What follows belongs to an exercise in optimizing a design on an open flow for small area, a short achievable clock period and few clock cycles per item; a production flow would make more cautious choices.
Where RTL was checked, it was by simulation tests only, not by an equivalence proof against the original.
The series may have gaps, and a smaller design here may also do less where the tests do not look.
For runs 2 to 6, only the layout was checked, not whether the RTL still works.

==> flow/design.v <==
module non_restoring_div #(parameter N = 16) (
    input  logic clk, rst_n, start,
    input  logic [N-1:0] dividend, divisor,
    output logic [N-1:0] quotient, remainder,
    output logic ready
);
    logic [N-1:0] m, q;
    logic [N:0]   a; 
    logic [$clog2(N):0] count;
    typedef enum logic [1:0] {IDLE, CALC, FIX, DONE} state_t;
    state_t state;
    logic [N:0] next_a;
    logic [N-1:0] next_q;
    logic [N:0] add_sub_a;
    always @(*) begin
        next_a = {a[N-1:0], q[N-1]};
        next_q = {q[N-2:0], 1'b0};
        if (a[N]) add_sub_a = next_a + m;
        else      add_sub_a = next_a - m;
    end
    always_ff @(posedge clk or negedge rst_n) begin
        if (!rst_n) begin
            state <= IDLE; ready <= 0;
            quotient <= '0; remainder <= '0;
            a <= '0; m <= '0; q <= '0; count <= '0;
        end else begin
            case (state)
                IDLE: begin
                    ready <= 0;
                    if (start && divisor != 0) begin
                        m <= divisor; q <= dividend; 
                        a <= '0; count <= N; state <= CALC;
                    end
                end
                CALC: begin
                    if (count > 0) begin
                        a <= add_sub_a;
                        q <= {next_q[N-1:1], ~add_sub_a[N]};
                        count <= count - 1;
                    end else begin
                        state <= FIX;
                    end
                end
                FIX: begin
                    if (a[N]) a <= a + m;
                    state <= DONE;
                end
                DONE: begin
                    quotient <= q; remainder <= a[N-1:0];
                    ready <= 1; state <= IDLE;
                end
            endcase
        end
    end
endmodule
==> flow/run.sh <==
#!/bin/bash
# synth_recipe.tcl (not shown) runs the flow's synth.tcl, then flattens the netlist and writes it again
# the make line also repeats each setting of config.mk as NAME=value (left out here)
make -C /OpenROAD-flow-scripts/flow DESIGN_CONFIG=/design/flow/config.mk WORK_HOME=/design/flow/orfs CLKGATE_MAP_FILE= SYNTH_SCRIPT=/design/flow/synth_recipe.tcl finish
==> flow/config.mk <==
export PLATFORM = sky130hd
export DESIGN_NAME = non_restoring_div
export DESIGN_NICKNAME = non_restoring_div
export VERILOG_FILES = /design/flow/design.v
export SDC_FILE = /design/flow/constraint.sdc
export NUM_CORES = 4
export LEC_CHECK = 0
export CAP_MARGIN = 20
export CORE_MARGIN = 2
export CORE_UTILIZATION = 40
export SLEW_MARGIN = 20
==> flow/constraint.sdc <==
create_clock -name core_clock -period 5.0 [get_ports {clk}]
set_input_delay 1.0000 -clock core_clock [delete_from_list [all_inputs] [get_ports {clk}]]
set_output_delay 1.0000 -clock core_clock [all_outputs]
set_load 0.01 [all_outputs]
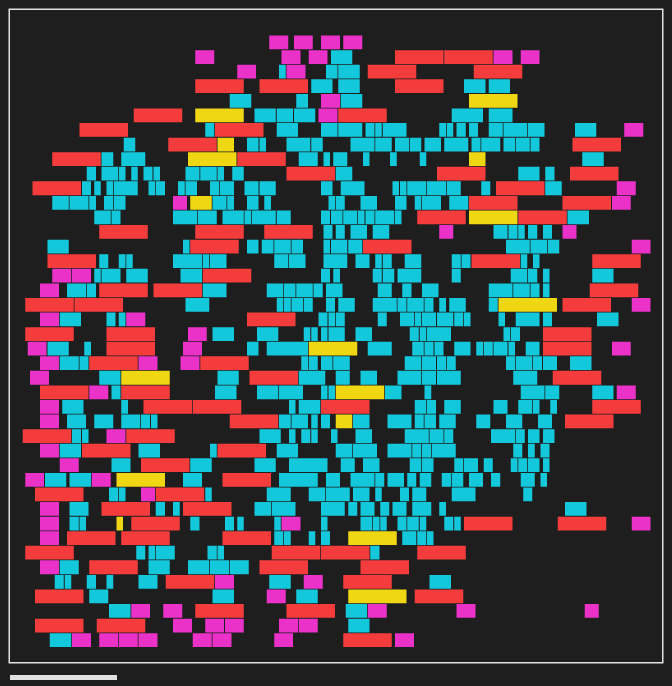
(run_1/class_map.png)
The bar under the picture is 20 um long.
- cyan: remaining logic cells (cells 440)
- yellow: clock drivers and dummy loads (cells 16)
- magenta: remaining buffers and delay cells (cells 71)
- red: registers (cells 89)

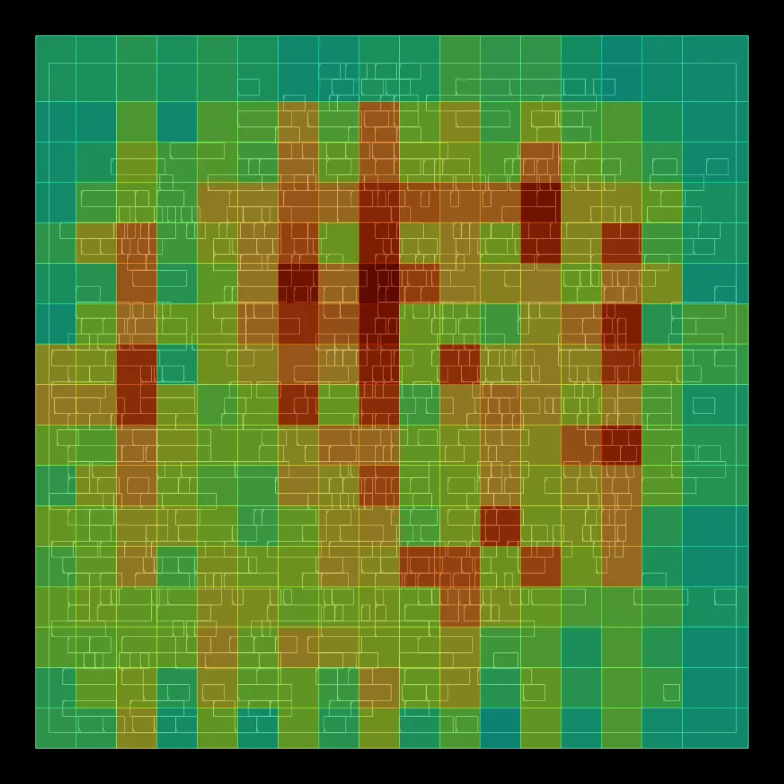
(run_1/congestion_map.png)
Avg WL per Cell: 17.4 um
GRT met3 Usage: 4.63%
M2 GR Usage: 32.2%
met1 Use GR: 26.2%
fin util: 50.1%

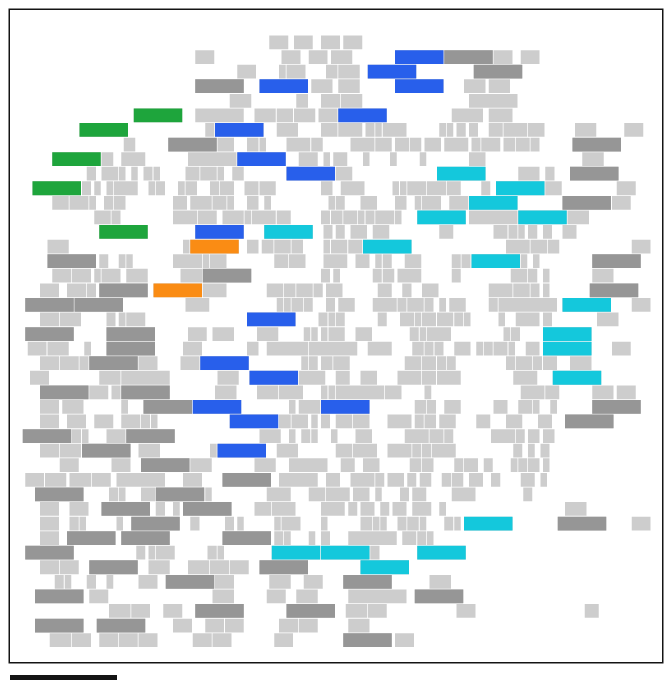
(run_1/ff_map.png)
The bar under the picture is 20 um long. Other sequential cells in the stronger gray, the rest of the logic in the fainter gray.
- cyan: a (flops 17)
- blue: m (flops 16)
- orange: state (flops 2)
- green: count (flops 5; where upper left)
- not colored: 49
Seq/total area: 33.2%
flip-flop and latch area: 2230 um^2

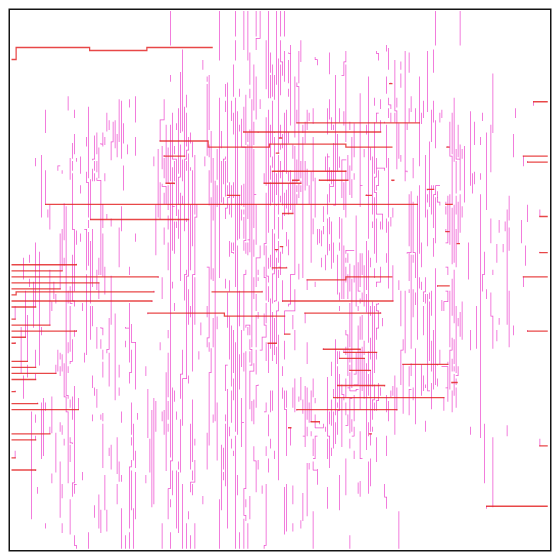
(run_1/layers.png)
Two of the layers only.
- magenta: M2 (wire length 6530 um)
- red: M3 (wire length 821 um)
Detailed Route WL: 13800 um
Tot GR Track Use: 20.0%
vias: 4387

==> impl_metrics.csv, run 1 <==
group,metric,value,unit
placed_design,dpl_worst_slack,1.16,ns
detailed_routing,viasPerCell,5.54,
floorplanning,dieArea,14800,um^2
clock_network,clkSinkCount,89,
floorplanning,die_h,122,um
detailed_routing,route.detailed.drc,0,
sta,setup_slack,1.08,ns
floorplanning,rows,42,
yosys,seq_area_frac_synth,40.2,%
finish,diodes,0,
yosys,yosysMostFrequentCell,"dfrtp_1",
global_routing,grt_pass1_wl,23000,um
detailed_routing,drtIter0Drc,239,
finish,area_delta_synth_final,21.2,%
yosys,synth_top_area_share,40.2,%
clock_network,cts_resized,0,
sta,hold_viol_final,0,
yosys,synth_edf_count,0,
clock_network,path_clk_slew,0.07,ns
detailed_routing,dr.pass1.iters,4,
sta,setup-tns-final,0,ns
global_routing,grt_overflow,0,
floorplanning,core_area,13400,um^2
job,drv_cap,0,
yosys,synth_ff_type,"dfrtp_1",
clock_network,cts_inserted_buffers,9,
clock_network,clock_path_buffers,2,
clock_network,clk_latency,0.35,ns
sta,period_minus_slack,3.92,ns
sta,period_share,78.4,%
finish,drive_gt1_share,12.8,%
sta,finalSetupViolCount,0,
yosys,yosysWarnings,1,
min_path,hold_path_class,"flop to flop",
clock_network,root_buffer,"clkbuf_16",
critical_path,cp-end-kind,"flop",
finish,fin_nets,687,
critical_path,crit_required,5.21,ns
yosys,synth_commonest_cells,"dfrtp_1 (89), mux2_2 (51), nand2_1 (51), ha_1 (39), a21oi_1 (34)",
placed_design,gp_congestion,0.916,
yosys,synth-seq-cells,89,
finish,fillCellCount,1235,
yosys,synthCells,550,
global_routing,grt_max_degree,59,
sta,fmax,255,MHz
sta,grt_setup_unrepaired,"false",
detailed_routing,ant_nets,0,
sta,slew_viol_final,0,
yosys,synthesis.nets,626,
placed_design,dpl-instance-area,6380,um^2
global_routing,antenna_found_initial,0,
sta,max_slew_margin,38.0,%
critical_path,crit_slowest_cell,"nor4b_1",
yosys,syn_area_per_cell,10.1,um^2
yosys,netlist_area,5540,um^2
floorplanning,die_w,122,um
clock_network,cts_tree,"yes",
placed_design,port_buffers,67,
critical_path,crit_type,"flop to flop",
critical_path,start_kind,"flop",
outcome,run_status,"complete, no violations",
yosys,ys_types,56,
critical_path,crit_fanout,7,
critical_path,path_cells,"nor2_1 -> nor4b_1 -> nand2_1 -> nor2_1 -> a21oi_1 -> xor2_1 -> ha_1 -> a21o_1 -> a21o_1 -> a21oi_1 -> a21boi_1 -> o31a_1 -> or4_1 -> o311ai_1 -> o311ai_1",
sta,finClkSkew,0.00530,ns
Testbench counts for the RTL of run 1, summed over its fixed seeds: cycles 64,000, items 3,200.
[run 1: routing by layer]
metal | wire length (um) | share of wire (%) | global-route usage [%]
met3 | 820 | 6.0 | 4.63
met4 | 282 | 2.0 | 8.05
met1 | 6150 | 45 | 26.2
met2 | 6530 | 47 | 32.2
met5 | 0 | 0 | 0
[run 1: kinds of logic after synthesis]
group	share of synthesized area, %
buffers and inverters	2.44
muxes	13.4
DFF	40.2
and+or+nand+nor	11.4
adders and majority gates	9.53
xor gates and xnor gates	5.54
AOI/OAI and AO/OA	17.4
[run 1: state kept, by name (all words and copies together) (netlist names)]
signal,count
q,16
ready,1
quotient,16
m,16
count,5
remainder,16
state,2
a,17
[run 1: cells in the final DEF, fill, tap and decap left out, drive strengths merged, types with 10 or more instances in the layout]
cell,netlist,layout
a21oi,34,34
clkbuf,18,10
clkdlybuf4s50,0,66
dfrtp,89,89
ha,39,39
inv,15,18
mux2,51,51
mux2i,17,17
nand2,51,51
nor2,29,29
o21ai,51,51
xnor2,18,18
xor2,17,17
[run 1: path summary, 6_finish.rpt]
path / from / to / slack, ns / depth (start not counted)
setup / recovery: m[3] / a[16] / 1.08 / 15
hold / removal: q[11] / q[11] / 0.50 / 2
setup reg to reg: m[3] / a[16] / 1.08 / 15
hold reg to reg: q[11] / q[11] / 0.50 / 2
max in group asynchronous: rst_n / q[0] / 3.37 / 2
min in group asynchronous: rst_n / remainder[4] / 0.71 / 1
[run 1: final cells by class]
cell class / instances / area [um^2] / share of cell area [%]
multi-input cells: 425 / 3180 / 47.4
flip-flops and latches: 89 / 2230 / 33.2
repair buffers: 71 / 698 / 10.4
clock buffers: 10 / 229 / 3.41
well taps: 176 / 220 / 3.28
clock inverters: 6 / 97.6 / 1.45
inverters: 15 / 56.3 / 0.839
[run 1: critical path: cells and delay by family, from the launching register on]
kind | cells | cell delay (ns)
simple gates | 5 | 1.48
compound gates | 8 | 1.35
flops | 1 | 0.44
fa+ha+maj | 1 | 0.36
xor+xnor | 1 | 0.17
[run 1: per-stage QoR]
step	hold WS, ns	std cells
finish	0.503	792
global route	0.524	792
CTS	0.507	792
detailed placement	0.491	776
global placement	0.488	776
floorplan	0.466	550
## Run 2: what changed since run 1
==> flow/design.v (replaced) <==
module non_restoring_div #(parameter N = 16) (
    input  logic clk, rst_n, start,
    input  logic [N-1:0] dividend, divisor,
    output logic [N-1:0] quotient, remainder,
    output logic ready
);
    localparam W = $clog2(N);
    function automatic logic [W:0] blen(input logic [N-1:0] x);
        blen = '0;
        for (int i = 0; i < N; i++)
            if (x[i]) blen = i + 1;
    endfunction
    logic [N-1:0] r, d, q;
    logic [W-1:0] cnt;
    logic         busy;
    logic [W:0]   la, ld;
    logic [W+1:0] s;
    logic         accept;
    logic [N-1:0] dsh;
    logic [N:0]   diff;
    assign la     = blen(dividend);
    assign ld     = blen(divisor);
    assign s      = {1'b0, la} - {1'b0, ld};
    assign accept = start && !busy && divisor != '0;
    assign dsh    = d << cnt;
    assign diff   = {1'b0, r} - {1'b0, dsh};
    always_ff @(posedge clk or negedge rst_n) begin
        if (!rst_n) begin
            busy  <= 1'b0;
            ready <= 1'b0;
        end else if (accept) begin
            busy  <= !s[W+1];
            ready <= s[W+1];
        end else begin
            busy  <= busy && cnt != '0;
            ready <= busy && cnt == '0;
        end
    end
    always_ff @(posedge clk) begin
        if (accept) begin
            r   <= dividend;
            d   <= divisor;
            q   <= '0;
            cnt <= s[W-1:0];
        end else if (busy) begin
            if (!diff[N]) r <= diff[N-1:0];
            q   <= {q[N-2:0], !diff[N]};
            cnt <= cnt - 1'b1;
        end
    end
    assign quotient  = q;
    assign remainder = r;
endmodule
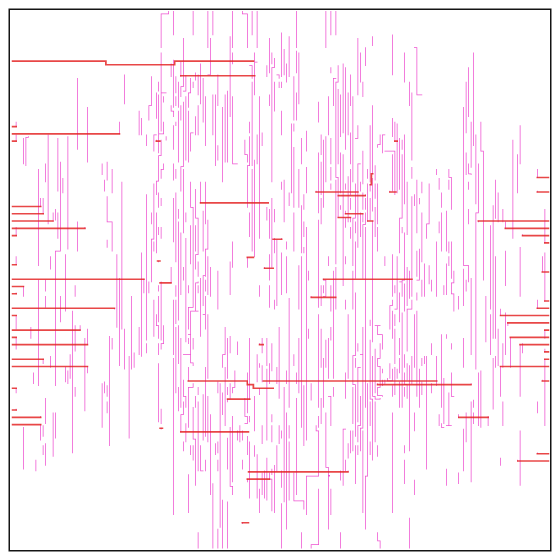
(run_2/layers.png)
Two of the layers only.
- red: M3 (wire length 484 um)
- magenta: M2 (wire length 4490 um)

==> run 2 against run 1 <==
Cell area down 31%. Utilization grew 0.27 points. Register-to-register slack worse by 0.04 ns. Largest cell class unchanged.
==> impl_metrics.csv, run 2 <==
group,metric,value,unit
finish,seq_area,1450,um^2
detailed_routing,routedWlPerCell,16.3,um
yosys,yosysMostFrequentCell,"nor2_1",
detailed_routing,ant_nets,0,
critical_path,max_stage_delay,0.89,ns
clock_network,clk_latency,0.31,ns
critical_path,cp-end-kind,"flop",
sta,period_share,79.2,%
finish,final_common_cell,"clkdlybuf4s50_1",
clock_network,clock_path_buffers,2,
finish,diodes,0,
global_routing,grt_max_degree,38,
critical_path,path_cells,"mux2_2 -> nor2_1 -> nor2_1 -> mux2i_1 -> or2_2 -> ha_1 -> o211ai_1 -> a21oi_1 -> o311a_1 -> o21bai_1 -> a21o_1 -> nand2_1",
finish,fillCellCount,913,
finish,fin_nets,537,
sta,fmax,252,MHz
sta,grt_setup_unrepaired,"false",
yosys,seq_area_frac_synth,38.5,%
yosys,synth_ff_type,"edfxtp_1",
global_routing,antenna_found_initial,0,
sta,finalSetupViolCount,0,
detailed_routing,drtIter0Drc,186,
critical_path,path_common_cell,"nor2_1",
sta,timing.hold.ws,0.508,ns
floorplanning,start_util,41.0,%
clock_network,cts_tree,"yes",
finish,area_delta_synth_final,22.9,%
clock_network,cts_inserted_buffers,5,
yosys,synth-seq-cells,54,
sta,max_slew_margin,39.3,%
yosys,synthCells,418,
yosys,ys_types,47,
finish,drive_gt1_share,4.80,%
clock_network,cts_setup_buffers,0,
sta,hold_viol_final,0,
finish,layout_common_cells,"clkdlybuf4s50_1 (67), nor2_1 (49), nand2_1 (44)",
clock_network,cts_resized,0,
floorplanning,dieArea,10200,um^2
outcome,run_status,"complete, no violations",
clock_network,path_clk_slew,0.10,ns
floorplanning,die_h,101,um
yosys,synthArstFlopShare,3.70,%
detailed_routing,dr.pass1.iters,4,
sta,period_minus_slack,3.96,ns
finish,multiInputGateArea,2160,um^2
sta,worstMarginPinSlew,0.911,ns
yosys,synth_edf_count,36,
finish,reg.largest.list,"d (16), q (16), r (16)",
floorplanning,die_w,101,um
sta,slew_viol_final,0,
yosys,synthesis.nets,477,
yosys,yosysWarnings,1,
sta,setup_slack,1.04,ns
detailed_routing,viasPerCell,5.51,
placed_design,port_buffers,67,
critical_path,path_buf_inv,0,
yosys,synth.largest_area_cell,"edfxtp_1",
critical_path,crit_fanout,19,
detailed_routing,vias,3250,
critical_path,cp_top_family,"compound AO/OA/AOI/OAI gates",
global_routing,grt_pass1_wl,15400,um
placed_design,hpwl,7400,um
yosys,syn_area_per_cell,9.01,um^2
floorplanning,rows,35,
critical_path,start_kind,"flop",
job,drv_cap,0,
global_routing,grt_pass1_vias,3215,
yosys,synth_commonest_cells,"nor2_1 (49), nand2_1 (44), a21oi_1 (39), edfxtp_1 (36), o21ai_0 (32)",
detailed_routing,route.detailed.drc,0,
detailed_routing,wirelength,9630,um
floorplanning,core_area,9200,um^2
clock_network,cts_hold_buf,0,
min_path,hold_path_class,"flop to flop",
critical_path,crit_type,"flop to flop",
critical_path,crit_slowest_cell,"edfxtp_1",
sta,finClkSkew,0.00576,ns
critical_path,crit_required,4.89,ns
yosys,netlist_area,3770,um^2
critical_path,arrival,3.85,ns
clock_network,root_buffer,"clkbuf_8",
sta,setup-tns-final,0,ns
placed_design,dpl-instance-area,4530,um^2
placed_design,gp_congestion,0.903,
placed_design,dpl_worst_slack,1.06,ns
yosys,synth_top_area_share,28.7,%
yosys,synth_area_leaders,"edfxtp_1 (29%), dfxtp_1 (8.5%), mux2i_1 (8.2%), ha_1 (7.3%), a21oi_1 (5.2%)",
clock_network,clkSinkCount,54,
finish,final_area,4630,um^2
global_routing,grt_overflow,0,
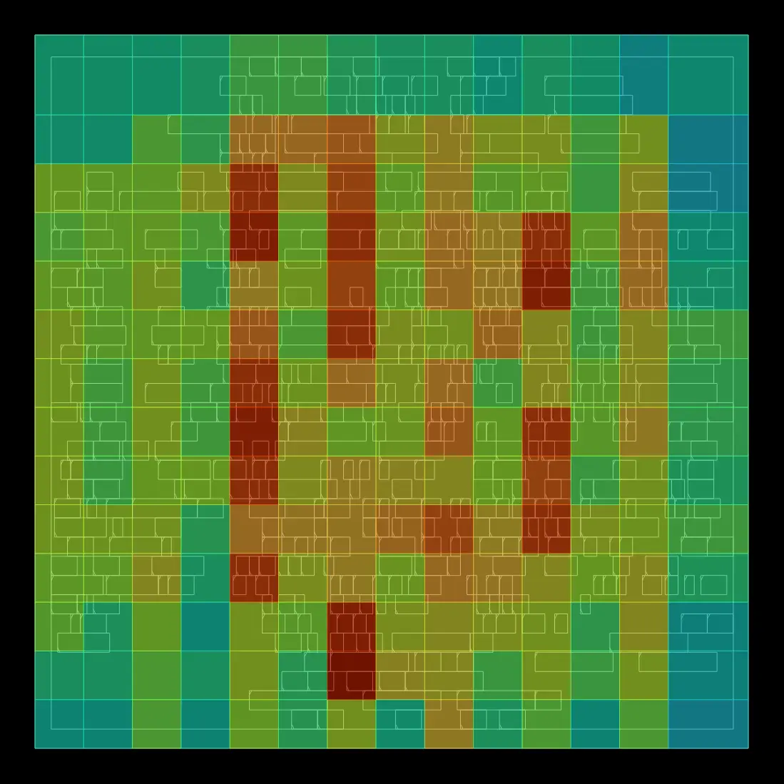
(run_2/congestion_map.png)
gr busiest metal: met2
Tot GR Track Use: 19.3%

## run 2: cell count changes after synthesis, moves of 11 or more
cell      previous run  this run
dfrtp_1             89         2
mux2_2              51         6
edfxtp_1             0        36
o21ai_1             24         0
nor2_1              29        49
ha_1                39        22
dfxtp_1              0        16
mux2i_1             17        31
xnor2_1             18         7
xor2_1              17         6
## run 2: final timing paths
| path | start | slack (ns) | cells past startpoint | to |
|---|---|---|---|---|
| setup / recovery | cnt[1] | 1.04 | 12 | r[3] |
| hold / removal | q[15] | 0.51 | 2 | q[15] |
| setup reg to reg | cnt[1] | 1.04 | 12 | r[3] |
| hold reg to reg | q[15] | 0.51 | 2 | q[15] |
| max in group asynchronous | rst_n | 4.02 | 1 | ready |
| min in group asynchronous | rst_n | 0.85 | 1 | busy |
## run 2: worst reg2reg max path: stages (launching register included)
cell      delay, ns
edfxtp_1       0.89
mux2_2         0.31
nor2_1         0.04
nor2_1         0.14
mux2i_1        0.10
or2_2          0.29
ha_1           0.35
o211ai_1       0.12
a21oi_1        0.08
o311a_1        0.38
o21bai_1       0.22
a21o_1         0.17
nand2_1        0.45
## run 2: final cells by class
class,count,share of cell area (%)
sequential,54,31.4
inverter,20,1.62
tap,111,3.00
clock buffer,8,2.19
timing repair buffer,71,15.1
multi-input combinational,326,46.7
## run 2: stage by stage
step	utilization (%)	instances
final	50.3	590
after floorplan	-	418
after CTS	50.3	590
after detailed placement	49.2	582
after global routing	50.3	590
after global placement	49.2	582
## run 2: cell families (layout without fill, tap and decap cells)
group / Yosys count / in the layout / synth area share (%)
AND/OR/NAND/NOR: 140 / 140 / 16.8
AO/OA/AOI/OAI: 109 / 109 / 17.3
flip-flops: 54 / 54 / 38.5
multiplexers: 40 / 40 / 11.8
buffers and inverters: 38 / 99 / 4.05
adder cells (fa/ha/maj): 24 / 24 / 8.37
XOR/XNOR: 13 / 13 / 3.02
## run 2: metal layers
metal	share of wire, %	track usage, %	vias up
met5	0	0	-
met4	1.8	5.41	0
met3	5.0	4.16	18
met2	47	31.7	87
met1	47	25.7	1512
li1	-	-	1633
## Run 3: what changed since run 2
--- a/flow/config.mk
+++ b/flow/config.mk
@@ -7,2 +7,3 @@
 export LEC_CHECK = 0
+export ABC_CLOCK_PERIOD_IN_PS = 2800
 export CAP_MARGIN = 20
@@ -10,2 +11,3 @@
 export CORE_UTILIZATION = 40
+export SETUP_SLACK_MARGIN = 2.2
 export SLEW_MARGIN = 20
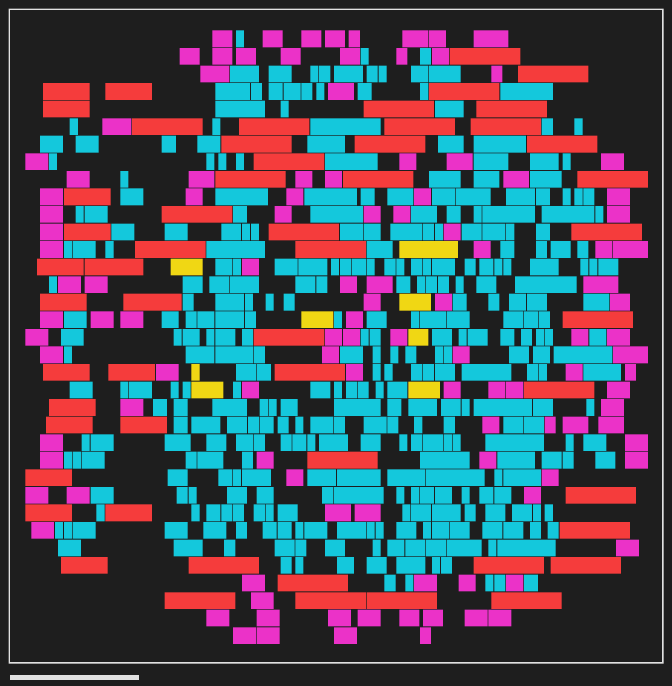
(run_3/class_map.png)
The bar under the picture is 20 um long.
- magenta: remaining buffers and delay cells (cells 114)
- red: registers (cells 54)
- yellow: clock drivers and dummy loads (cells 8)
- cyan: remaining logic cells (cells 348)

==> run 3 against run 2 <==
Clock skew grew 0.0029 ns. Synthesized cell count is the same. Critical path depth grew 1. Cell area grew 19%.
==> impl_metrics.csv, run 3 <==
group,metric,value,unit
placed_design,port_buffers,67,
yosys,netlist_area,3770,um^2
sta,grt_setup_unrepaired,"true",
detailed_routing,routedWlPerCell,17.1,um
global_routing,grt_pass1_vias,3500,
yosys,synth-seq-cells,54,
critical_path,crit_required,5.03,ns
global_routing,grt_usage,21.2,%
sta,hold_viol_final,0,
critical_path,start_kind,"flop",
outcome,run_status,"complete, no violations",
yosys,ys_types,47,
sta,period_share,59.6,%
detailed_routing,viasPerCell,5.55,
global_routing,grt_max_degree,33,
sta,setup_slack,2.02,ns
finish,diodes,0,
yosys,synthArstFlopShare,3.70,%
finish,fin_nets,582,
yosys,yosysWarnings,1,
yosys,synth_commonest_cells,"nor2_1 (49), nand2_1 (44), a21oi_1 (39), edfxtp_1 (36), o21ai_0 (32)",
yosys,syn_area_per_cell,9.01,um^2
clock_network,root_buffer,"clkbuf_8",
finish,final_area,5510,um^2
detailed_routing,wirelength,10900,um
detailed_routing,dr.pass1.iters,4,
sta,period_minus_slack,2.98,ns
sta,finalSetupViolCount,0,
floorplanning,die_h,101,um
sta,timing.hold.ws,0.520,ns
detailed_routing,ant_nets,0,
global_routing,grt_pass1_wl,17100,um
clock_network,cts_inserted_buffers,5,
critical_path,crit_fanout,8,
floorplanning,start_util,41.0,%
finish,fin_cells,635,
placed_design,dpl_worst_slack,1.30,ns
min_path,holdPathStages,2,
placed_design,gp_congestion,0.934,
clock_network,clk_latency,0.32,ns
floorplanning,die_w,101,um
job,drv_cap,0,
critical_path,r2r_end,"r[4]",
yosys,synth.largest_area_cell,"edfxtp_1",
critical_path,r2r_slack,2.02,ns
min_path,hold_path_class,"flop to flop",
sta,fmax,336,MHz
global_routing,grt_overflow,0,
critical_path,cp-end-kind,"flop",
floorplanning,rows,35,
detailed_routing,route.detailed.drc,0,
yosys,synth_top_area_share,28.7,%
critical_path,rr_worst_depth,13,
clock_network,cts_hold_buf,0,
finish,drive_gt1_share,29.4,%
floorplanning,dieArea,10200,um^2
clock_network,path_clk_slew,0.11,ns
clock_network,cts_tree,"yes",
yosys,synth_edf_count,36,
placed_design,dpl-instance-area,4560,um^2
yosys,synthCells,418,
placed_design,hpwl,7210,um
finish,layout_common_cells,"nor2_1 (43), nand2_1 (40), clkdlybuf4s50_1 (40)",
yosys,synth_area_leaders,"edfxtp_1 (29%), dfxtp_1 (8.5%), mux2i_1 (8.2%), ha_1 (7.3%), a21oi_1 (5.2%)",
finish,final_common_cell,"nor2_1",
global_routing,antenna_found_initial,0,
critical_path,crit_type,"flop to flop",
finish,reg.largest.list,"d (16), q (16), r (16)",
min_path,hold_end,"q[15]",
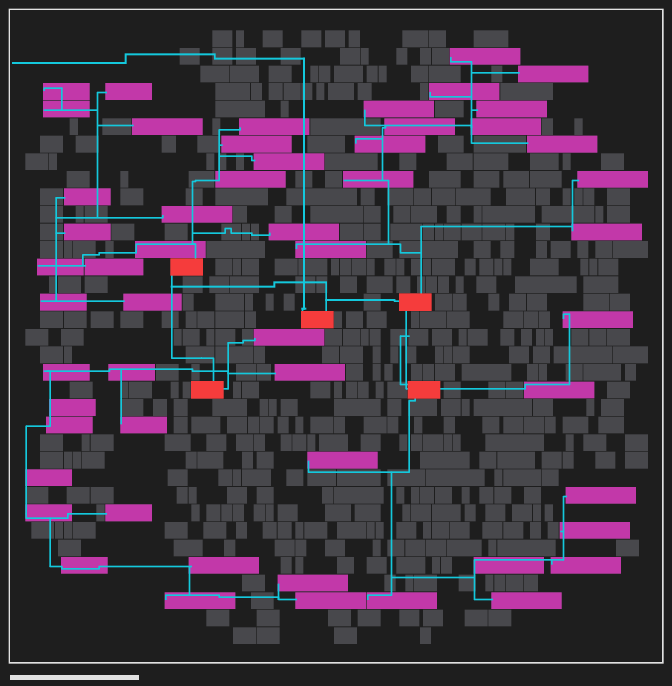
(run_3/clock_wires.png)
The bar under the picture is 20 um long.
- magenta: flip-flops (count 54)
- cyan: clock wires (length 807 um)
- red: clock-net drivers (count 5)
- flops lie: spread over the die

==> run 3: worst max path at each step <==
stage	start	endpoint	slack [ns]	cells after the start
2_1_floorplan	divisor[0]	busy	2.12	13
3_3_place_gp	cnt[0]	r[5]	1.32	11
3_5_place_dp	cnt[0]	r[5]	1.30	11
4_1_cts	cnt[1]	r[14]	1.94	13
5_1_grt	cnt[1]	r[4]	1.88	15
6_report	cnt[1]	r[4]	2.02	13
==> run 3: area by class of cell <==
| cell class | instances | area [um^2] |
|---|---|---|
| clock buffers | 6 | 93.8 |
| clock inverters | 2 | 12.5 |
| fillers | 808 | 3690 |
| inverters | 20 | 104 |
| multi-input cells | 327 | 2660 |
| flip-flops and latches | 54 | 1450 |
| well taps | 111 | 139 |
| repair buffers | 114 | 1040 |
| repair inverters | 1 | 8.76 |
==> run 3: metal layers <==
layer / share of wire, % / GRT usage [%]
met1: 44 / 27.1
met2: 50 / 37.1
met3: 4.2 / 4.16
met4: 1.6 / 4.78
met5: 0 / 0
==> run 3: critical path, stage by stage, from the launching register on <==
cell and delay (ns):
edfxtp_1 0.42, buf_6 0.16, buf_6 0.13, mux2i_4 0.19, nand2_1 0.08, o21ai_2 0.08, o21ai_0 0.23, o21ai_2 0.10
ha_1 0.36, and3_1 0.22, o311a_4 0.25, o21bai_4 0.08, a21o_4 0.25, nand2_4 0.15
==> run 3: cell families (layout without fill, tap and decap cells) <==
logic type / after synthesis / after routing / share of synthesized area (%)
xor+xnor: 13 / 13 / 3.02
compound gates: 109 / 109 / 17.3
simple gates: 140 / 141 / 16.8
fa+ha+maj: 24 / 24 / 8.37
mux: 40 / 40 / 11.8
flops: 54 / 54 / 38.5
buf+inv: 38 / 143 / 4.05
==> run 3: repair_timing <==
action / in CTS / in global routing
setup endpoints to repair: 36 / 32
setup buffers: 40 / 6
gates cloned: 2 / 0
pin swaps: 52 / 32
gates resized for setup: 145 / 49
## Run 4: what changed since run 3
--- a/flow/design.v
+++ b/flow/design.v
@@ -18,3 +18,2 @@
     logic         accept;
-    logic [N-1:0] dsh;
     logic [N:0]   diff;
@@ -24,4 +23,3 @@
     assign accept = start && !busy && divisor != '0;
-    assign dsh    = d << cnt;
-    assign diff   = {1'b0, r} - {1'b0, dsh};
+    assign diff   = {1'b0, r} - {1'b0, d};
     always_ff @(posedge clk or negedge rst_n) begin
@@ -41,3 +39,3 @@
             r   <= dividend;
-            d   <= divisor;
+            d   <= divisor << s[W-1:0];
             q   <= '0;
@@ -46,2 +44,3 @@
             if (!diff[N]) r <= diff[N-1:0];
+            d   <= d >> 1;
             q   <= {q[N-2:0], !diff[N]};
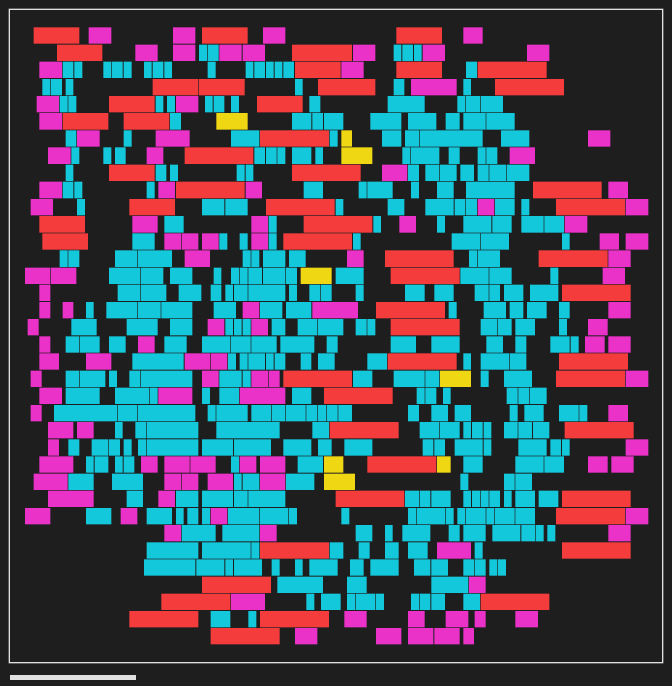
(run_4/class_map.png)
The bar under the picture is 20 um long.
- yellow: clock drivers and dummy loads (cells 8)
- cyan: remaining logic cells (cells 380)
- red: registers (cells 54)
- magenta: remaining buffers and delay cells (cells 114)

==> run 4 against run 3 <==
Global-route usage down 0.84 points. Cell area up 3.1%. Sequential share of layout area down 0.77 points. Sequential cell count unchanged. Worst setup slack worse by 0.85 ns. Synthesized area up 4.8%.
==> impl_metrics.csv, run 4 <==
group,metric,value,unit
floorplanning,start_util,40.7,%
sta,setup-tns-final,0,ns
yosys,synthesis.nets,511,
clock_network,cts_tree,"yes",
yosys,synth_simple_gate_area_share,18.0,%
detailed_routing,vias,3781,
finish,seq_area,1450,um^2
global_routing,grt_overflow,0,
clock_network,cts_inserted_buffers,5,
detailed_routing,viasPerCell,5.49,
detailed_routing,ant_nets,0,
placed_design,gp_congestion,0.858,
yosys,synth_commonest_cells,"nand2_1 (71), o21ai_0 (38), edfxtp_1 (36), a21oi_1 (34), nor2_1 (33)",
finish,diodes,0,
clock_network,cts_max_level,2,
critical_path,crit_type,"input pin to flop",
floorplanning,die_w,103,um
global_routing,grt_pass1_wl,16900,um
yosys,netlist_area,3950,um^2
yosys,synth_area_leaders,"edfxtp_1 (27%), dfxtp_1 (8.1%), ha_1 (7.0%), nand2_1 (6.8%), mux2i_1 (6.6%)",
yosys,synth_compound_area_share,20.4,%
critical_path,crit_fanout,5,
yosys,synth-xor-area-share,2.89,%
detailed_routing,dr.pass1.iters,5,
sta,worstMarginPinSlew,0.640,ns
outcome,run_status,"complete, no violations",
critical_path,cp-end-kind,"flop",
global_routing,grt_max_degree,39,
floorplanning,core_area,9680,um^2
critical_path,r2r_slack,2.24,ns
yosys,synthAdderAreaFrac,7.99,%
detailed_routing,wirelength,11400,um
sta,slew_viol_final,0,
yosys,syn_area_per_cell,8.73,um^2
critical_path,arrival,3.91,ns
finish,reg.largest.list,"d (16), q (16), r (16)",
sta,period_minus_slack,3.83,ns
yosys,synth-seq-cells,54,
detailed_routing,route.detailed.drc,0,
finish,drive_gt1_share,29.5,%
critical_path,crit_required,5.08,ns
clock_network,clk_latency,0.32,ns
floorplanning,io_pins,68,
placed_design,hpwl,7720,um
sta,setup_slack,1.17,ns
clock_network,cts_hold_buf,0,
placed_design,dpl_worst_slack,0.316,ns
yosys,synth_ff_type,"edfxtp_1",
global_routing,grt_usage,20.4,%
yosys,synth_edf_count,36,
clock_network,root_buffer,"clkbuf_8",
yosys,synthCells,452,
yosys,synth.largest_area_cell,"edfxtp_1",
yosys,yosysMostFrequentCell,"nand2_1",
finish,fin_util,58.7,%
critical_path,start_kind,"input pin",
yosys,yosysWarnings,1,
finish,multiInputGateArea,2770,um^2
detailed_routing,routedWlPerCell,16.6,um
finish,fin_nets,614,
job,drv_cap,0,
yosys,synthArstFlopShare,3.70,%
clock_network,path_clk_slew,0.11,ns
yosys,ys_types,58,
detailed_routing,drtIter0Drc,144,
critical_path,crit_start,"dividend[4]",
clock_network,clkSinkCount,54,
sta,period_share,76.7,%
finish,layout_common_cells,"nand2_1 (67), clkdlybuf4s50_1 (37), edfxtp_1 (36)",
floorplanning,dieArea,10700,um^2
sta,grt_setup_unrepaired,"true",
finish,area_delta_synth_final,43.9,%
yosys,seq_area_frac_synth,36.8,%
finish,fillCellCount,854,
floorplanning,rows,36,
sta,finalSetupViolCount,0,
yosys,synth_top_family_by_area,"compound AO/OA/AOI/OAI gates",
min_path,hold_path_class,"flop to flop",
min_path,holdCritStartpoint,"q[7]",
floorplanning,die_h,103,um
sta,finClkSkew,0.0108,ns
global_routing,grt_pass1_vias,3402,
finish,final_common_cell,"nand2_1",
placed_design,port_buffers,67,
yosys,synth_top_area_share,27.4,%
critical_path,worstReg2RegStart,"r[0]",
sta,max_slew_margin,57.1,%
yosys,synthMuxAreaShare,8.88,%
global_routing,antenna_found_initial,0,
clock_network,clock_path_buffers,2,
sta,hold_viol_final,0,
sta,fmax,261,MHz
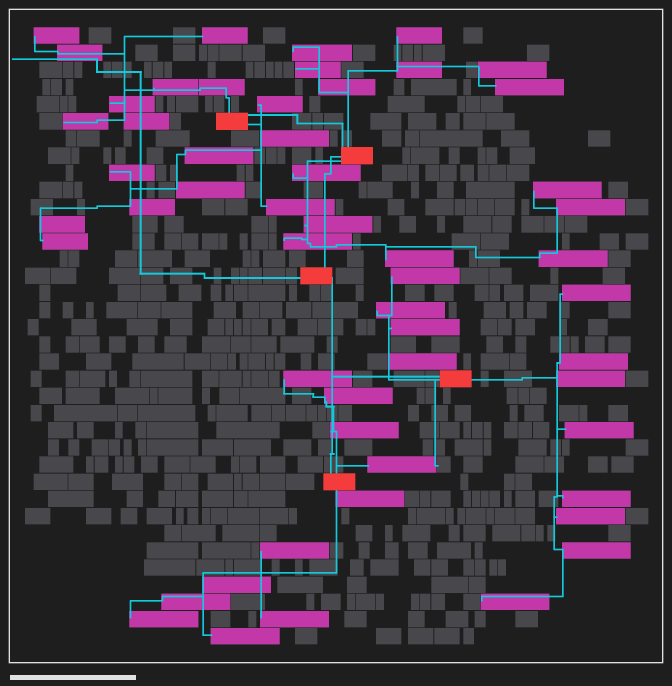
(run_4/clock_wires.png)
The bar under the picture is 20 um long.
- magenta: flip-flops (count 54)
- red: clock-net drivers (count 5)
- cyan: clock wires (length 731 um)
- routed clock nets: 6
- flops lie: spread over the die

==> run 4: changes by cell type after synthesis, moves of 4 or more <==
| cell | change |
|---|---|
| a21o_1 | -4 |
| nand2_1 | +27 |
| inv_1 | +10 |
| o31ai_1 | +4 |
| nor2_1 | -16 |
| o21ai_0 | +6 |
| a21oi_1 | -5 |
| mux2i_1 | -5 |
==> run 4: logic make-up after synthesis <==
kind of cell / Yosys count
AOI/OAI and AO/OA: 126
xor gates and xnor gates: 13
adders and majority gates: 24
buffers and inverters: 49
DFF: 54
muxes: 32
and+or+nand+nor: 154
==> run 4: final timing paths <==
path | to | cells past startpoint
setup reg to reg | r[2] | 10
min in group asynchronous | busy | 1
hold reg to reg | q[7] | 2
setup / recovery | d[11] | 16
hold / removal | q[7] | 2
max in group asynchronous | busy | 1
==> run 4: through the flow <==
| stage | std cells | hold WS, ns | area [um^2] |
|---|---|---|---|
| 2_1_floorplan | 452 | 0.480 | 4130 |
| 3_3_place_gp | 637 | 0.450 | 4850 |
| 3_5_place_dp | 637 | 0.456 | 4850 |
| 4_1_cts | 668 | 0.484 | 5240 |
| 5_1_grt | 689 | 0.499 | 5680 |
| 6_report | 689 | 0.478 | 5680 |
==> run 4: final cells by class <==
type,instances,area share (%)
multi-input cells,351,48.7
flip-flops and latches,54,25.6
repair buffers,114,19.3
well taps,133,2.93
inverters,29,2.00
clock buffers,5,1.21
clock inverters,3,0.352
==> run 4: layer usage <==
metal,track usage (%),routed length (um),up-vias
li1,-,-,1854
met1,28.2,5200,1767
met2,32.8,5340,130
met3,2.62,524,30
met4,7.29,373,0
met5,0,0,-
==> run 4: timing repair <==
action	CTS	global route
setup endpoints to repair	79	78
resized for setup	138	78
pin swaps	31	32
gates cloned	1	1
setup buffers	22	20
==> run 4: worst max-delay path, cell delays in order <==
cell	delay (ns)
buf_8	0.10
nor3_4	0.18
nor3_2	0.06
o31a_1	0.27
o31ai_1	0.22
nor2b_4	0.23
inv_2	0.06
fa_2	0.67
buf_6	0.13
buf_6	0.10
mux2i_4	0.26
nand2_2	0.10
o21ai_4	0.09
and4b_1	0.21
a31oi_1	0.16
a22oi_1	0.09
## Run 5: what changed since run 4
--- a/flow/design.v
+++ b/flow/design.v
@@ -14,3 +14,3 @@
     logic [W-1:0] cnt;
-    logic         busy;
+    logic         busy, align;
     logic [W:0]   la, ld;
@@ -32,4 +32,4 @@
         end else begin
-            busy  <= busy && cnt != '0;
-            ready <= busy && cnt == '0;
+            busy  <= busy && (align || cnt != '0);
+            ready <= busy && !align && cnt == '0;
         end
@@ -38,7 +38,11 @@
         if (accept) begin
-            r   <= dividend;
-            d   <= divisor << s[W-1:0];
-            q   <= '0;
-            cnt <= s[W-1:0];
-        end else if (busy) begin
+            r     <= dividend;
+            d     <= divisor;
+            q     <= '0;
+            cnt   <= s[W-1:0];
+            align <= 1'b1;
+        end else if (align) begin
+            d     <= d << cnt;
+            align <= 1'b0;
+        end else begin
             if (!diff[N]) r <= diff[N-1:0];
--- a/flow/config.mk
+++ b/flow/config.mk
@@ -7,3 +7,3 @@
 export LEC_CHECK = 0
-export ABC_CLOCK_PERIOD_IN_PS = 2800
+export ABC_CLOCK_PERIOD_IN_PS = 2000
 export CAP_MARGIN = 20
@@ -11,3 +11,3 @@
 export CORE_UTILIZATION = 40
-export SETUP_SLACK_MARGIN = 2.2
+export SETUP_SLACK_MARGIN = 3.0
 export SLEW_MARGIN = 20
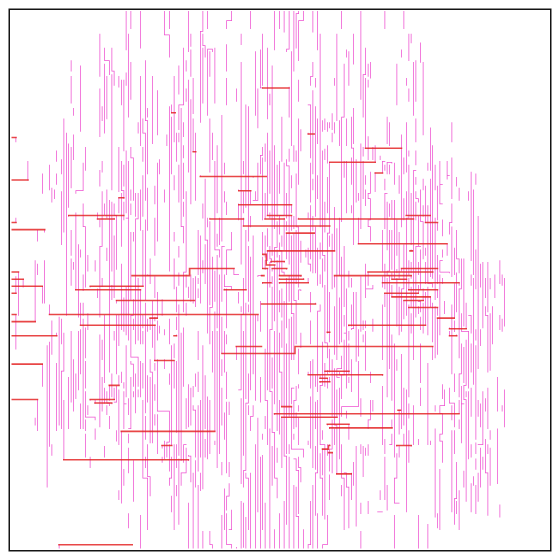
(run_5/layers.png)
Two of the layers only.
- magenta: M2 (wire length 6840 um)
- red: M3 (wire length 675 um)
Avg WL per Cell: 19.1 um
Detailed Route WL: 13500 um

==> run 5 against run 4 <==
Sequential share of layout area fell by 4.1 points. Register-to-register slack improved by 0.08 ns. First-iteration DRC count rose by 49%. Highest routed layer unchanged. Clock-buffer cell count did not move. Utilization rose by 5.8 points. Die area rose by 0.77%. Cell count rose by 3.0%. Sequential cell count rose by 1.
==> impl_metrics.csv, run 5 <==
group,metric,value,unit
detailed_routing,viasPerCell,5.72,
sta,finalSetupViolCount,0,
clock_network,cts_max_level,2,
sta,max_slew_margin,43.3,%
sta,finClkSkew,0.0121,ns
critical_path,path_cells,"buf_8 -> nor3_4 -> nor3_2 -> o31a_1 -> o31ai_2 -> nor2b_2 -> ha_1 -> a21o_1 -> a21oi_2 -> o21bai_1 -> a21o_1 -> a22o_1",
yosys,synth_edf_count,22,
floorplanning,die_w,104,um
finish,area_delta_synth_final,57.6,%
yosys,synth_ff_type,"dfxtp_1",
floorplanning,start_util,40.9,%
detailed_routing,route.detailed.drc,0,
detailed_routing,ant_nets,0,
outcome,run_status,"complete, no violations",
yosys,ys_types,62,
critical_path,arrival,2.98,ns
yosys,synthArstFlopShare,3.64,%
floorplanning,core_area,9730,um^2
critical_path,cp-end-kind,"flop",
global_routing,grt_overflow,0,
clock_network,clkSinkCount,55,
sta,slew_viol_final,0,
sta,hold_viol_final,0,
clock_network,clk_latency,0.32,ns
clock_network,cts_tree,"yes",
yosys,synthesis.nets,510,
critical_path,cp_top_family,"compound AO/OA/AOI/OAI gates",
global_routing,grt_pass1_vias,3900,
detailed_routing,dr.pass1.iters,5,
yosys,synth_top_area_share,16.6,%
clock_network,cts_inserted_buffers,5,
detailed_routing,vias,4062,
global_routing,grt_usage,24.0,%
critical_path,path_buf_inv,1,
yosys,synth_commonest_cells,"nor2_1 (45), o21ai_0 (42), a21oi_1 (37)",
finish,multiInputGateArea,2960,um^2
yosys,netlist_area,3980,um^2
sta,grt_setup_unrepaired,"true",
finish,layout_common_cells,"buf_6 (40), nor2_1 (31), mux2i_1 (31)",
global_routing,grt_max_degree,27,
yosys,synth-seq-cells,55,
placed_design,gp_congestion,0.863,
placed_design,placedCellCount,633,
sta,setup-tns-final,0,ns
yosys,syn_area_per_cell,8.82,um^2
job,drv_cap,0,
yosys,synth.largest_area_cell,"edfxtp_1",
finish,seq_area,1350,um^2
yosys,synthCells,451,
critical_path,path_common_cell,"a21o_1",
placed_design,port_buffers,67,
critical_path,crit_slowest_cell,"o31a_1",
finish,fillCellCount,768,
sta,worstMarginPinSlew,0.851,ns
clock_network,root_buffer,"clkbuf_8",
floorplanning,rows,36,
yosys,yosysMostFrequentCell,"nor2_1",
floorplanning,dieArea,10800,um^2
floorplanning,io_pins,68,
yosys,seq_area_frac_synth,33.5,%
sta,setup_slack,2.23,ns
yosys,synth_area_leaders,"edfxtp_1 (17%), dfxtp_1 (16%), mux2i_1 (7.8%), ha_1 (6.9%), o21ai_0 (5.3%)",
placed_design,dpl_worst_slack,1.14,ns
floorplanning,die_h,104,um
placed_design,hpwl,8740,um
global_routing,grt_pass1_wl,20700,um
critical_path,start_kind,"input pin",
finish,fin_nets,635,
critical_path,crit_required,5.21,ns
min_path,hold_path_class,"flop to flop",
finish,reg.largest.list,"d (16), q (16), r (16)",
finish,fin_cells,710,
sta,period_share,55.3,%
critical_path,crit_fanout,3,
finish,fin_util,64.4,%
finish,diodes,0,
clock_network,path_clk_slew,0.11,ns
finish,final_common_cell,"buf_6",
clock_network,clock_path_buffers,2,
sta,period_minus_slack,2.77,ns
detailed_routing,drtIter0Drc,215,
global_routing,antenna_found_initial,0,
critical_path,max_stage_delay,0.26,ns
finish,drive_gt1_share,42.1,%
critical_path,crit_type,"input pin to flop",
sta,fmax,362,MHz
yosys,yosysWarnings,1,
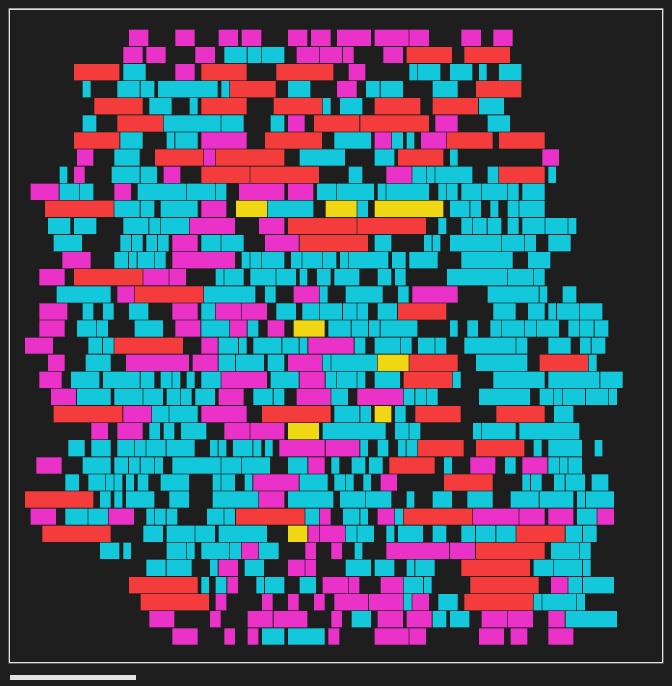
(run_5/class_map.png)
The bar under the picture is 20 um long.
- magenta: remaining buffers and delay cells (cells 135)
- yellow: clock drivers and dummy loads (cells 8)
- cyan: remaining logic cells (cells 379)
- red: registers (cells 55)

==> run 5: cell type report <==
cell class	instances	area share, %
Sequential cell	55	21.5
Clock buffer	5	1.10
Clock inverter	3	0.739
Timing Repair inverter	5	1.34
Timing Repair Buffer	135	23.2
Tap cell	133	2.65
Inverter	33	2.36
Multi-Input combinational cell	341	47.1
==> run 5: path summary, 6_finish.rpt <==
path	from	to	slack, ns	cells past startpoint
min reg2reg	q[15]	q[15]	0.52	2
max in group asynchronous	rst_n	ready	4.05	1
min in group asynchronous	rst_n	busy	0.83	1
max reg2reg	r[0]	r[0]	2.32	11
max	dividend[3]	busy	2.23	12
min	q[15]	q[15]	0.52	2
==> run 5: cells by family after synthesis <==
| kind of cell | count (synthesis) | share of synthesized area [%] |
|---|---|---|
| XOR/XNOR | 13 | 2.86 |
| flip-flops | 55 | 33.5 |
| buffers and inverters | 55 | 6.10 |
| AO/OA/AOI/OAI | 129 | 20.4 |
| multiplexers | 42 | 13.2 |
| AND/OR/NAND/NOR | 133 | 16.1 |
| adder cells (fa/ha/maj) | 24 | 7.93 |
==> run 5: routing by layer <==
| layer | GRT usage (%) | share of wire, % | up-vias |
|---|---|---|---|
| li1 | - | - | 1903 |
| met1 | 32.1 | 43 | 1975 |
| met2 | 41.8 | 51 | 164 |
| met3 | 2.83 | 5.0 | 20 |
| met4 | 5.41 | 1.6 | 0 |
| met5 | 0 | 0 | - |
==> run 5: through the flow <==
stage	hold slack [ns]	area [um^2]
final	0.517	6270
after global routing	0.547	6270
after CTS	0.525	5770
after detailed placement	0.504	4860
after global placement	0.498	4860
after floorplan	0.488	4170
==> run 5: timing repair <==
| action | in CTS | in global routing |
|---|---|---|
| cloned | 8 | 0 |
| setup endpoints to repair | 110 | 97 |
| hold buffers | 0 | 0 |
| gates resized for setup | 270 | 114 |
| endpoints found under the hold margin | 0 | 0 |
| setup buffers | 41 | 20 |
| pin swaps | 38 | 44 |
==> run 5: worst reg2reg max path: stages, from the launching register on <==
cell and delay [ns]:
edfxtp_1 0.36, inv_1 0.05, ha_2 0.19, fa_2 0.42
nor2b_4 0.13, o31a_1 0.24, o22ai_4 0.15, o21ai_4 0.25
a311oi_4 0.15, o21ai_4 0.22, buf_6 0.14, buf_12 0.12
## Run 6: what changed since run 5
--- a/flow/design.v
+++ b/flow/design.v
@@ -12,3 +12,4 @@
     endfunction
-    logic [N-1:0] r, d, q;
+    logic [N-1:0] r, d;
+    logic [N-2:0] q;
     logic [W-1:0] cnt;
@@ -17,3 +18,3 @@
     logic [W+1:0] s;
-    logic         accept;
+    logic         last, accept;
     logic [N:0]   diff;
@@ -22,15 +23,10 @@
     assign s      = {1'b0, la} - {1'b0, ld};
-    assign accept = start && !busy && divisor != '0;
+    assign last   = !align && cnt == '0;
+    assign accept = start && (!busy || last) && divisor != '0;
     assign diff   = {1'b0, r} - {1'b0, d};
     always_ff @(posedge clk or negedge rst_n) begin
-        if (!rst_n) begin
-            busy  <= 1'b0;
-            ready <= 1'b0;
-        end else if (accept) begin
-            busy  <= !s[W+1];
-            ready <= s[W+1];
-        end else begin
-            busy  <= busy && (align || cnt != '0);
-            ready <= busy && !align && cnt == '0;
-        end
+        if (!rst_n)
+            busy <= 1'b0;
+        else
+            busy <= accept || (busy && !last);
     end
@@ -41,4 +37,4 @@
             q     <= '0;
-            cnt   <= s[W-1:0];
-            align <= 1'b1;
+            cnt   <= s[W+1] ? '0 : s[W-1:0];
+            align <= !s[W+1];
         end else if (align) begin
@@ -49,3 +45,3 @@
             d   <= d >> 1;
-            q   <= {q[N-2:0], !diff[N]};
+            q   <= {q[N-3:0], !diff[N]};
             cnt <= cnt - 1'b1;
@@ -53,4 +49,5 @@
     end
-    assign quotient  = q;
-    assign remainder = r;
+    assign ready     = busy && last;
+    assign quotient  = {q, !diff[N]};
+    assign remainder = diff[N] ? r : diff[N-1:0];
 endmodule
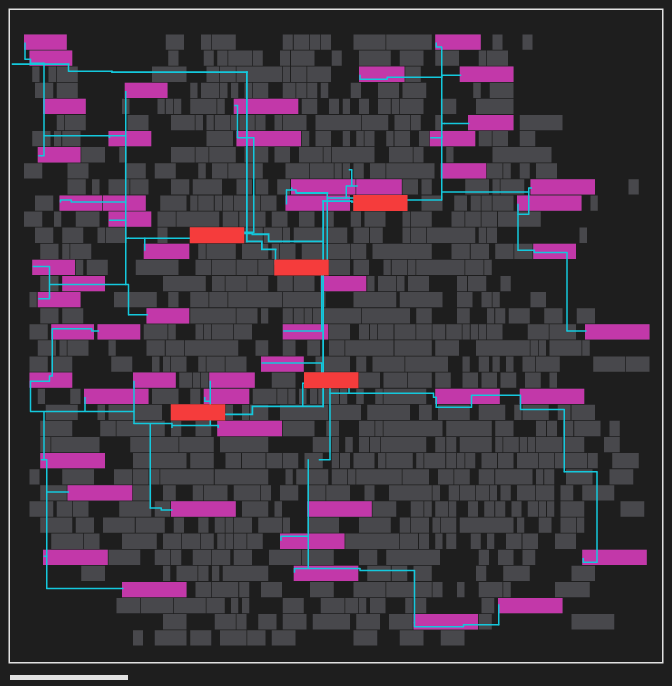
(run_6/clock_wires.png)
The bar under the picture is 20 um long.
- cyan: clock wires (length 835 um)
- magenta: flip-flops (count 53)
- red: clock-net drivers (count 5)
- routed clock nets: 6
- flops lie: spread over the die

==> run 6 against run 5 <==
Critical endpoint is now remainder[6]. Utilization fell by 0.093 points. Worst setup slack got worse by 0.95 ns. Synthesized area rose by 13%. Sequential cell count fell by 2. Global-route usage rose by 3.7 points. Cell area rose by 12%. First-iteration DRC count rose by 110%. Hold slack barely moved. Critical path type is now flop to output port.
==> impl_metrics.csv, run 6 <==
group,metric,value,unit
yosys,synth_area_leaders,"edfxtp_1 (15%), dfxtp_1 (13%), mux2i_1 (7.8%), ha_1 (6.4%), o21ai_0 (4.8%)",
yosys,seq_area_frac_synth,28.5,%
detailed_routing,wirelength,17500,um
finish,layout_common_cells,"buf_4 (49), nand2_1 (47), nor2_1 (47)",
clock_network,clock_path_buffers,2,
yosys,yosysWarnings,1,
finish,reg.largest.list,"d (16), r (16), q (15)",
min_path,hold_end,"q[14]",
min_path,holdCritStartpoint,"q[14]",
global_routing,grt_pass1_vias,4709,
detailed_routing,ant_nets,0,
floorplanning,io_pins,68,
critical_path,crit_required,4.00,ns
detailed_routing,vias,5009,
finish,drive_gt1_share,40.4,%
sta,finalSetupViolCount,0,
floorplanning,dieArea,12100,um^2
clock_network,cts_inserted_buffers,5,
critical_path,crit_slowest_cell,"edfxtp_1",
detailed_routing,viasPerCell,6.18,
sta,timing.hold.ws,0.517,ns
sta,slew_viol_final,0,
placed_design,dpl-instance-area,5390,um^2
finish,fin_util,64.3,%
yosys,yosysMostFrequentCell,"nor2_1",
clock_network,cts_max_level,2,
yosys,synth_ff_type,"dfxtp_1",
yosys,ys_types,72,
yosys,netlist_area,4510,um^2
critical_path,worstReg2RegStart,"r[3]",
clock_network,cts_hold_buf,0,
global_routing,grt_pass1_wl,25700,um
yosys,synth.largest_area_cell,"edfxtp_1",
global_routing,antenna_found_initial,0,
sta,period_share,74.3,%
job,drv_cap,0,
clock_network,root_buffer,"clkbuf_16",
clock_network,clk_latency,0.30,ns
global_routing,grt_max_degree,40,
placed_design,gp_congestion,0.888,
sta,grt_setup_unrepaired,"true",
sta,max_slew_margin,54.6,%
critical_path,start_kind,"flop",
placed_design,hpwl,9780,um
finish,final_area,7040,um^2
yosys,synth_top_area_share,14.7,%
detailed_routing,drtIter0Drc,442,
sta,finClkSkew,0.0113,ns
critical_path,arrival,2.71,ns
critical_path,r2r_end,"r[3]",
placed_design,port_buffers,67,
sta,hold_viol_final,0,
yosys,synth_commonest_cells,"nor2_1 (53), nand2_1 (52), o21ai_0 (43), inv_1 (36), mux2i_1 (35)",
yosys,synth_edf_count,22,
global_routing,grt_overflow,0,
floorplanning,die_h,110,um
finish,area_delta_synth_final,56.2,%
critical_path,crit_start,"r[4]",
yosys,synth-seq-cells,53,
yosys,syn_area_per_cell,8.58,um^2
clock_network,clkSinkCount,53,
detailed_routing,route.detailed.drc,0,
critical_path,r2r_slack,2.21,ns
yosys,synthesis.nets,585,
finish,fillCellCount,901,
critical_path,max_stage_delay,0.46,ns
finish,diodes,0,
floorplanning,die_w,110,um
clock_network,cts_tree,"yes",
sta,setup-tns-final,0,ns
sta,fmax,269,MHz
critical_path,crit_fanout,8,
yosys,synthArstFlopShare,1.89,%
min_path,holdPathStages,2,
critical_path,rr_worst_depth,9,
finish,fin_nets,729,
yosys,synthCells,525,
outcome,run_status,"complete, no violations",
detailed_routing,routedWlPerCell,21.7,um
clock_network,path_clk_slew,0.07,ns
finish,final_common_cell,"buf_4",
global_routing,grt_usage,27.8,%
critical_path,cp-end-kind,"output port",
floorplanning,start_util,41.2,%
detailed_routing,dr.pass1.iters,5,
critical_path,path_cells,"ha_4 -> o21a_1 -> o31a_1 -> o211ai_2 -> o211a_4 -> inv_12 -> buf_12 -> mux2_2 -> buf_6",
sta,period_minus_slack,3.71,ns
critical_path,crit_type,"flop to output port",
min_path,hold_path_class,"flop to flop",
floorplanning,rows,38,
sta,worstMarginPinSlew,0.682,ns
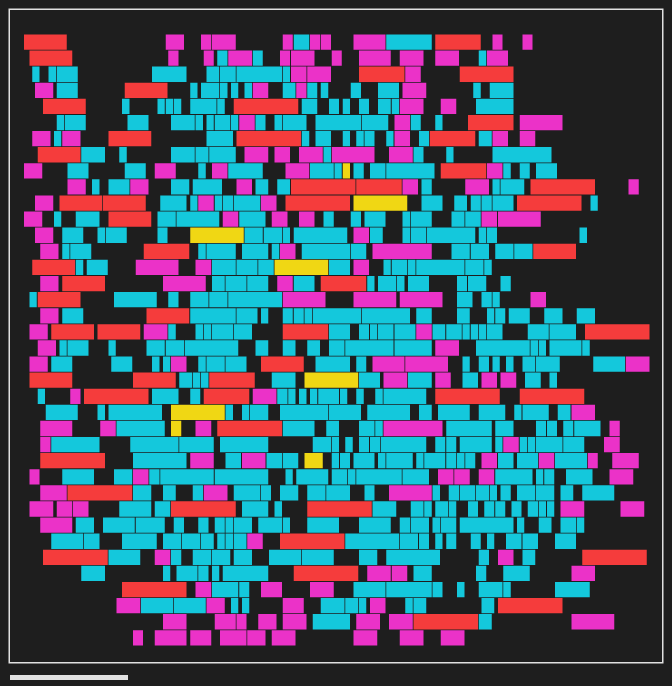
(run_6/class_map.png)
The bar under the picture is 20 um long.
- magenta: remaining buffers and delay cells (cells 153)
- cyan: remaining logic cells (cells 456)
- yellow: clock drivers and dummy loads (cells 8)
- red: registers (cells 53)
Core Area: 10900 um^2
Seq/total area: 18.5%

[run 6: layout make-up]
class                           count  area (um^2)  area share, %
Tap cell                          140          175           2.49
Multi-Input combinational cell    418         3730           53.0
Inverter                           37          154           2.19
Clock inverter                      2         13.8          0.196
Timing Repair inverter              1         11.3          0.160
Timing Repair Buffer              153         1520           21.6
Clock buffer                        6          129           1.83
Sequential cell                    53         1300           18.5
[run 6: timing repair]
action	4_1_cts	5_1_grt
cloned	11	1
buffers inserted	55	26
endpoints found under the setup margin	108	92
gates resized for setup	283	85
pin swaps	50	39
[run 6: worst max-delay path: cells and delay by family, from the launching register on]
family                     cells  cell delay, ns
AOI/OAI and AO/OA              4            0.92
adders and majority gates      1            0.33
buffers and inverters          3            0.34
DFF                            1            0.46
muxes                          1            0.36
[run 6: stage by stage]
| stage | setup slack (ns) | cells |
|---|---|---|
| after floorplan | 1.78 | 525 |
| after global placement | 0.990 | 709 |
| after detailed placement | 0.962 | 709 |
| after CTS | 1.33 | 783 |
| after global routing | 1.21 | 810 |
| final | 1.29 | 810 |
[run 6: how the worst max path moves through the flow]
stage / slack [ns] / cells after the start / to
floorplan: 1.78 / 11 / remainder[11]
CTS: 1.33 / 11 / remainder[2]
global placement: 0.99 / 14 / cnt[3]
finish: 1.29 / 9 / remainder[6]
detailed placement: 0.96 / 14 / cnt[3]
global route: 1.21 / 11 / remainder[7]
[run 6: cells by family after synthesis]
kind of cell	share of synthesized area, %
AOI/OAI and AO/OA	21.6
xor gates and xnor gates	2.14
DFF	28.5
buffers and inverters	5.83
muxes	17.1
adders and majority gates	7.28
and+or+nand+nor	17.5
[run 6: layer usage]
metal  global-route usage [%]  up-vias  wire length [um]
li1                         -     2258                 -
met1                     37.6     2429              7190
met2                     45.9      272              8460
met3                     3.76       50              1210
met4                     9.02        0               687
met5                        0        -                 0
## Run 7: what changed since run 6
==> flow/design.v (replaced) <==
module non_restoring_div #(parameter N = 16) (
    input  logic clk, rst_n, start,
    input  logic [N-1:0] dividend, divisor,
    output logic [N-1:0] quotient, remainder,
    output logic ready
);
    localparam W = $clog2(N);
    function automatic logic [W-1:0] lead(input logic [N-1:0] x);
        logic [N-1:0] sm;
        lead = '0;
        sm[N-1] = x[N-1];
        for (int i = N - 2; i >= 0; i--) sm[i] = sm[i+1] | x[i];
        for (int k = 0; k < W; k++)
            for (int i = 0; i < N; i++)
                if (i[k] && x[i] && (i == N - 1 || !sm[i+1])) lead[k] = 1'b1;
    endfunction
    logic [N-1:0] r, d, q;
    logic [W-1:0] cnt, pd;
    logic         busy, align;
    logic [N-1:0] sma;
    logic         below, accept;
    logic [N:0]   diff;
    always_comb begin
        sma[N-1] = dividend[N-1];
        for (int i = N - 2; i >= 0; i--) sma[i] = sma[i+1] | dividend[i];
    end
    assign below  = |(divisor & ~sma);
    assign accept = start && !busy && divisor != '0;
    assign diff   = {1'b0, r} - {1'b0, d};
    always_ff @(posedge clk or negedge rst_n) begin
        if (!rst_n) begin
            busy  <= 1'b0;
            ready <= 1'b0;
        end else if (accept) begin
            busy  <= !below;
            ready <= below;
        end else begin
            busy  <= busy && (align || cnt != '0);
            ready <= busy && !align && cnt == '0;
        end
    end
    always_ff @(posedge clk) begin
        if (!busy) begin
            r     <= dividend;
            d     <= divisor;
            q     <= '0;
            cnt   <= lead(dividend);
            pd    <= lead(divisor);
            align <= 1'b1;
        end else if (align) begin
            d     <= d << (cnt - pd);
            cnt   <= cnt - pd;
            align <= 1'b0;
        end else begin
            if (!diff[N]) r <= diff[N-1:0];
            d   <= d >> 1;
            q   <= {q[N-2:0], !diff[N]};
            cnt <= cnt - 1'b1;
        end
    end
    assign quotient  = q;
    assign remainder = r;
endmodule
--- a/flow/config.mk
+++ b/flow/config.mk
@@ -7,3 +7,3 @@
 export LEC_CHECK = 0
-export ABC_CLOCK_PERIOD_IN_PS = 2000
+export ABC_CLOCK_PERIOD_IN_PS = 2500
 export CAP_MARGIN = 20
@@ -11,3 +11,3 @@
 export CORE_UTILIZATION = 40
-export SETUP_SLACK_MARGIN = 3.0
+export SETUP_SLACK_MARGIN = 2.5
 export SLEW_MARGIN = 20
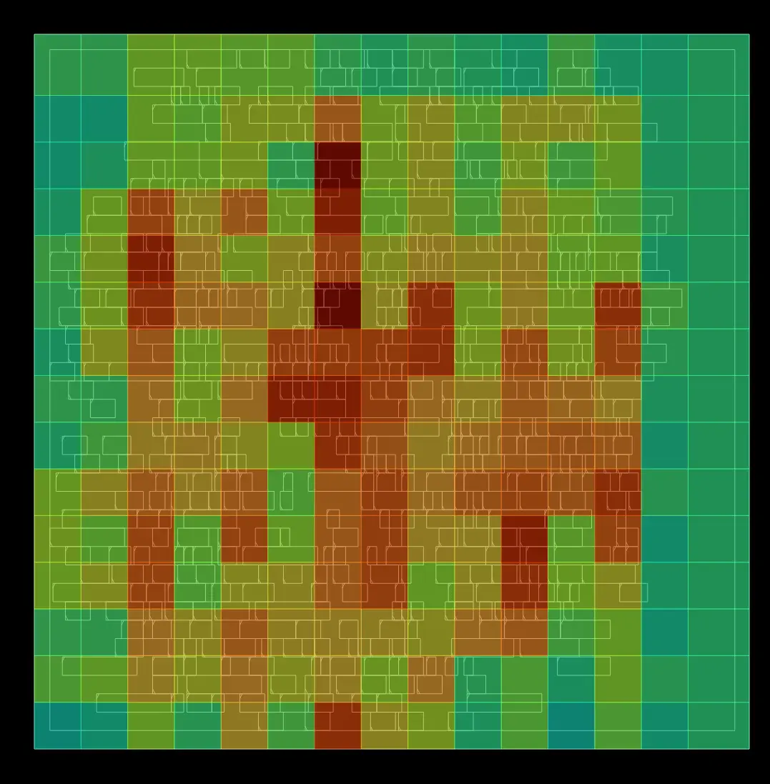
(run_7/congestion_map.png)
fin util: 54.4%
M2 GR Usage: 36.7%
Tot GR Track Use: 23.2%
met1 Use GR: 32.8%

==> run 7 against run 6 <==
Maximum frequency is 46% higher. Cell count fell by 14%. Still clean on timing, DRC and antenna. Synthesized cell count decreased by 9.5%. Global-route usage fell by 4.6 points. Critical path depth fell by 3. Utilization decreased by 9.9 points. First-iteration DRC count fell by 40%. Die area fell by 8.0%.
==> impl_metrics.csv, run 7 <==
group,metric,value,unit
outcome,run_status,"complete, no violations",
sta,period_minus_slack,2.55,ns
sta,setup_slack,2.45,ns
global_routing,grt_overflow,0,
critical_path,crit_required,5.27,ns
sta,period_share,51.0,%
sta,max_slew_margin,30.6,%
detailed_routing,viasPerCell,5.70,
clock_network,cts_hold_buf,0,
placed_design,placedCellCount,658,
floorplanning,dieArea,11200,um^2
critical_path,crit_fanout,5,
floorplanning,die_w,106,um
floorplanning,start_util,40.6,%
floorplanning,die_h,106,um
floorplanning,rows,37,
yosys,synth_top_area_share,17.0,%
detailed_routing,vias,3975,
yosys,synthCells,475,
global_routing,grt_max_degree,48,
critical_path,r2r_slack,2.49,ns
finish,reg.largest.list,"d (16), q (16), r (16)",
job,drv_cap,0,
detailed_routing,ant_nets,0,
clock_network,clkSinkCount,59,
finish,fin_cells,697,
clock_network,cts_inserted_buffers,9,
yosys,synth_edf_count,22,
global_routing,grt_pass1_wl,19900,um
floorplanning,io_pins,68,
yosys,synth.largest_area_cell,"dfxtp_1",
finish,layout_common_cells,"clkdlybuf4s50_1 (66), nor2_1 (40), inv_1 (36)",
finish,fin_nets,614,
global_routing,grt_pass1_vias,3779,
sta,fmax,392,MHz
sta,grt_setup_unrepaired,"true",
yosys,syn_area_per_cell,8.70,um^2
placed_design,gp_congestion,0.879,
detailed_routing,drtIter0Drc,264,
global_routing,antenna_found_initial,0,
sta,worstMarginPinSlew,1.04,ns
yosys,yosysWarnings,9,
clock_network,cts_max_level,3,
sta,setup-tns-final,0,ns
floorplanning,core_area,10200,um^2
detailed_routing,dr.pass1.iters,6,
clock_network,root_buffer,"clkbuf_8",
yosys,synth_area_leaders,"dfxtp_1 (17%), edfxtp_1 (16%), mux2i_1 (9.0%), ha_1 (6.4%), a21oi_1 (4.0%)",
yosys,netlist_area,4130,um^2
yosys,seq_area_frac_synth,34.2,%
sta,slew_viol_final,0,
sta,finClkSkew,0.0111,ns
yosys,ys_types,64,
clock_network,cts_tree,"yes",
clock_network,clock_path_buffers,2,
critical_path,arrival,2.82,ns
finish,diodes,0,
placed_design,port_buffers,67,
yosys,yosysMostFrequentCell,"nor2_1",
placed_design,hpwl,9010,um
finish,final_common_cell,"clkdlybuf4s50_1",
yosys,synthesis.nets,533,
critical_path,cp-end-kind,"flop",
sta,hold_viol_final,0,
clock_network,path_clk_slew,0.08,ns
yosys,synthArstFlopShare,3.39,%
detailed_routing,wirelength,12800,um
yosys,synth_ff_type,"dfxtp_1",
min_path,hold_path_class,"flop to flop",
Testbench counts for the RTL of run 7, summed over its fixed seeds: cycles 14,538, items 3,200.
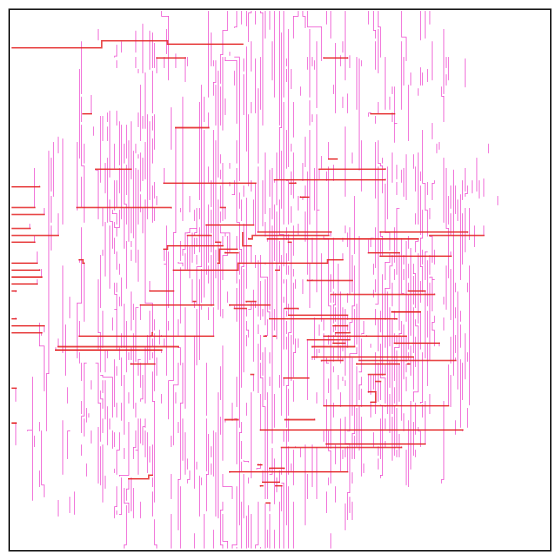
(run_7/layers.png)
Two of the layers only.
- red: M3 (wire length 856 um)
- magenta: M2 (wire length 6000 um)

[run 7: cell count changes in the layout (fill, tap and decap cells not counted), moves of 9 or more]
cell and change:
buf_4 -27, clkdlybuf4s50_1 +63, dlygate4sd2_1 -19, o21ai_0 +14, nand2_1 -14, buf_2 -16
buf_6 -33, ha_4 -9, mux2_4 -14, o21ai_1 -16, clkbuf_8 +9, buf_12 -11
[run 7: layer usage]
metal / track usage, % / wire, um / share of wire, % / up-vias
met1: 32.8 / 5630 / 44 / 1871
met5: 0 / 0 / 0 / -
met2: 36.7 / 6000 / 47 / 172
met4: 6.58 / 319 / 2.5 / 0
li1: - / - / - / 1903
met3: 3.53 / 855 / 6.7 / 29
[run 7: what timing repair did]
action                     CTS  global route
gates resized for setup     33            33
hold endpoints to repair     0             0
setup endpoints to repair   39            36
cloned                       1             0
buffers inserted            14             8
pin swaps                    5            11
[run 7: metrics by stage]
step                      area, um^2  hold slack, ns  util (%)
after global placement          4910           0.483      48.2
after CTS                       5360           0.505      52.6
after global routing            5540           0.542      54.4
final                           5540           0.502      54.4
after detailed placement        4910           0.489      48.2
after floorplan                 4150           0.480         -
[run 7: area by class of cell]
type                    count  area [um^2]
clock inverters             7         75.1
repair buffers             92          872
inverters                  40          150
well taps                 136          170
clock buffers               9          124
fillers                   945         4640
multi-input cells         354         2730
flip-flops and latches     59         1430
[run 7: cell families (layout without fill, tap and decap cells)]
group           Yosys count  count (layout)  share of synthesized area [%]
compound gates          132             133                           20.7
simple gates            132             132                           15.4
buf+inv                  63             148                           5.84
flops                    59              59                           34.2
mux                      51              51                           13.4
fa+ha+maj                23              23                           7.33
xor+xnor                 15              15                           3.18
[run 7: worst paths after layout]
kind / from / endpoint / cells past startpoint
max: dividend[11] / cnt[1] / 6
min: q[15] / q[15] / 2
max reg2reg: cnt[0] / d[14] / 11
min reg2reg: q[15] / q[15] / 2
max in group asynchronous: rst_n / busy / 1
min in group asynchronous: rst_n / ready / 1
[run 7: critical path, stage by stage]
cell and delay, ns:
clkdlybuf4s50_1 0.53, or2_2 0.38, or3_1 0.41, o221ai_1 0.20, nor2_1 0.11, a21oi_1 0.19
## Run 8: what changed since run 7
--- a/flow/config.mk
+++ b/flow/config.mk
@@ -7,3 +7,3 @@
 export LEC_CHECK = 0
-export ABC_CLOCK_PERIOD_IN_PS = 2500
+export ABC_CLOCK_PERIOD_IN_PS = 2000
 export CAP_MARGIN = 20
@@ -11,3 +11,3 @@
 export CORE_UTILIZATION = 40
-export SETUP_SLACK_MARGIN = 2.5
+export SETUP_SLACK_MARGIN = 3.0
 export SLEW_MARGIN = 20
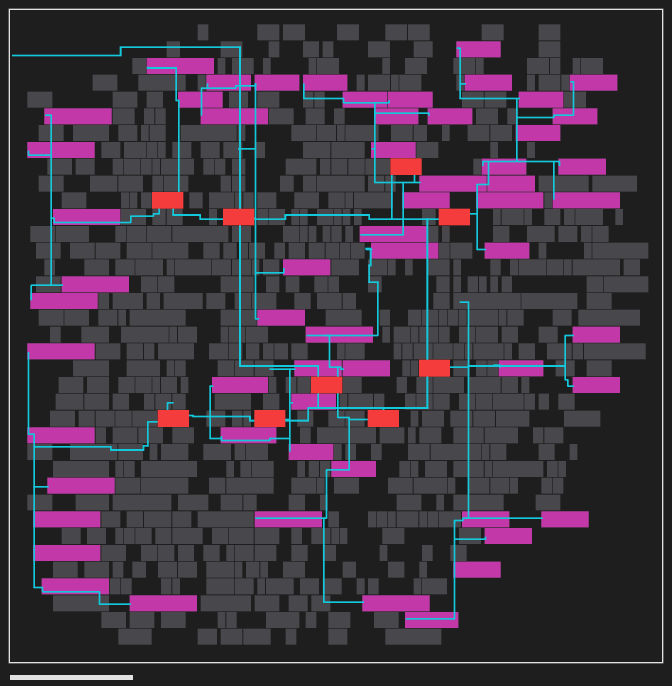
(run_8/clock_wires.png)
The bar under the picture is 20 um long.
- cyan: clock wires (length 919 um)
- magenta: flip-flops (count 59)
- red: clock-net drivers (count 9)
- flops lie: spread over the die

==> run 8 against run 7 <==
Clock-buffer cell count did not move. Sequential share of layout area fell by 3.2 points. Clock skew rose by 0.0026 ns. Critical endpoint is now d[14]. Largest cell class unchanged. Synthesized area did not move. Non-clock buffer count rose by 47. Critical path depth rose by 5.
==> impl_metrics.csv, run 8 <==
group,metric,value,unit
outcome,run_status,"complete, no violations",
sta,timing.hold.ws,0.512,ns
min_path,hold_path_class,"flop to flop",
clock_network,clkSinkCount,59,
clock_network,cts_tree,"yes",
critical_path,crit_fanout,10,
critical_path,crit_required,5.08,ns
floorplanning,rows,37,
finish,drive_gt1_share,42.1,%
finish,fin_cells,744,
floorplanning,die_h,106,um
yosys,synth_commonest_cells,"nor2_1 (42), inv_1 (39), mux2i_1 (37), dfxtp_1 (35), nand2_1 (34)",
critical_path,crit_type,"flop to flop",
sta,finClkSkew,0.0137,ns
yosys,netlist_area,4130,um^2
global_routing,grt_overflow,0,
clock_network,clk_latency,0.35,ns
yosys,synth_top_area_share,17.0,%
floorplanning,dieArea,11200,um^2
critical_path,start_kind,"flop",
floorplanning,die_w,106,um
critical_path,cp-end-kind,"flop",
yosys,synthesis.nets,533,
detailed_routing,vias,4262,
detailed_routing,dr.pass1.iters,5,
global_routing,antenna_found_initial,0,
sta,hold_viol_final,0,
yosys,synth_area_leaders,"dfxtp_1 (17%), edfxtp_1 (16%), mux2i_1 (9.0%), ha_1 (6.4%), a21oi_1 (4.0%)",
clock_network,clock_path_buffers,2,
yosys,seq_area_frac_synth,34.2,%
clock_network,root_buffer,"clkbuf_8",
detailed_routing,routedWlPerCell,19.2,um
floorplanning,start_util,40.6,%
placed_design,gp_congestion,0.898,
sta,period_minus_slack,2.53,ns
clock_network,cts_hold_buf,0,
finish,area_delta_synth_final,53.8,%
sta,fmax,395,MHz
sta,max_slew_margin,32.1,%
detailed_routing,drtIter0Drc,341,
yosys,synth.largest_area_cell,"dfxtp_1",
yosys,synth_edf_count,22,
placed_design,dpl_worst_slack,2.00,ns
yosys,ys_types,64,
sta,slew_viol_final,0,
finish,final_common_cell,"buf_4",
yosys,synth_ff_type,"dfxtp_1",
global_routing,grt_usage,24.9,%
sta,worstMarginPinSlew,1.02,ns
placed_design,hpwl,9250,um
critical_path,arrival,2.61,ns
clock_network,path_clk_slew,0.08,ns
finish,diodes,0,
global_routing,grt_pass1_vias,4047,
yosys,synth-seq-cells,59,
finish,reg.largest.list,"d (16), q (16), r (16)",
finish,layout_common_cells,"buf_4 (45), buf_6 (38), nor2_1 (36)",
floorplanning,core_area,10200,um^2
sta,finalSetupViolCount,0,
clock_network,cts_inserted_buffers,9,
placed_design,placedCellCount,658,
yosys,syn_area_per_cell,8.70,um^2
yosys,yosysMostFrequentCell,"nor2_1",
detailed_routing,route.detailed.drc,0,
sta,grt_setup_unrepaired,"true",
placed_design,port_buffers,67,
sta,setup-tns-final,0,ns
sta,setup_slack,2.47,ns
job,drv_cap,0,
yosys,synthCells,475,
placed_design,dpl-instance-area,5030,um^2
global_routing,grt_pass1_wl,21600,um
finish,final_area,6360,um^2
floorplanning,io_pins,68,
detailed_routing,viasPerCell,5.73,
clock_network,cts_max_level,3,
finish,fin_nets,661,
yosys,synthArstFlopShare,3.39,%
yosys,yosysWarnings,9,
detailed_routing,wirelength,14300,um
detailed_routing,ant_nets,0,
global_routing,grt_max_degree,47,
sta,period_share,50.7,%
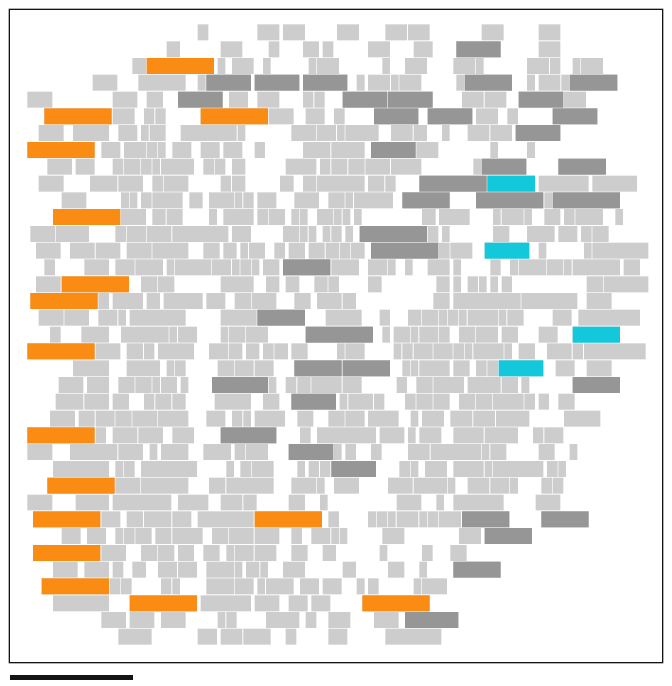
(run_8/ff_map.png)
The bar under the picture is 20 um long. Other sequential cells in the stronger gray, the rest of the logic in the fainter gray.
- cyan: cnt (flops 4; where middle right)
- orange: r (flops 16)
- not colored: 39
Seq/total area: 22.6%
fin util: 62.4%

[run 8: final cells by class]
cell class | instances | area [um^2]
tap | 136 | 170
clock inverter | 7 | 73.8
sequential | 59 | 1430
timing repair buffer | 139 | 1280
multi-input combinational | 354 | 3120
clock buffer | 9 | 124
fill | 865 | 3830
inverter | 40 | 150
[run 8: path summary, 6_finish.rpt]
kind                            startpoint  endpoint  slack, ns  depth (start not counted)
worst max-delay path                cnt[0]     d[14]       2.47                         11
worst min-delay path                  q[1]      q[2]       0.51                          2
worst max register to register      cnt[0]     d[14]       2.47                         11
worst min register to register        q[1]      q[2]       0.51                          2
max in group asynchronous            rst_n     ready       4.02                          1
min in group asynchronous            rst_n      busy       0.84                          1
[run 8: cells by family after synthesis]
kind of cell,after synthesis,share of synthesized area (%)
muxes,51,13.4
DFF,59,34.2
xor gates and xnor gates,15,3.18
and+or+nand+nor,132,15.4
buffers and inverters,63,5.84
adders and majority gates,23,7.33
AOI/OAI and AO/OA,132,20.7
[run 8: repair_timing]
action,in CTS,in global routing
gates resized for setup,245,102
cloned,3,0
setup buffers,42,25
endpoints found under the setup margin,88,86
pin swaps,36,39
[run 8: metrics by stage]
stage               utilization [%]
CTS                            58.2
finish                         62.4
global route                   62.4
global placement               49.4
detailed placement             49.4
floorplan                         -
[run 8: worst max-delay path: stages, from the launching register on]
cell	delay, ns
dfxtp_2	0.34
inv_2	0.09
ha_4	0.13
inv_2	0.05
fa_2	0.56
buf_12	0.15
mux2i_2	0.24
mux2i_1	0.12
mux2i_1	0.22
nor2_1	0.07
a31oi_1	0.17
o221ai_1	0.13
[run 8: routing by layer]
| metal | share of wire [%] | vias to the layer above | global-route usage, % |
|---|---|---|---|
| li1 | - | 2000 | - |
| met2 | 49 | 178 | 42.3 |
| met5 | 0 | - | 0 |
| met4 | 1.8 | 0 | 4.61 |
| met3 | 7.0 | 25 | 4.21 |
| met1 | 42 | 2059 | 33.7 |
## Run 9: what changed since run 8
==> flow/flow/run.sh (new file) <==
#!/bin/bash
set -euo pipefail
export BUFFER_PORTS_ARGS="-buffer_cell sky130_fd_sc_hd__buf_2"
bash standard.sh > flow.log 2>&1
==> flow/standard.sh (new file) <==
#!/bin/bash
# synth_recipe.tcl (not shown) runs the flow's synth.tcl, then flattens the netlist and writes it again
# the make line also repeats each setting of config.mk as NAME=value (left out here)
make -C /OpenROAD-flow-scripts/flow DESIGN_CONFIG=/design/flow/config.mk WORK_HOME=/design/flow/orfs CLKGATE_MAP_FILE= SYNTH_SCRIPT=/design/flow/synth_recipe.tcl "${@:-finish}"
--- a/flow/config.mk
+++ b/flow/config.mk
@@ -7,3 +7,3 @@
 export LEC_CHECK = 0
-export ABC_CLOCK_PERIOD_IN_PS = 2000
+export ABC_CLOCK_PERIOD_IN_PS = 2500
 export CAP_MARGIN = 20
@@ -11,3 +11,3 @@
 export CORE_UTILIZATION = 40
-export SETUP_SLACK_MARGIN = 3.0
+export SETUP_SLACK_MARGIN = 2.5
 export SLEW_MARGIN = 20
removed: flow/run.sh
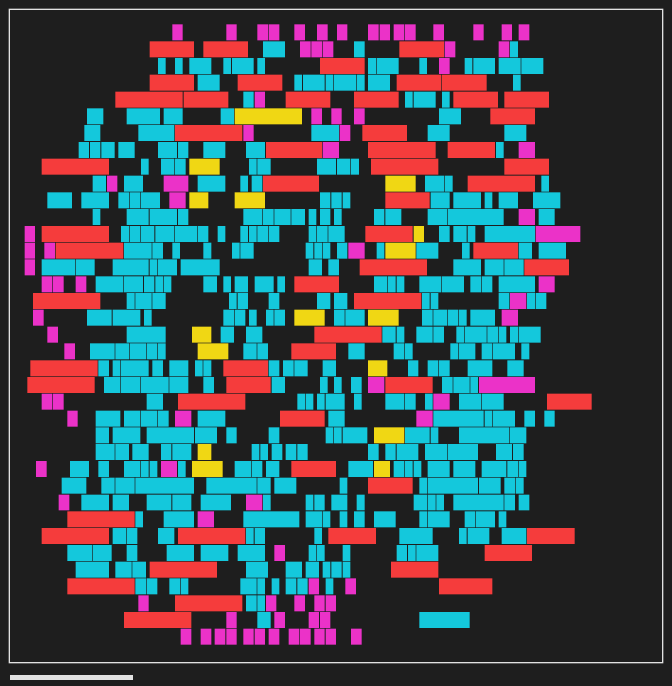
(run_9/class_map.png)
The bar under the picture is 20 um long.
- yellow: clock drivers and dummy loads (cells 16)
- cyan: remaining logic cells (cells 395)
- red: registers (cells 59)
- magenta: remaining buffers and delay cells (cells 85)

==> run 9 against run 8 <==
Clock skew down 0.0050 ns. Cell area down 19%. Critical endpoint unchanged. Critical path type unchanged. Critical path depth unchanged. First-iteration DRC count down 8.8%. Still clean on timing, DRC and antenna. Cell count down 7.1%. Clock-buffer cell count unchanged. Utilization down 12 points. Sequential cell count unchanged.
==> impl_metrics.csv, run 9 <==
group,metric,value,unit
outcome,run_status,"complete, no violations",
critical_path,arrival,2.58,ns
yosys,synth_ff_type,"dfxtp_1",
detailed_routing,ant_nets,0,
detailed_routing,viasPerCell,5.70,
finish,layout_common_cells,"buf_2 (67), nor2_1 (42), inv_1 (35)",
detailed_routing,drtIter0Drc,311,
yosys,synth-seq-cells,59,
floorplanning,core_area,10200,um^2
critical_path,rr_worst_depth,11,
critical_path,crit_type,"flop to flop",
detailed_routing,routedWlPerCell,18.2,um
sta,period_share,50.1,%
finish,fillCellCount,971,
sta,hold_viol_final,0,
sta,setup_slack,2.50,ns
clock_network,root_buffer,"clkbuf_8",
yosys,yosysMostFrequentCell,"nor2_1",
yosys,synthArstFlopShare,3.39,%
yosys,synth.largest_area_cell,"dfxtp_1",
yosys,ys_types,64,
detailed_routing,wirelength,12600,um
floorplanning,die_h,106,um
clock_network,clock_path_buffers,2,
global_routing,grt_usage,22.3,%
yosys,yosysWarnings,9,
placed_design,port_buffers,67,
yosys,synthesis.nets,533,
yosys,synthCells,475,
critical_path,crit_start,"cnt[0]",
detailed_routing,dr.pass1.iters,5,
finish,fin_nets,608,
critical_path,crit_required,5.07,ns
sta,worstMarginPinSlew,0.590,ns
yosys,synth_commonest_cells,"nor2_1 (42), inv_1 (39), mux2i_1 (37), dfxtp_1 (35), nand2_1 (34)",
critical_path,r2r_slack,2.50,ns
critical_path,cp-end-kind,"flop",
detailed_routing,route.detailed.drc,0,
sta,fmax,399,MHz
critical_path,worstReg2RegStart,"cnt[0]",
global_routing,grt_overflow,0,
clock_network,cts_max_level,3,
global_routing,grt_max_degree,48,
min_path,hold_path_class,"input pin to asynchronous set/reset pin",
detailed_routing,vias,3938,
yosys,seq_area_frac_synth,34.2,%
finish,multiInputGateArea,2670,um^2
global_routing,grt_pass1_vias,3680,
sta,slew_viol_final,0,
yosys,netlist_area,4130,um^2
floorplanning,dieArea,11200,um^2
yosys,syn_area_per_cell,8.70,um^2
floorplanning,rows,37,
critical_path,r2r_end,"d[14]",
finish,final_common_cell,"buf_2",
sta,max_slew_margin,60.1,%
clock_network,clkSinkCount,59,
sta,setup-tns-final,0,ns
yosys,synth_area_leaders,"dfxtp_1 (17%), edfxtp_1 (16%), mux2i_1 (9.0%), ha_1 (6.4%), a21oi_1 (4.0%)",
clock_network,cts_inserted_buffers,9,
finish,seq_area,1420,um^2
clock_network,clk_latency,0.34,ns
finish,reg.largest.list,"d (16), q (16), r (16)",
finish,drive_gt1_share,28.5,%
sta,finClkSkew,0.00864,ns
placed_design,hpwl,9130,um
clock_network,path_clk_slew,0.08,ns
yosys,synth_edf_count,22,
critical_path,start_kind,"flop",
placed_design,dpl_worst_slack,2.00,ns
global_routing,antenna_found_initial,0,
floorplanning,start_util,40.6,%
finish,diodes,0,
global_routing,grt_pass1_wl,19500,um
critical_path,critPathCapture,"d[14]",
placed_design,gp_congestion,0.946,
critical_path,crit_fanout,6,
clock_network,cts_tree,"yes",
floorplanning,io_pins,68,
yosys,synth_top_area_share,17.0,%
finish,area_delta_synth_final,24.0,%
sta,period_minus_slack,2.50,ns
sta,finalSetupViolCount,0,
floorplanning,die_w,106,um
job,drv_cap,0,
sta,grt_setup_unrepaired,"true",
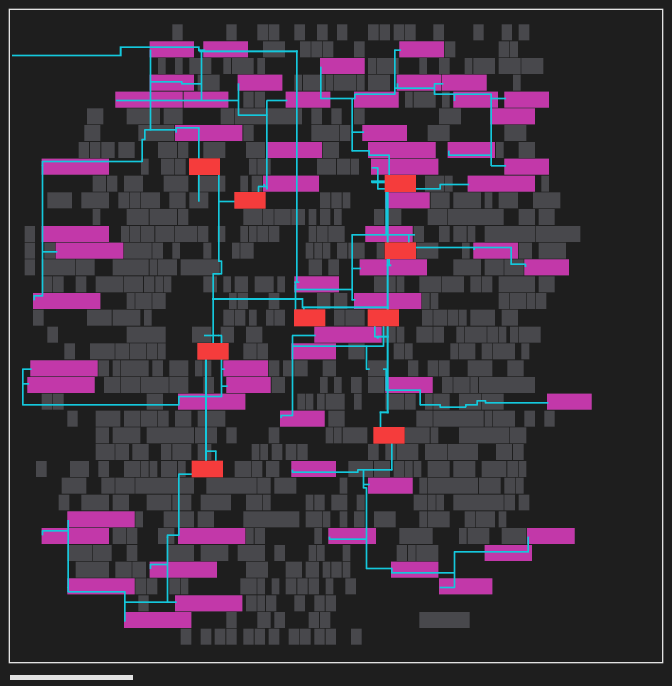
(run_9/clock_wires.png)
The bar under the picture is 20 um long.
- red: clock-net drivers (count 9)
- cyan: clock wires (length 870 um)
- magenta: flip-flops (count 59)
- flops lie: spread over the die

-- run 9: cell counts after synthesis --
Identical to the previous run, type by type.
-- run 9: layout make-up --
cell class              instances  area share, %
clock inverters                 7           1.47
flip-flops and latches         59           27.8
clock buffers                   9           2.42
multi-input cells             354           52.0
repair buffers                 85           9.84
inverters                      40           3.05
well taps                     136           3.32
repair inverters                1         0.0977
-- run 9: repair_timing --
action | 4_1_cts | 5_1_grt
setup endpoints to repair | 35 | 32
cloned | 1 | 2
pin swaps | 7 | 9
buffers inserted | 6 | 6
gates resized for setup | 19 | 27
hold buffers | 0 | 0
endpoints found under the hold margin | 0 | 0
-- run 9: logic make-up (layout without fill, tap and decap cells) --
kind of cell / Yosys count / count (layout) / share of synthesized area [%]
XOR/XNOR: 15 / 15 / 3.18
adder cells (fa/ha/maj): 23 / 23 / 7.33
AND/OR/NAND/NOR: 132 / 132 / 15.4
AO/OA/AOI/OAI: 132 / 133 / 20.7
buffers and inverters: 63 / 142 / 5.84
flip-flops: 59 / 59 / 34.2
multiplexers: 51 / 51 / 13.4
-- run 9: critical path, stage by stage (launching register included) --
cell and delay [ns]:
dfxtp_2 0.34, inv_4 0.07, ha_4 0.12, inv_2 0.04, fa_2 0.60, buf_12 0.16, mux2i_4 0.23, mux2i_1 0.11
mux2i_1 0.22, nor2_1 0.07, a31oi_1 0.16, o221ai_1 0.12
-- run 9: worst min-delay path by stage --
stage	from	endpoint	slack, ns	depth (start not counted)
global route	rst_n	busy	0.43	1
CTS	rst_n	busy	0.43	1
detailed placement	q[1]	q[2]	0.51	2
global placement	q[15]	q[15]	0.47	2
finish	rst_n	busy	0.44	1
floorplan	d[0]	d[0]	0.48	2
-- run 9: routing by layer --
layer  global-route usage, %  up-vias  share of wire, %
li1                        -     1888                 -
met1                    30.5     1886                44
met2                    36.8      136                48
met3                    2.84       28               6.0
met4                    7.05        0               2.2
met5                       0        -                 0
-- run 9: per-stage QoR --
stage               hold slack [ns]  instance area, um^2  cells  util, %
detailed placement            0.507                 4590    660     45.1
floorplan                     0.480                 4150    475        -
global route                  0.430                 5120    691     50.3
global placement              0.475                 4590    660     45.1
CTS                           0.430                 4950    683     48.6
finish                        0.435                 5120    691     50.3
## Run 10: what changed since run 9
==> flow/design.v (replaced) <==
module non_restoring_div #(parameter N = 16) (
    input  logic clk, rst_n, start,
    input  logic [N-1:0] dividend, divisor,
    output logic [N-1:0] quotient, remainder,
    output logic ready
);
    localparam W = $clog2(N);
    function automatic logic [3:0] lead16(input logic [15:0] x);
        logic [3:0] v;
        logic [1:0] e [4];
        for (int k = 0; k < 4; k++) begin
            v[k] = |x[4*k +: 4];
            e[k] = x[4*k+3] ? 2'd3 : x[4*k+2] ? 2'd2 : x[4*k+1] ? 2'd1 : 2'd0;
        end
        lead16[3] = v[3] | v[2];
        lead16[2] = v[3] | (!v[2] & v[1]);
        lead16[1:0] = v[3] ? e[3] : v[2] ? e[2] : v[1] ? e[1] : e[0];
    endfunction
    logic [N-1:0] r, d, q;
    logic [W-1:0] cnt;
    logic         busy, align;
    logic [N-1:0] sma;
    logic         below, accept, last;
    logic [W-1:0] amt;
    logic [N-1:0] rot;
    logic [N:0]   diff;
    always_comb begin
        sma[N-1] = dividend[N-1];
        for (int i = N - 2; i >= 0; i--) sma[i] = sma[i+1] | dividend[i];
    end
    assign below  = |(divisor & ~sma);
    assign accept = start && !busy && divisor != '0;
    assign last   = !align && cnt == '1;
    assign amt    = align ? cnt : '1;
    logic [N-1:0] rot1, rot2, rot4;
    assign rot1 = amt[0] ? {d[N-2:0],    d[N-1]}      : d;
    assign rot2 = amt[1] ? {rot1[N-3:0], rot1[N-1-:2]} : rot1;
    assign rot4 = amt[2] ? {rot2[N-5:0], rot2[N-1-:4]} : rot2;
    assign rot  = amt[3] ? {rot4[N-9:0], rot4[N-1-:8]} : rot4;
    assign diff   = {1'b0, r} - {1'b0, d};
    always_ff @(posedge clk or negedge rst_n) begin
        if (!rst_n) begin
            busy  <= 1'b0;
            ready <= 1'b0;
        end else if (accept) begin
            busy  <= !below;
            ready <= below;
        end else begin
            busy  <= busy && !last;
            ready <= busy && last;
        end
    end
    always_ff @(posedge clk) begin
        align <= !busy;
        if (!busy) begin
            r   <= dividend;
            d   <= divisor;
            q   <= '0;
            cnt <= lead16(dividend) - lead16(divisor);
        end else begin
            if (!align && !diff[N]) r <= diff[N-1:0];
            d   <= rot;
            q   <= {q[N-2:0], !align && !diff[N]};
            cnt <= cnt - 1'b1;
        end
    end
    assign quotient  = q;
    assign remainder = r;
endmodule
--- a/flow/config.mk
+++ b/flow/config.mk
@@ -10,3 +10,3 @@
 export CORE_MARGIN = 2
-export CORE_UTILIZATION = 40
+export CORE_UTILIZATION = 65
 export SETUP_SLACK_MARGIN = 2.5
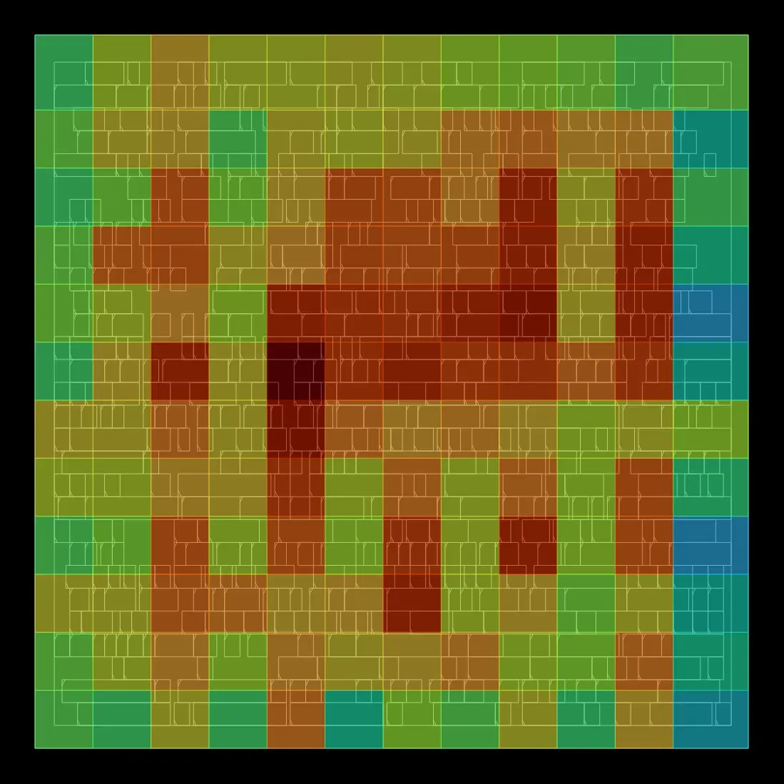
(run_10/congestion_map.png)
M2 GR Usage: 52.4%
fin util: 76.3%
met1 Use GR: 49.3%
Avg WL per Cell: 19.1 um

==> run 10 against run 9 <==
Register-to-register slack gained 0.08 ns. Synthesized area grew 2.8%. Via count grew 10%. Global-route usage grew 11 points. Clock-buffer cell count shrank 4. Sequential share of layout area shrank 1.5 points. Non-clock buffer count shrank 11. Die area shrank 36%. Routed wire length shrank 2.0%. Critical endpoint is now cnt[3]. Largest cell class unchanged.
==> impl_metrics.csv, run 10 <==
group,metric,value,unit
critical_path,path_buf_inv,2,
finish,fin_cells,646,
yosys,synth_compound_area_share,21.8,%
yosys,synth_top_family_by_area,"simple AND/OR/NAND/NOR gates",
yosys,synthMuxAreaShare,9.07,%
sta,fmax,396,MHz
sta,hold_viol_final,0,
yosys,synth_top_area_share,17.4,%
floorplanning,dieArea,7200,um^2
finish,layout_common_cells,"buf_2 (62), nor2_1 (54), a21oi_1 (51)",
critical_path,critPathCapture,"cnt[3]",
yosys,seq_area_frac_synth,29.9,%
yosys,yosysWarnings,3,
min_path,hold_path_class,"input pin to asynchronous set/reset pin",
yosys,synthAdderAreaFrac,7.13,%
floorplanning,die_w,84.8,um
detailed_routing,dr.pass1.iters,6,
sta,max_slew_margin,27.7,%
yosys,yosysMostFrequentCell,"nor2_1",
critical_path,rr_worst_depth,7,
yosys,synthCells,514,
clock_network,root_buffer,"clkbuf_8",
sta,finalSetupViolCount,0,
placed_design,port_buffers,67,
yosys,synth_ff_type,"dfxtp_1",
detailed_routing,route.detailed.drc,0,
detailed_routing,ant_nets,0,
yosys,syn_area_per_cell,8.26,um^2
finish,final_common_cell,"buf_2",
yosys,synth.largest_area_cell,"dfxtp_1",
yosys,ys_types,64,
finish,fin_nets,626,
sta,period_share,50.5,%
critical_path,crit_type,"input pin to flop",
critical_path,worstReg2RegStart,"d[10]",
finish,final_area,4840,um^2
clock_network,path_clk_slew,0.12,ns
critical_path,r2r_end,"r[4]",
job,drv_cap,0,
clock_network,cts_inserted_buffers,5,
yosys,synthesis.nets,572,
critical_path,crit_fanout,2,
floorplanning,io_pins,68,
critical_path,worst-path-stages,12,
critical_path,crit_required,5.19,ns
yosys,netlist_area,4250,um^2
critical_path,cp_top_family,"compound AO/OA/AOI/OAI gates",
sta,timing.hold.ws,0.427,ns
sta,period_minus_slack,2.53,ns
finish,drive_gt1_share,23.0,%
critical_path,crit_slowest_cell,"ha_1",
yosys,synth_simple_gate_area_share,23.3,%
critical_path,crit_start,"divisor[4]",
yosys,synth-seq-cells,55,
clock_network,cts_hold_buf,0,
yosys,synth_commonest_cells,"nor2_1 (55), a21oi_1 (54), dfxtp_1 (37), inv_1 (36), nand2_1 (31)",
placed_design,gp_congestion,0.990,
placed_design,hpwl,8960,um
sta,grt_setup_unrepaired,"true",
global_routing,busiest_layer,"met2",
floorplanning,rows,29,
global_routing,grt_pass1_wl,19500,um
clock_network,cts_max_level,2,
critical_path,path_cells,"buf_8 -> nor2_4 -> o21ai_2 -> a211oi_2 -> nor3_2 -> o31ai_2 -> inv_1 -> ha_1 -> a21o_1 -> a21oi_2 -> xnor2_1 -> o21ai_1",
sta,slew_viol_final,0,
sta,finClkSkew,0.0103,ns
yosys,synth-xor-area-share,2.06,%
yosys,synth_area_leaders,"dfxtp_1 (17%), edfxtp_1 (11%), a21oi_1 (6.4%), ha_1 (6.2%), nor2_1 (4.9%)",
yosys,synth_edf_count,16,
critical_path,arrival,2.72,ns
sta,worstMarginPinSlew,1.08,ns
global_routing,grt_max_degree,77,
global_routing,grt_pass1_vias,3890,
floorplanning,start_util,66.9,%
finish,area_delta_synth_final,14.0,%
finish,fillCellCount,489,
critical_path,cp-end-kind,"flop",
clock_network,clkSinkCount,55,
yosys,synthArstFlopShare,3.64,%
floorplanning,die_h,84.8,um
placed_design,dpl-instance-area,4570,um^2
detailed_routing,drtIter0Drc,427,
critical_path,max_stage_delay,0.29,ns
clock_network,clk_latency,0.33,ns
placed_design,placedCellCount,632,
finish,diodes,0,
critical_path,r2r_slack,2.58,ns
global_routing,grt_overflow,0,
detailed_routing,vias,4333,
global_routing,antenna_found_initial,0,
clock_network,clock_path_buffers,2,
detailed_routing,wirelength,12300,um
global_routing,use_met3,4.09,%
outcome,run_status,"complete, no violations",
detailed_routing,viasPerCell,6.71,
critical_path,start_kind,"input pin",
sta,setup-tns-final,0,ns
clock_network,cts_tree,"yes",
floorplanning,core_area,6350,um^2
global_routing,grt_usage,33.8,%
finish,reg.largest.list,"d (16), q (16), r (16)",
Testbench counts for the RTL of run 10, summed over its fixed seeds: cycles 14,538, items 3,200.
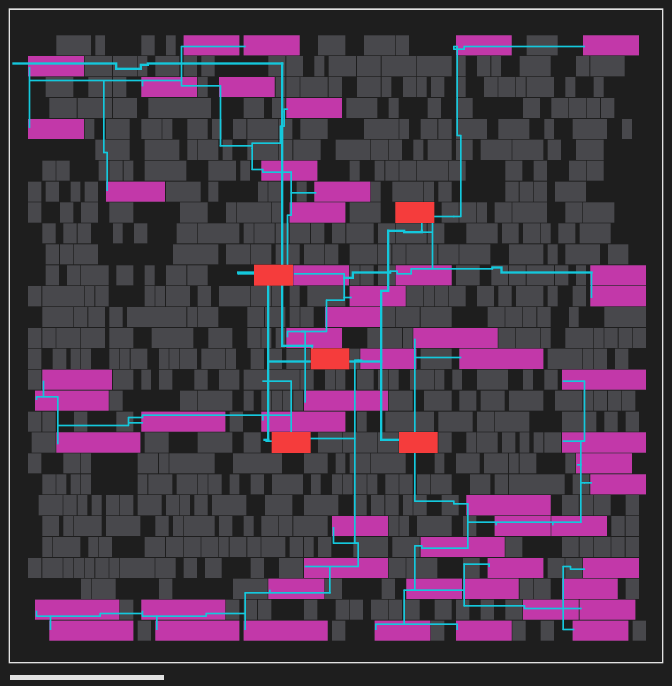
(run_10/clock_wires.png)
The bar under the picture is 20 um long.
- cyan: clock wires (length 712 um)
- red: clock-net drivers (count 5)
- magenta: flip-flops (count 55)
- flops lie: spread over the die

run 10: cell types whose count changed in the layout (fill, tap and decap cells not counted), sizes merged, moves of 9 or more:
cell   previous run  this run
and2              0        17
nor4              3        14
o21ai            34        15
buf              84        74
nand3             6        15
mux2i            37        16
o22ai             5        23
nor2             42        55
a21oi            33        54
run 10: worst min path at each step:
stage               startpoint  cells after the start  slack [ns]  endpoint
floorplan                 q[9]                      1        0.50     q[10]
global placement          q[6]                      1        0.43      q[7]
detailed placement       q[11]                      1        0.44     q[12]
CTS                      rst_n                      1        0.44      busy
global route             rst_n                      1        0.43      busy
finish                   rst_n                      1        0.43      busy
run 10: final cells by class:
cell class	instances	area (um^2)	area share [%]
Clock buffer	5	68.8	1.42
Timing Repair Buffer	74	423	8.73
Clock inverter	3	31.3	0.646
Tap cell	77	96.3	1.99
Inverter	36	135	2.79
Sequential cell	55	1270	26.3
Multi-Input combinational cell	396	2810	58.1
run 10: cell families after synthesis:
family / Yosys count
AOI/OAI and AO/OA: 142
xor gates and xnor gates: 10
adders and majority gates: 23
buffers and inverters: 64
DFF: 55
muxes: 36
and+or+nand+nor: 184
run 10: timing repair:
| action | 4_1_cts | 5_1_grt |
|---|---|---|
| endpoints found under the setup margin | 19 | 19 |
| buffers inserted | 1 | 4 |
| gates resized for setup | 11 | 26 |
| gates cloned | 1 | 0 |
| pin swaps | 8 | 15 |
run 10: routing by layer:
layer  wire length (um)  share of wire (%)
met5                  0                  0
met4                345                2.8
met3               1330                 11
met2               5400                 44
met1               5240                 43
run 10: per-stage QoR:
stage	util, %	worst slack [ns]
2_1_floorplan	-	2.37
3_3_place_gp	72.0	2.11
3_5_place_dp	72.0	2.02
4_1_cts	74.5	2.48
5_1_grt	76.3	2.41
6_report	76.3	2.47
## Run 11: what changed since run 10
==> flow/flow/run.sh (replaced) <==
#!/bin/bash
set -euo pipefail
export BUFFER_PORTS_ARGS="-buffer_cell sky130_fd_sc_hd__buf_1"
bash standard.sh > flow.log 2>&1
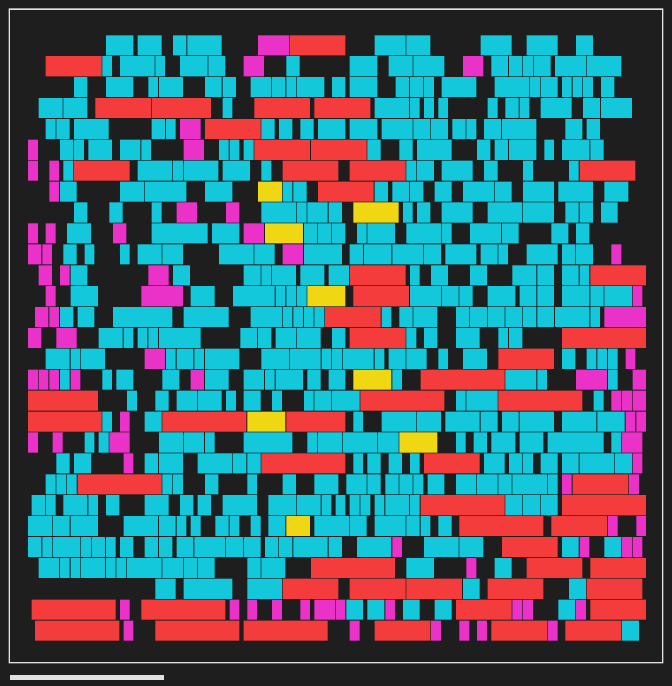
(run_11/class_map.png)
The bar under the picture is 20 um long.
- cyan: remaining logic cells (cells 432)
- red: registers (cells 55)
- magenta: remaining buffers and delay cells (cells 77)
- yellow: clock drivers and dummy loads (cells 8)

==> run 11 against run 10 <==
Still clean. Die area stayed put. Worst setup slack worse by 0.0048 ns. Utilization is 0.18 points lower. Sequential share of layout area is 0.087 points higher. Clock-buffer cell count stayed put. Critical endpoint is now cnt[2]. Largest cell class unchanged. Highest routed layer unchanged.
==> impl_metrics.csv, run 11 <==
group,metric,value,unit
outcome,run_status,"complete, no violations",
critical_path,r2r_slack,2.59,ns
placed_design,gp_congestion,0.946,
clock_network,cts_max_level,2,
yosys,yosysMostFrequentCell,"nor2_1",
finish,fin_cells,649,
critical_path,crit_required,5.18,ns
global_routing,grt_overflow,0,
detailed_routing,drtIter0Drc,332,
detailed_routing,ant_nets,0,
clock_network,cts_hold_buf,0,
finish,fin_nets,629,
clock_network,clkSinkCount,55,
yosys,synth_area_leaders,"dfxtp_1 (17%), edfxtp_1 (11%), a21oi_1 (6.4%), ha_1 (6.2%), nor2_1 (4.9%)",
clock_network,cts_tree,"yes",
sta,hold_viol_final,0,
critical_path,cp-end-kind,"flop",
sta,slew_viol_final,0,
sta,fmax,395,MHz
detailed_routing,route.detailed.drc,0,
yosys,synthArstFlopShare,3.64,%
sta,period_share,50.6,%
floorplanning,core_area,6350,um^2
critical_path,worstReg2RegStart,"r[0]",
finish,layout_common_cells,"nor2_1 (51), buf_1 (51), a21oi_1 (50)",
clock_network,path_clk_slew,0.12,ns
yosys,netlist_area,4250,um^2
critical_path,arrival,2.71,ns
detailed_routing,vias,4328,
sta,max_slew_margin,44.3,%
clock_network,cts_inserted_buffers,5,
yosys,synth_commonest_cells,"nor2_1 (55), a21oi_1 (54), dfxtp_1 (37), inv_1 (36), nand2_1 (31)",
critical_path,crit_type,"input pin to flop",
global_routing,grt_pass1_vias,4009,
sta,grt_setup_unrepaired,"true",
floorplanning,io_pins,68,
clock_network,clock_path_buffers,2,
critical_path,crit_fanout,6,
yosys,ys_types,64,
yosys,synthesis.nets,572,
placed_design,port_buffers,67,
critical_path,rr_worst_depth,8,
finish,reg.largest.list,"d (16), q (16), r (16)",
finish,area_delta_synth_final,13.8,%
global_routing,grt_max_degree,77,
yosys,synth_ff_type,"dfxtp_1",
yosys,synth_edf_count,16,
global_routing,grt_usage,34.3,%
clock_network,root_buffer,"clkbuf_8",
sta,period_minus_slack,2.53,ns
floorplanning,start_util,66.9,%
floorplanning,die_h,84.8,um
detailed_routing,routedWlPerCell,19.2,um
floorplanning,rows,29,
finish,drive_gt1_share,15.9,%
min_path,hold_path_class,"input pin to asynchronous set/reset pin",
critical_path,crit_start,"divisor[9]",
global_routing,antenna_found_initial,0,
sta,finalSetupViolCount,0,
yosys,synth-seq-cells,55,
critical_path,critPathCapture,"cnt[2]",
floorplanning,dieArea,7200,um^2
sta,worstMarginPinSlew,0.834,ns
job,drv_cap,0,
sta,finClkSkew,0.0157,ns
yosys,yosysWarnings,3,
yosys,syn_area_per_cell,8.26,um^2
global_routing,grt_pass1_wl,19800,um
yosys,synth.largest_area_cell,"dfxtp_1",
yosys,synth_top_area_share,17.4,%
yosys,seq_area_frac_synth,29.9,%
critical_path,start_kind,"input pin",
placed_design,hpwl,9080,um
detailed_routing,viasPerCell,6.67,
detailed_routing,dr.pass1.iters,5,
detailed_routing,wirelength,12500,um
placed_design,placedCellCount,633,
clock_network,clk_latency,0.32,ns
floorplanning,die_w,84.8,um
sta,setup-tns-final,0,ns
yosys,synthCells,514,
critical_path,r2r_end,"r[5]",
finish,diodes,0,
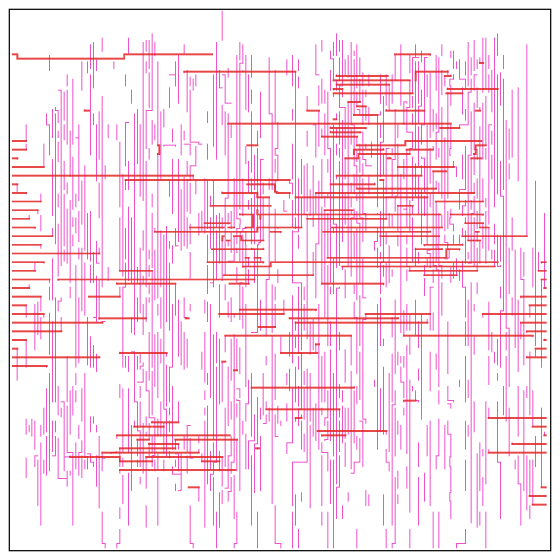
(run_11/layers.png)
Two of the layers only.
- magenta: M2 (wire length 5520 um)
- red: M3 (wire length 1260 um)

## run 11: timing repair
| action | in CTS | in global routing |
|---|---|---|
| resized for setup | 34 | 26 |
| cloned | 1 | 0 |
| pin swaps | 17 | 9 |
| setup endpoints to repair | 19 | 32 |
| buffers inserted | 5 | 2 |
## run 11: how the worst min path moves through the flow
stage	end	slack [ns]	cells past startpoint
2_1_floorplan	q[10]	0.50	1
3_3_place_gp	q[1]	0.44	1
3_5_place_dp	q[3]	0.45	1
4_1_cts	ready	0.44	1
5_1_grt	ready	0.44	1
6_report	ready	0.44	1
## run 11: through the flow
| step | utilization [%] | hold WS (ns) | cell area [um^2] | setup slack (ns) |
|---|---|---|---|---|
| after floorplan | - | 0.504 | 4270 | 2.37 |
| after global placement | 70.8 | 0.436 | 4500 | 2.04 |
| after detailed placement | 70.8 | 0.447 | 4500 | 2.02 |
| after CTS | 74.9 | 0.438 | 4760 | 2.50 |
| after global routing | 76.1 | 0.439 | 4830 | 2.36 |
| final | 76.1 | 0.436 | 4830 | 2.47 |
## run 11: final cells by class
class,count,area [um^2]
Clock buffer,5,68.8
Timing Repair Buffer,77,387
Sequential cell,55,1270
Multi-Input combinational cell,396,2840
Clock inverter,3,33.8
Tap cell,77,96.3
Inverter,36,135
Fill cell,503,1520
## run 11: cells by family after synthesis
family	count (synthesis)	synth area share (%)
XOR/XNOR	10	2.06
multiplexers	36	9.07
flip-flops	55	29.9
adder cells (fa/ha/maj)	23	7.13
AND/OR/NAND/NOR	184	23.3
buffers and inverters	64	6.66
AO/OA/AOI/OAI	142	21.8
## run 11: worst max-delay path: stages
cell      delay [ns]
buf_1           0.19
nor3_2          0.24
a221oi_2        0.10
a221o_1         0.33
ha_2            0.20
fa_1            0.40
xor2_1          0.16
a21oi_1         0.08
## run 11: layer usage
layer / part of all wire [%] / up-vias / wire, um / GRT usage [%]
met5: 0 / - / 0 / 0
met4: 2.7 / 0 / 341 / 11.0
met3: 10 / 45 / 1260 / 6.81
met2: 44 / 273 / 5520 / 52.0
met1: 43 / 1999 / 5370 / 49.5
li1: - / 2011 / - / -
## Run 12: what changed since run 11
==> flow/flow/run.sh (replaced) <==
#!/bin/bash
set -euo pipefail
export BUFFER_PORTS_ARGS="-buffer_cell sky130_fd_sc_hd__buf_2"
bash standard.sh ADDER_MAP_FILE= finish > flow.log 2>&1
--- a/flow/config.mk
+++ b/flow/config.mk
@@ -10,3 +10,3 @@
 export CORE_MARGIN = 2
-export CORE_UTILIZATION = 65
+export CORE_UTILIZATION = 40
 export SETUP_SLACK_MARGIN = 2.5
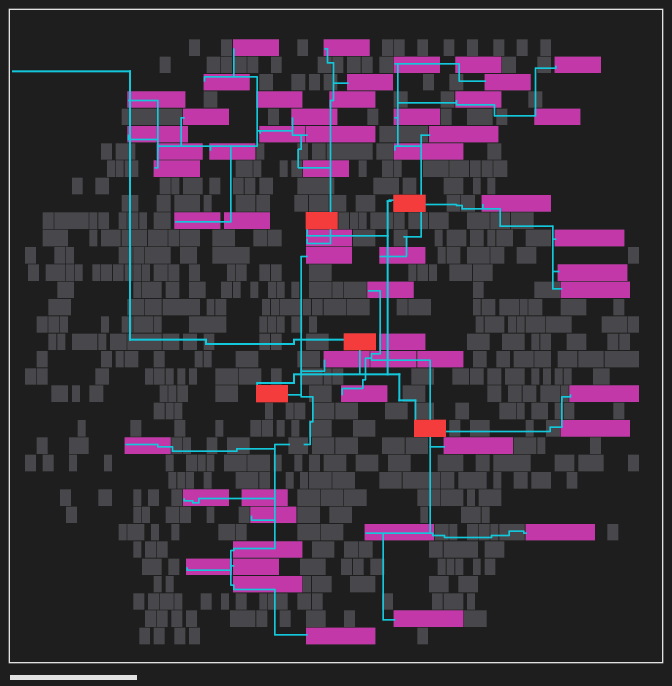
(run_12/clock_wires.png)
The bar under the picture is 20 um long.
- magenta: flip-flops (count 55)
- red: clock-net drivers (count 5)
- cyan: clock wires (length 746 um)
- routed clock nets: 6
clk_skew: 0.00537 ns
worst skew pair latency: 0.32 ns

==> run 12 against run 11 <==
Synthesized area down 8.7%. Critical endpoint is now cnt[3]. Register-to-register slack better by 0.05 ns. Routed wire length down 14%. Critical path type unchanged. Still clean.
==> impl_metrics.csv, run 12 <==
group,metric,value,unit
outcome,run_status,"complete, no violations",
critical_path,r2r_slack,2.64,ns
yosys,synthesis.nets,506,
critical_path,arrival,3.09,ns
sta,period_share,56.6,%
finish,reg.largest.list,"d (16), q (16), r (16)",
yosys,synth_area_leaders,"dfxtp_1 (19%), edfxtp_1 (12%), mux2i_1 (12%), xnor2_1 (6.5%), nand2_1 (4.7%)",
yosys,synth_edf_count,16,
yosys,yosysWarnings,3,
critical_path,cp_top_family,"simple AND/OR/NAND/NOR gates",
critical_path,crit_slowest_cell,"or4_4",
finish,diodes,0,
detailed_routing,route.detailed.drc,0,
finish,layout_common_cells,"buf_2 (62), nand2_1 (49), mux2i_1 (47)",
critical_path,path_cells,"buf_8 -> or4_4 -> nor3_4 -> o21a_4 -> o221ai_4 -> maj3_2 -> maj3_2 -> xnor2_2 -> mux2i_1",
sta,setup_slack,2.17,ns
placed_design,placedCellCount,649,
detailed_routing,vias,3530,
detailed_routing,dr.pass1.iters,5,
sta,worstMarginPinSlew,1.05,ns
sta,period_minus_slack,2.83,ns
yosys,yosysMostFrequentCell,"nand2_1",
yosys,synthArstFlopShare,3.64,%
finish,multiInputGateArea,2500,um^2
yosys,synth_commonest_cells,"nand2_1 (49), mux2i_1 (47), nor2_1 (41), dfxtp_1 (37)",
critical_path,crit_required,5.26,ns
finish,seq_area,1270,um^2
critical_path,cp-end-kind,"flop",
global_routing,grt_pass1_wl,16700,um
critical_path,crit_type,"input pin to flop",
detailed_routing,wirelength,10700,um
global_routing,grt_usage,20.8,%
sta,setup-tns-final,0,ns
floorplanning,dieArea,10500,um^2
placed_design,port_buffers,67,
yosys,netlist_area,3880,um^2
placed_design,gp_congestion,0.883,
yosys,synth_top_area_share,19.1,%
floorplanning,die_w,102,um
job,drv_cap,0,
yosys,synth.largest_area_cell,"dfxtp_1",
detailed_routing,ant_nets,0,
global_routing,grt_pass1_vias,3275,
min_path,hold_path_class,"input pin to asynchronous set/reset pin",
sta,finalSetupViolCount,0,
yosys,synth-seq-cells,55,
critical_path,start_kind,"input pin",
sta,grt_setup_unrepaired,"true",
finish,fin_nets,571,
sta,max_slew_margin,29.6,%
clock_network,cts_tree,"yes",
clock_network,cts_max_level,2,
detailed_routing,drtIter0Drc,239,
floorplanning,start_util,41.6,%
sta,slew_viol_final,0,
critical_path,max_stage_delay,0.55,ns
critical_path,path_common_cell,"maj3_2",
critical_path,path_buf_inv,1,
clock_network,cts_hold_buf,0,
yosys,synthCells,471,
global_routing,antenna_found_initial,0,
clock_network,cts_inserted_buffers,5,
finish,fin_cells,666,
critical_path,crit_fanout,3,
floorplanning,io_pins,68,
floorplanning,die_h,102,um
clock_network,clock_path_buffers,2,
detailed_routing,viasPerCell,5.30,
detailed_routing,routedWlPerCell,16.1,um
finish,drive_gt1_share,22.3,%
global_routing,grt_max_degree,42,
finish,fillCellCount,919,
yosys,ys_types,48,
placed_design,dpl_worst_slack,1.73,ns
global_routing,grt_overflow,0,
finish,area_delta_synth_final,18.9,%
sta,timing.hold.ws,0.438,ns
sta,hold_viol_final,0,
yosys,seq_area_frac_synth,32.8,%
clock_network,clkSinkCount,55,
yosys,syn_area_per_cell,8.24,um^2
finish,final_common_cell,"buf_2",
clock_network,root_buffer,"clkbuf_8",
sta,fmax,353,MHz
clock_network,path_clk_slew,0.11,ns
yosys,synth_ff_type,"dfxtp_1",
placed_design,hpwl,8240,um
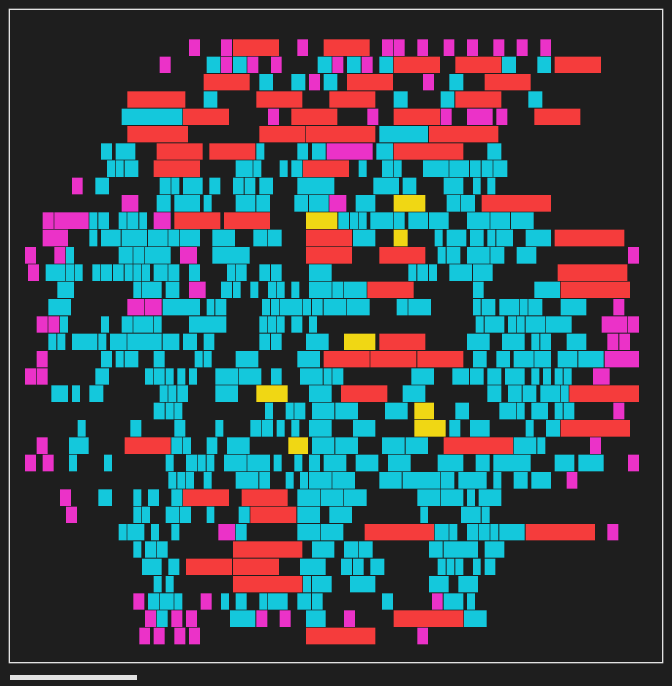
(run_12/class_map.png)
The bar under the picture is 20 um long.
- magenta: remaining buffers and delay cells (cells 77)
- cyan: remaining logic cells (cells 397)
- yellow: clock drivers and dummy loads (cells 8)
- red: registers (cells 55)
fin util: 49.5%
Design Area, Final: 4610 um^2
Core Area: 9330 um^2
FP Rows: 35
Seq/total area: 27.6%

## run 12: cell count changes after synthesis, moves of 6 or more
cell	delta
o21ai_0	+19
ha_1	-21
nor2b_1	+7
nor3_1	-9
o22ai_1	-18
xnor2_1	+25
nand2_1	+18
maj3_1	+11
mux2_1	-11
a21oi_1	-38
nand3_1	+6
nor4_2	-8
mux2i_1	+31
nor2_1	-14
## run 12: metrics by stage
stage | area (um^2)
2_1_floorplan | 3890
3_3_place_gp | 4320
3_5_place_dp | 4320
4_1_cts | 4540
5_1_grt | 4610
6_report | 4610
## run 12: worst paths after layout
check / from / end / depth (start not counted)
min reg2reg: q[2] / q[3] / 1
max in group asynchronous: rst_n / busy / 1
min in group core_clock: q[2] / q[3] / 1
min: rst_n / busy / 1
max: dividend[12] / cnt[3] / 9
max reg2reg: r[12] / r[4] / 8
## run 12: final cells by class
cell class	count	area share, %
sequential	55	27.6
clock buffer	5	1.49
timing repair buffer	77	10.0
inverter	33	2.69
tap	129	3.50
clock inverter	3	0.515
multi-input combinational	364	54.2
## run 12: metal layers
layer / GRT usage (%) / vias to the layer above / part of all wire, %
met2: 32.4 / 108 / 45
met5: 0 / - / 0
li1: - / 1749 / -
met4: 6.15 / 0 / 1.9
met1: 29.5 / 1654 / 47
met3: 3.56 / 19 / 5.6
## run 12: what timing repair did
action | CTS | global route
buffers inserted | 8 | 1
resized for setup | 9 | 16
endpoints found under the setup margin | 18 | 37
pin swaps | 8 | 5
## run 12: cell families (layout without fill, tap and decap cells)
| logic type | count (synthesis) | count (layout) | share of synthesized area, % |
|---|---|---|---|
| xor gates and xnor gates | 37 | 37 | 8.35 |
| and+or+nand+nor | 174 | 174 | 22.0 |
| buffers and inverters | 52 | 118 | 5.10 |
| muxes | 58 | 58 | 15.3 |
| adders and majority gates | 13 | 13 | 3.42 |
| AOI/OAI and AO/OA | 82 | 82 | 13.0 |
| DFF | 55 | 55 | 32.8 |

==> separate check: timing with driven ports <==
The results above use ideal ports. As a check the final layouts listed here were re-extracted and re-timed, cells and wires unchanged. Step 1 sets driving cells, clkbuf_16 on the clock port and buf_2 on the other inputs (assumed; they add their load-dependent delay and slew). Step 2 times the ports against the registers' clock, not the clock port: input delays grow and output delays shrink by t, the midpoint of the rising clock arrivals with the driver on. Three values: ideal, step 1, step 2; two values: the first two.
run	t (ns)	slack for setup (ns)	worst hold slack (ns)	worst setup path after step 2
run 1	0.387	1.079 / 1.079 / 1.079	0.503 / 0.503 / 0.503	register to register
run 2	0.338	1.038 / 1.038 / 1.038	0.508 / 0.508 / 0.508	register to register
run 3	0.344	2.020 / 2.020 / 1.809	0.520 / 0.520 / 0.520	input to register
run 4	0.347	1.166 / 1.156 / 0.809	0.478 / 0.478 / 0.478	input to register
run 5	0.347	2.234 / 2.216 / 1.869	0.517 / 0.517 / 0.517	input to register
run 6	0.334	1.287 / 1.251 / 1.402	0.517 / 0.517 / 0.517	input to register
run 7	0.379	2.449 / 2.462 / 2.083	0.502 / 0.502 / 0.502	input to register
run 8	0.379	2.467 / 2.467 / 2.467	0.512 / 0.512 / 0.512	register to register
run 9	0.371	2.496 / 2.496 / 2.348	0.435 / 0.425 / 0.520	input to register
run 10	0.356	2.475 / 2.470 / 2.114	0.427 / 0.414 / 0.465	input to register
run 11	0.343	2.470 / 2.473 / 2.130	0.436 / 0.428 / 0.471	input to register
run 12	0.351	2.170 / 2.165 / 1.813	0.438 / 0.427 / 0.461	input to register
After both steps every run listed still meets setup and hold. For run 7, which loses most, drivers alone change the setup slack by +0.013 ns; drivers and shift together by -0.366 ns.
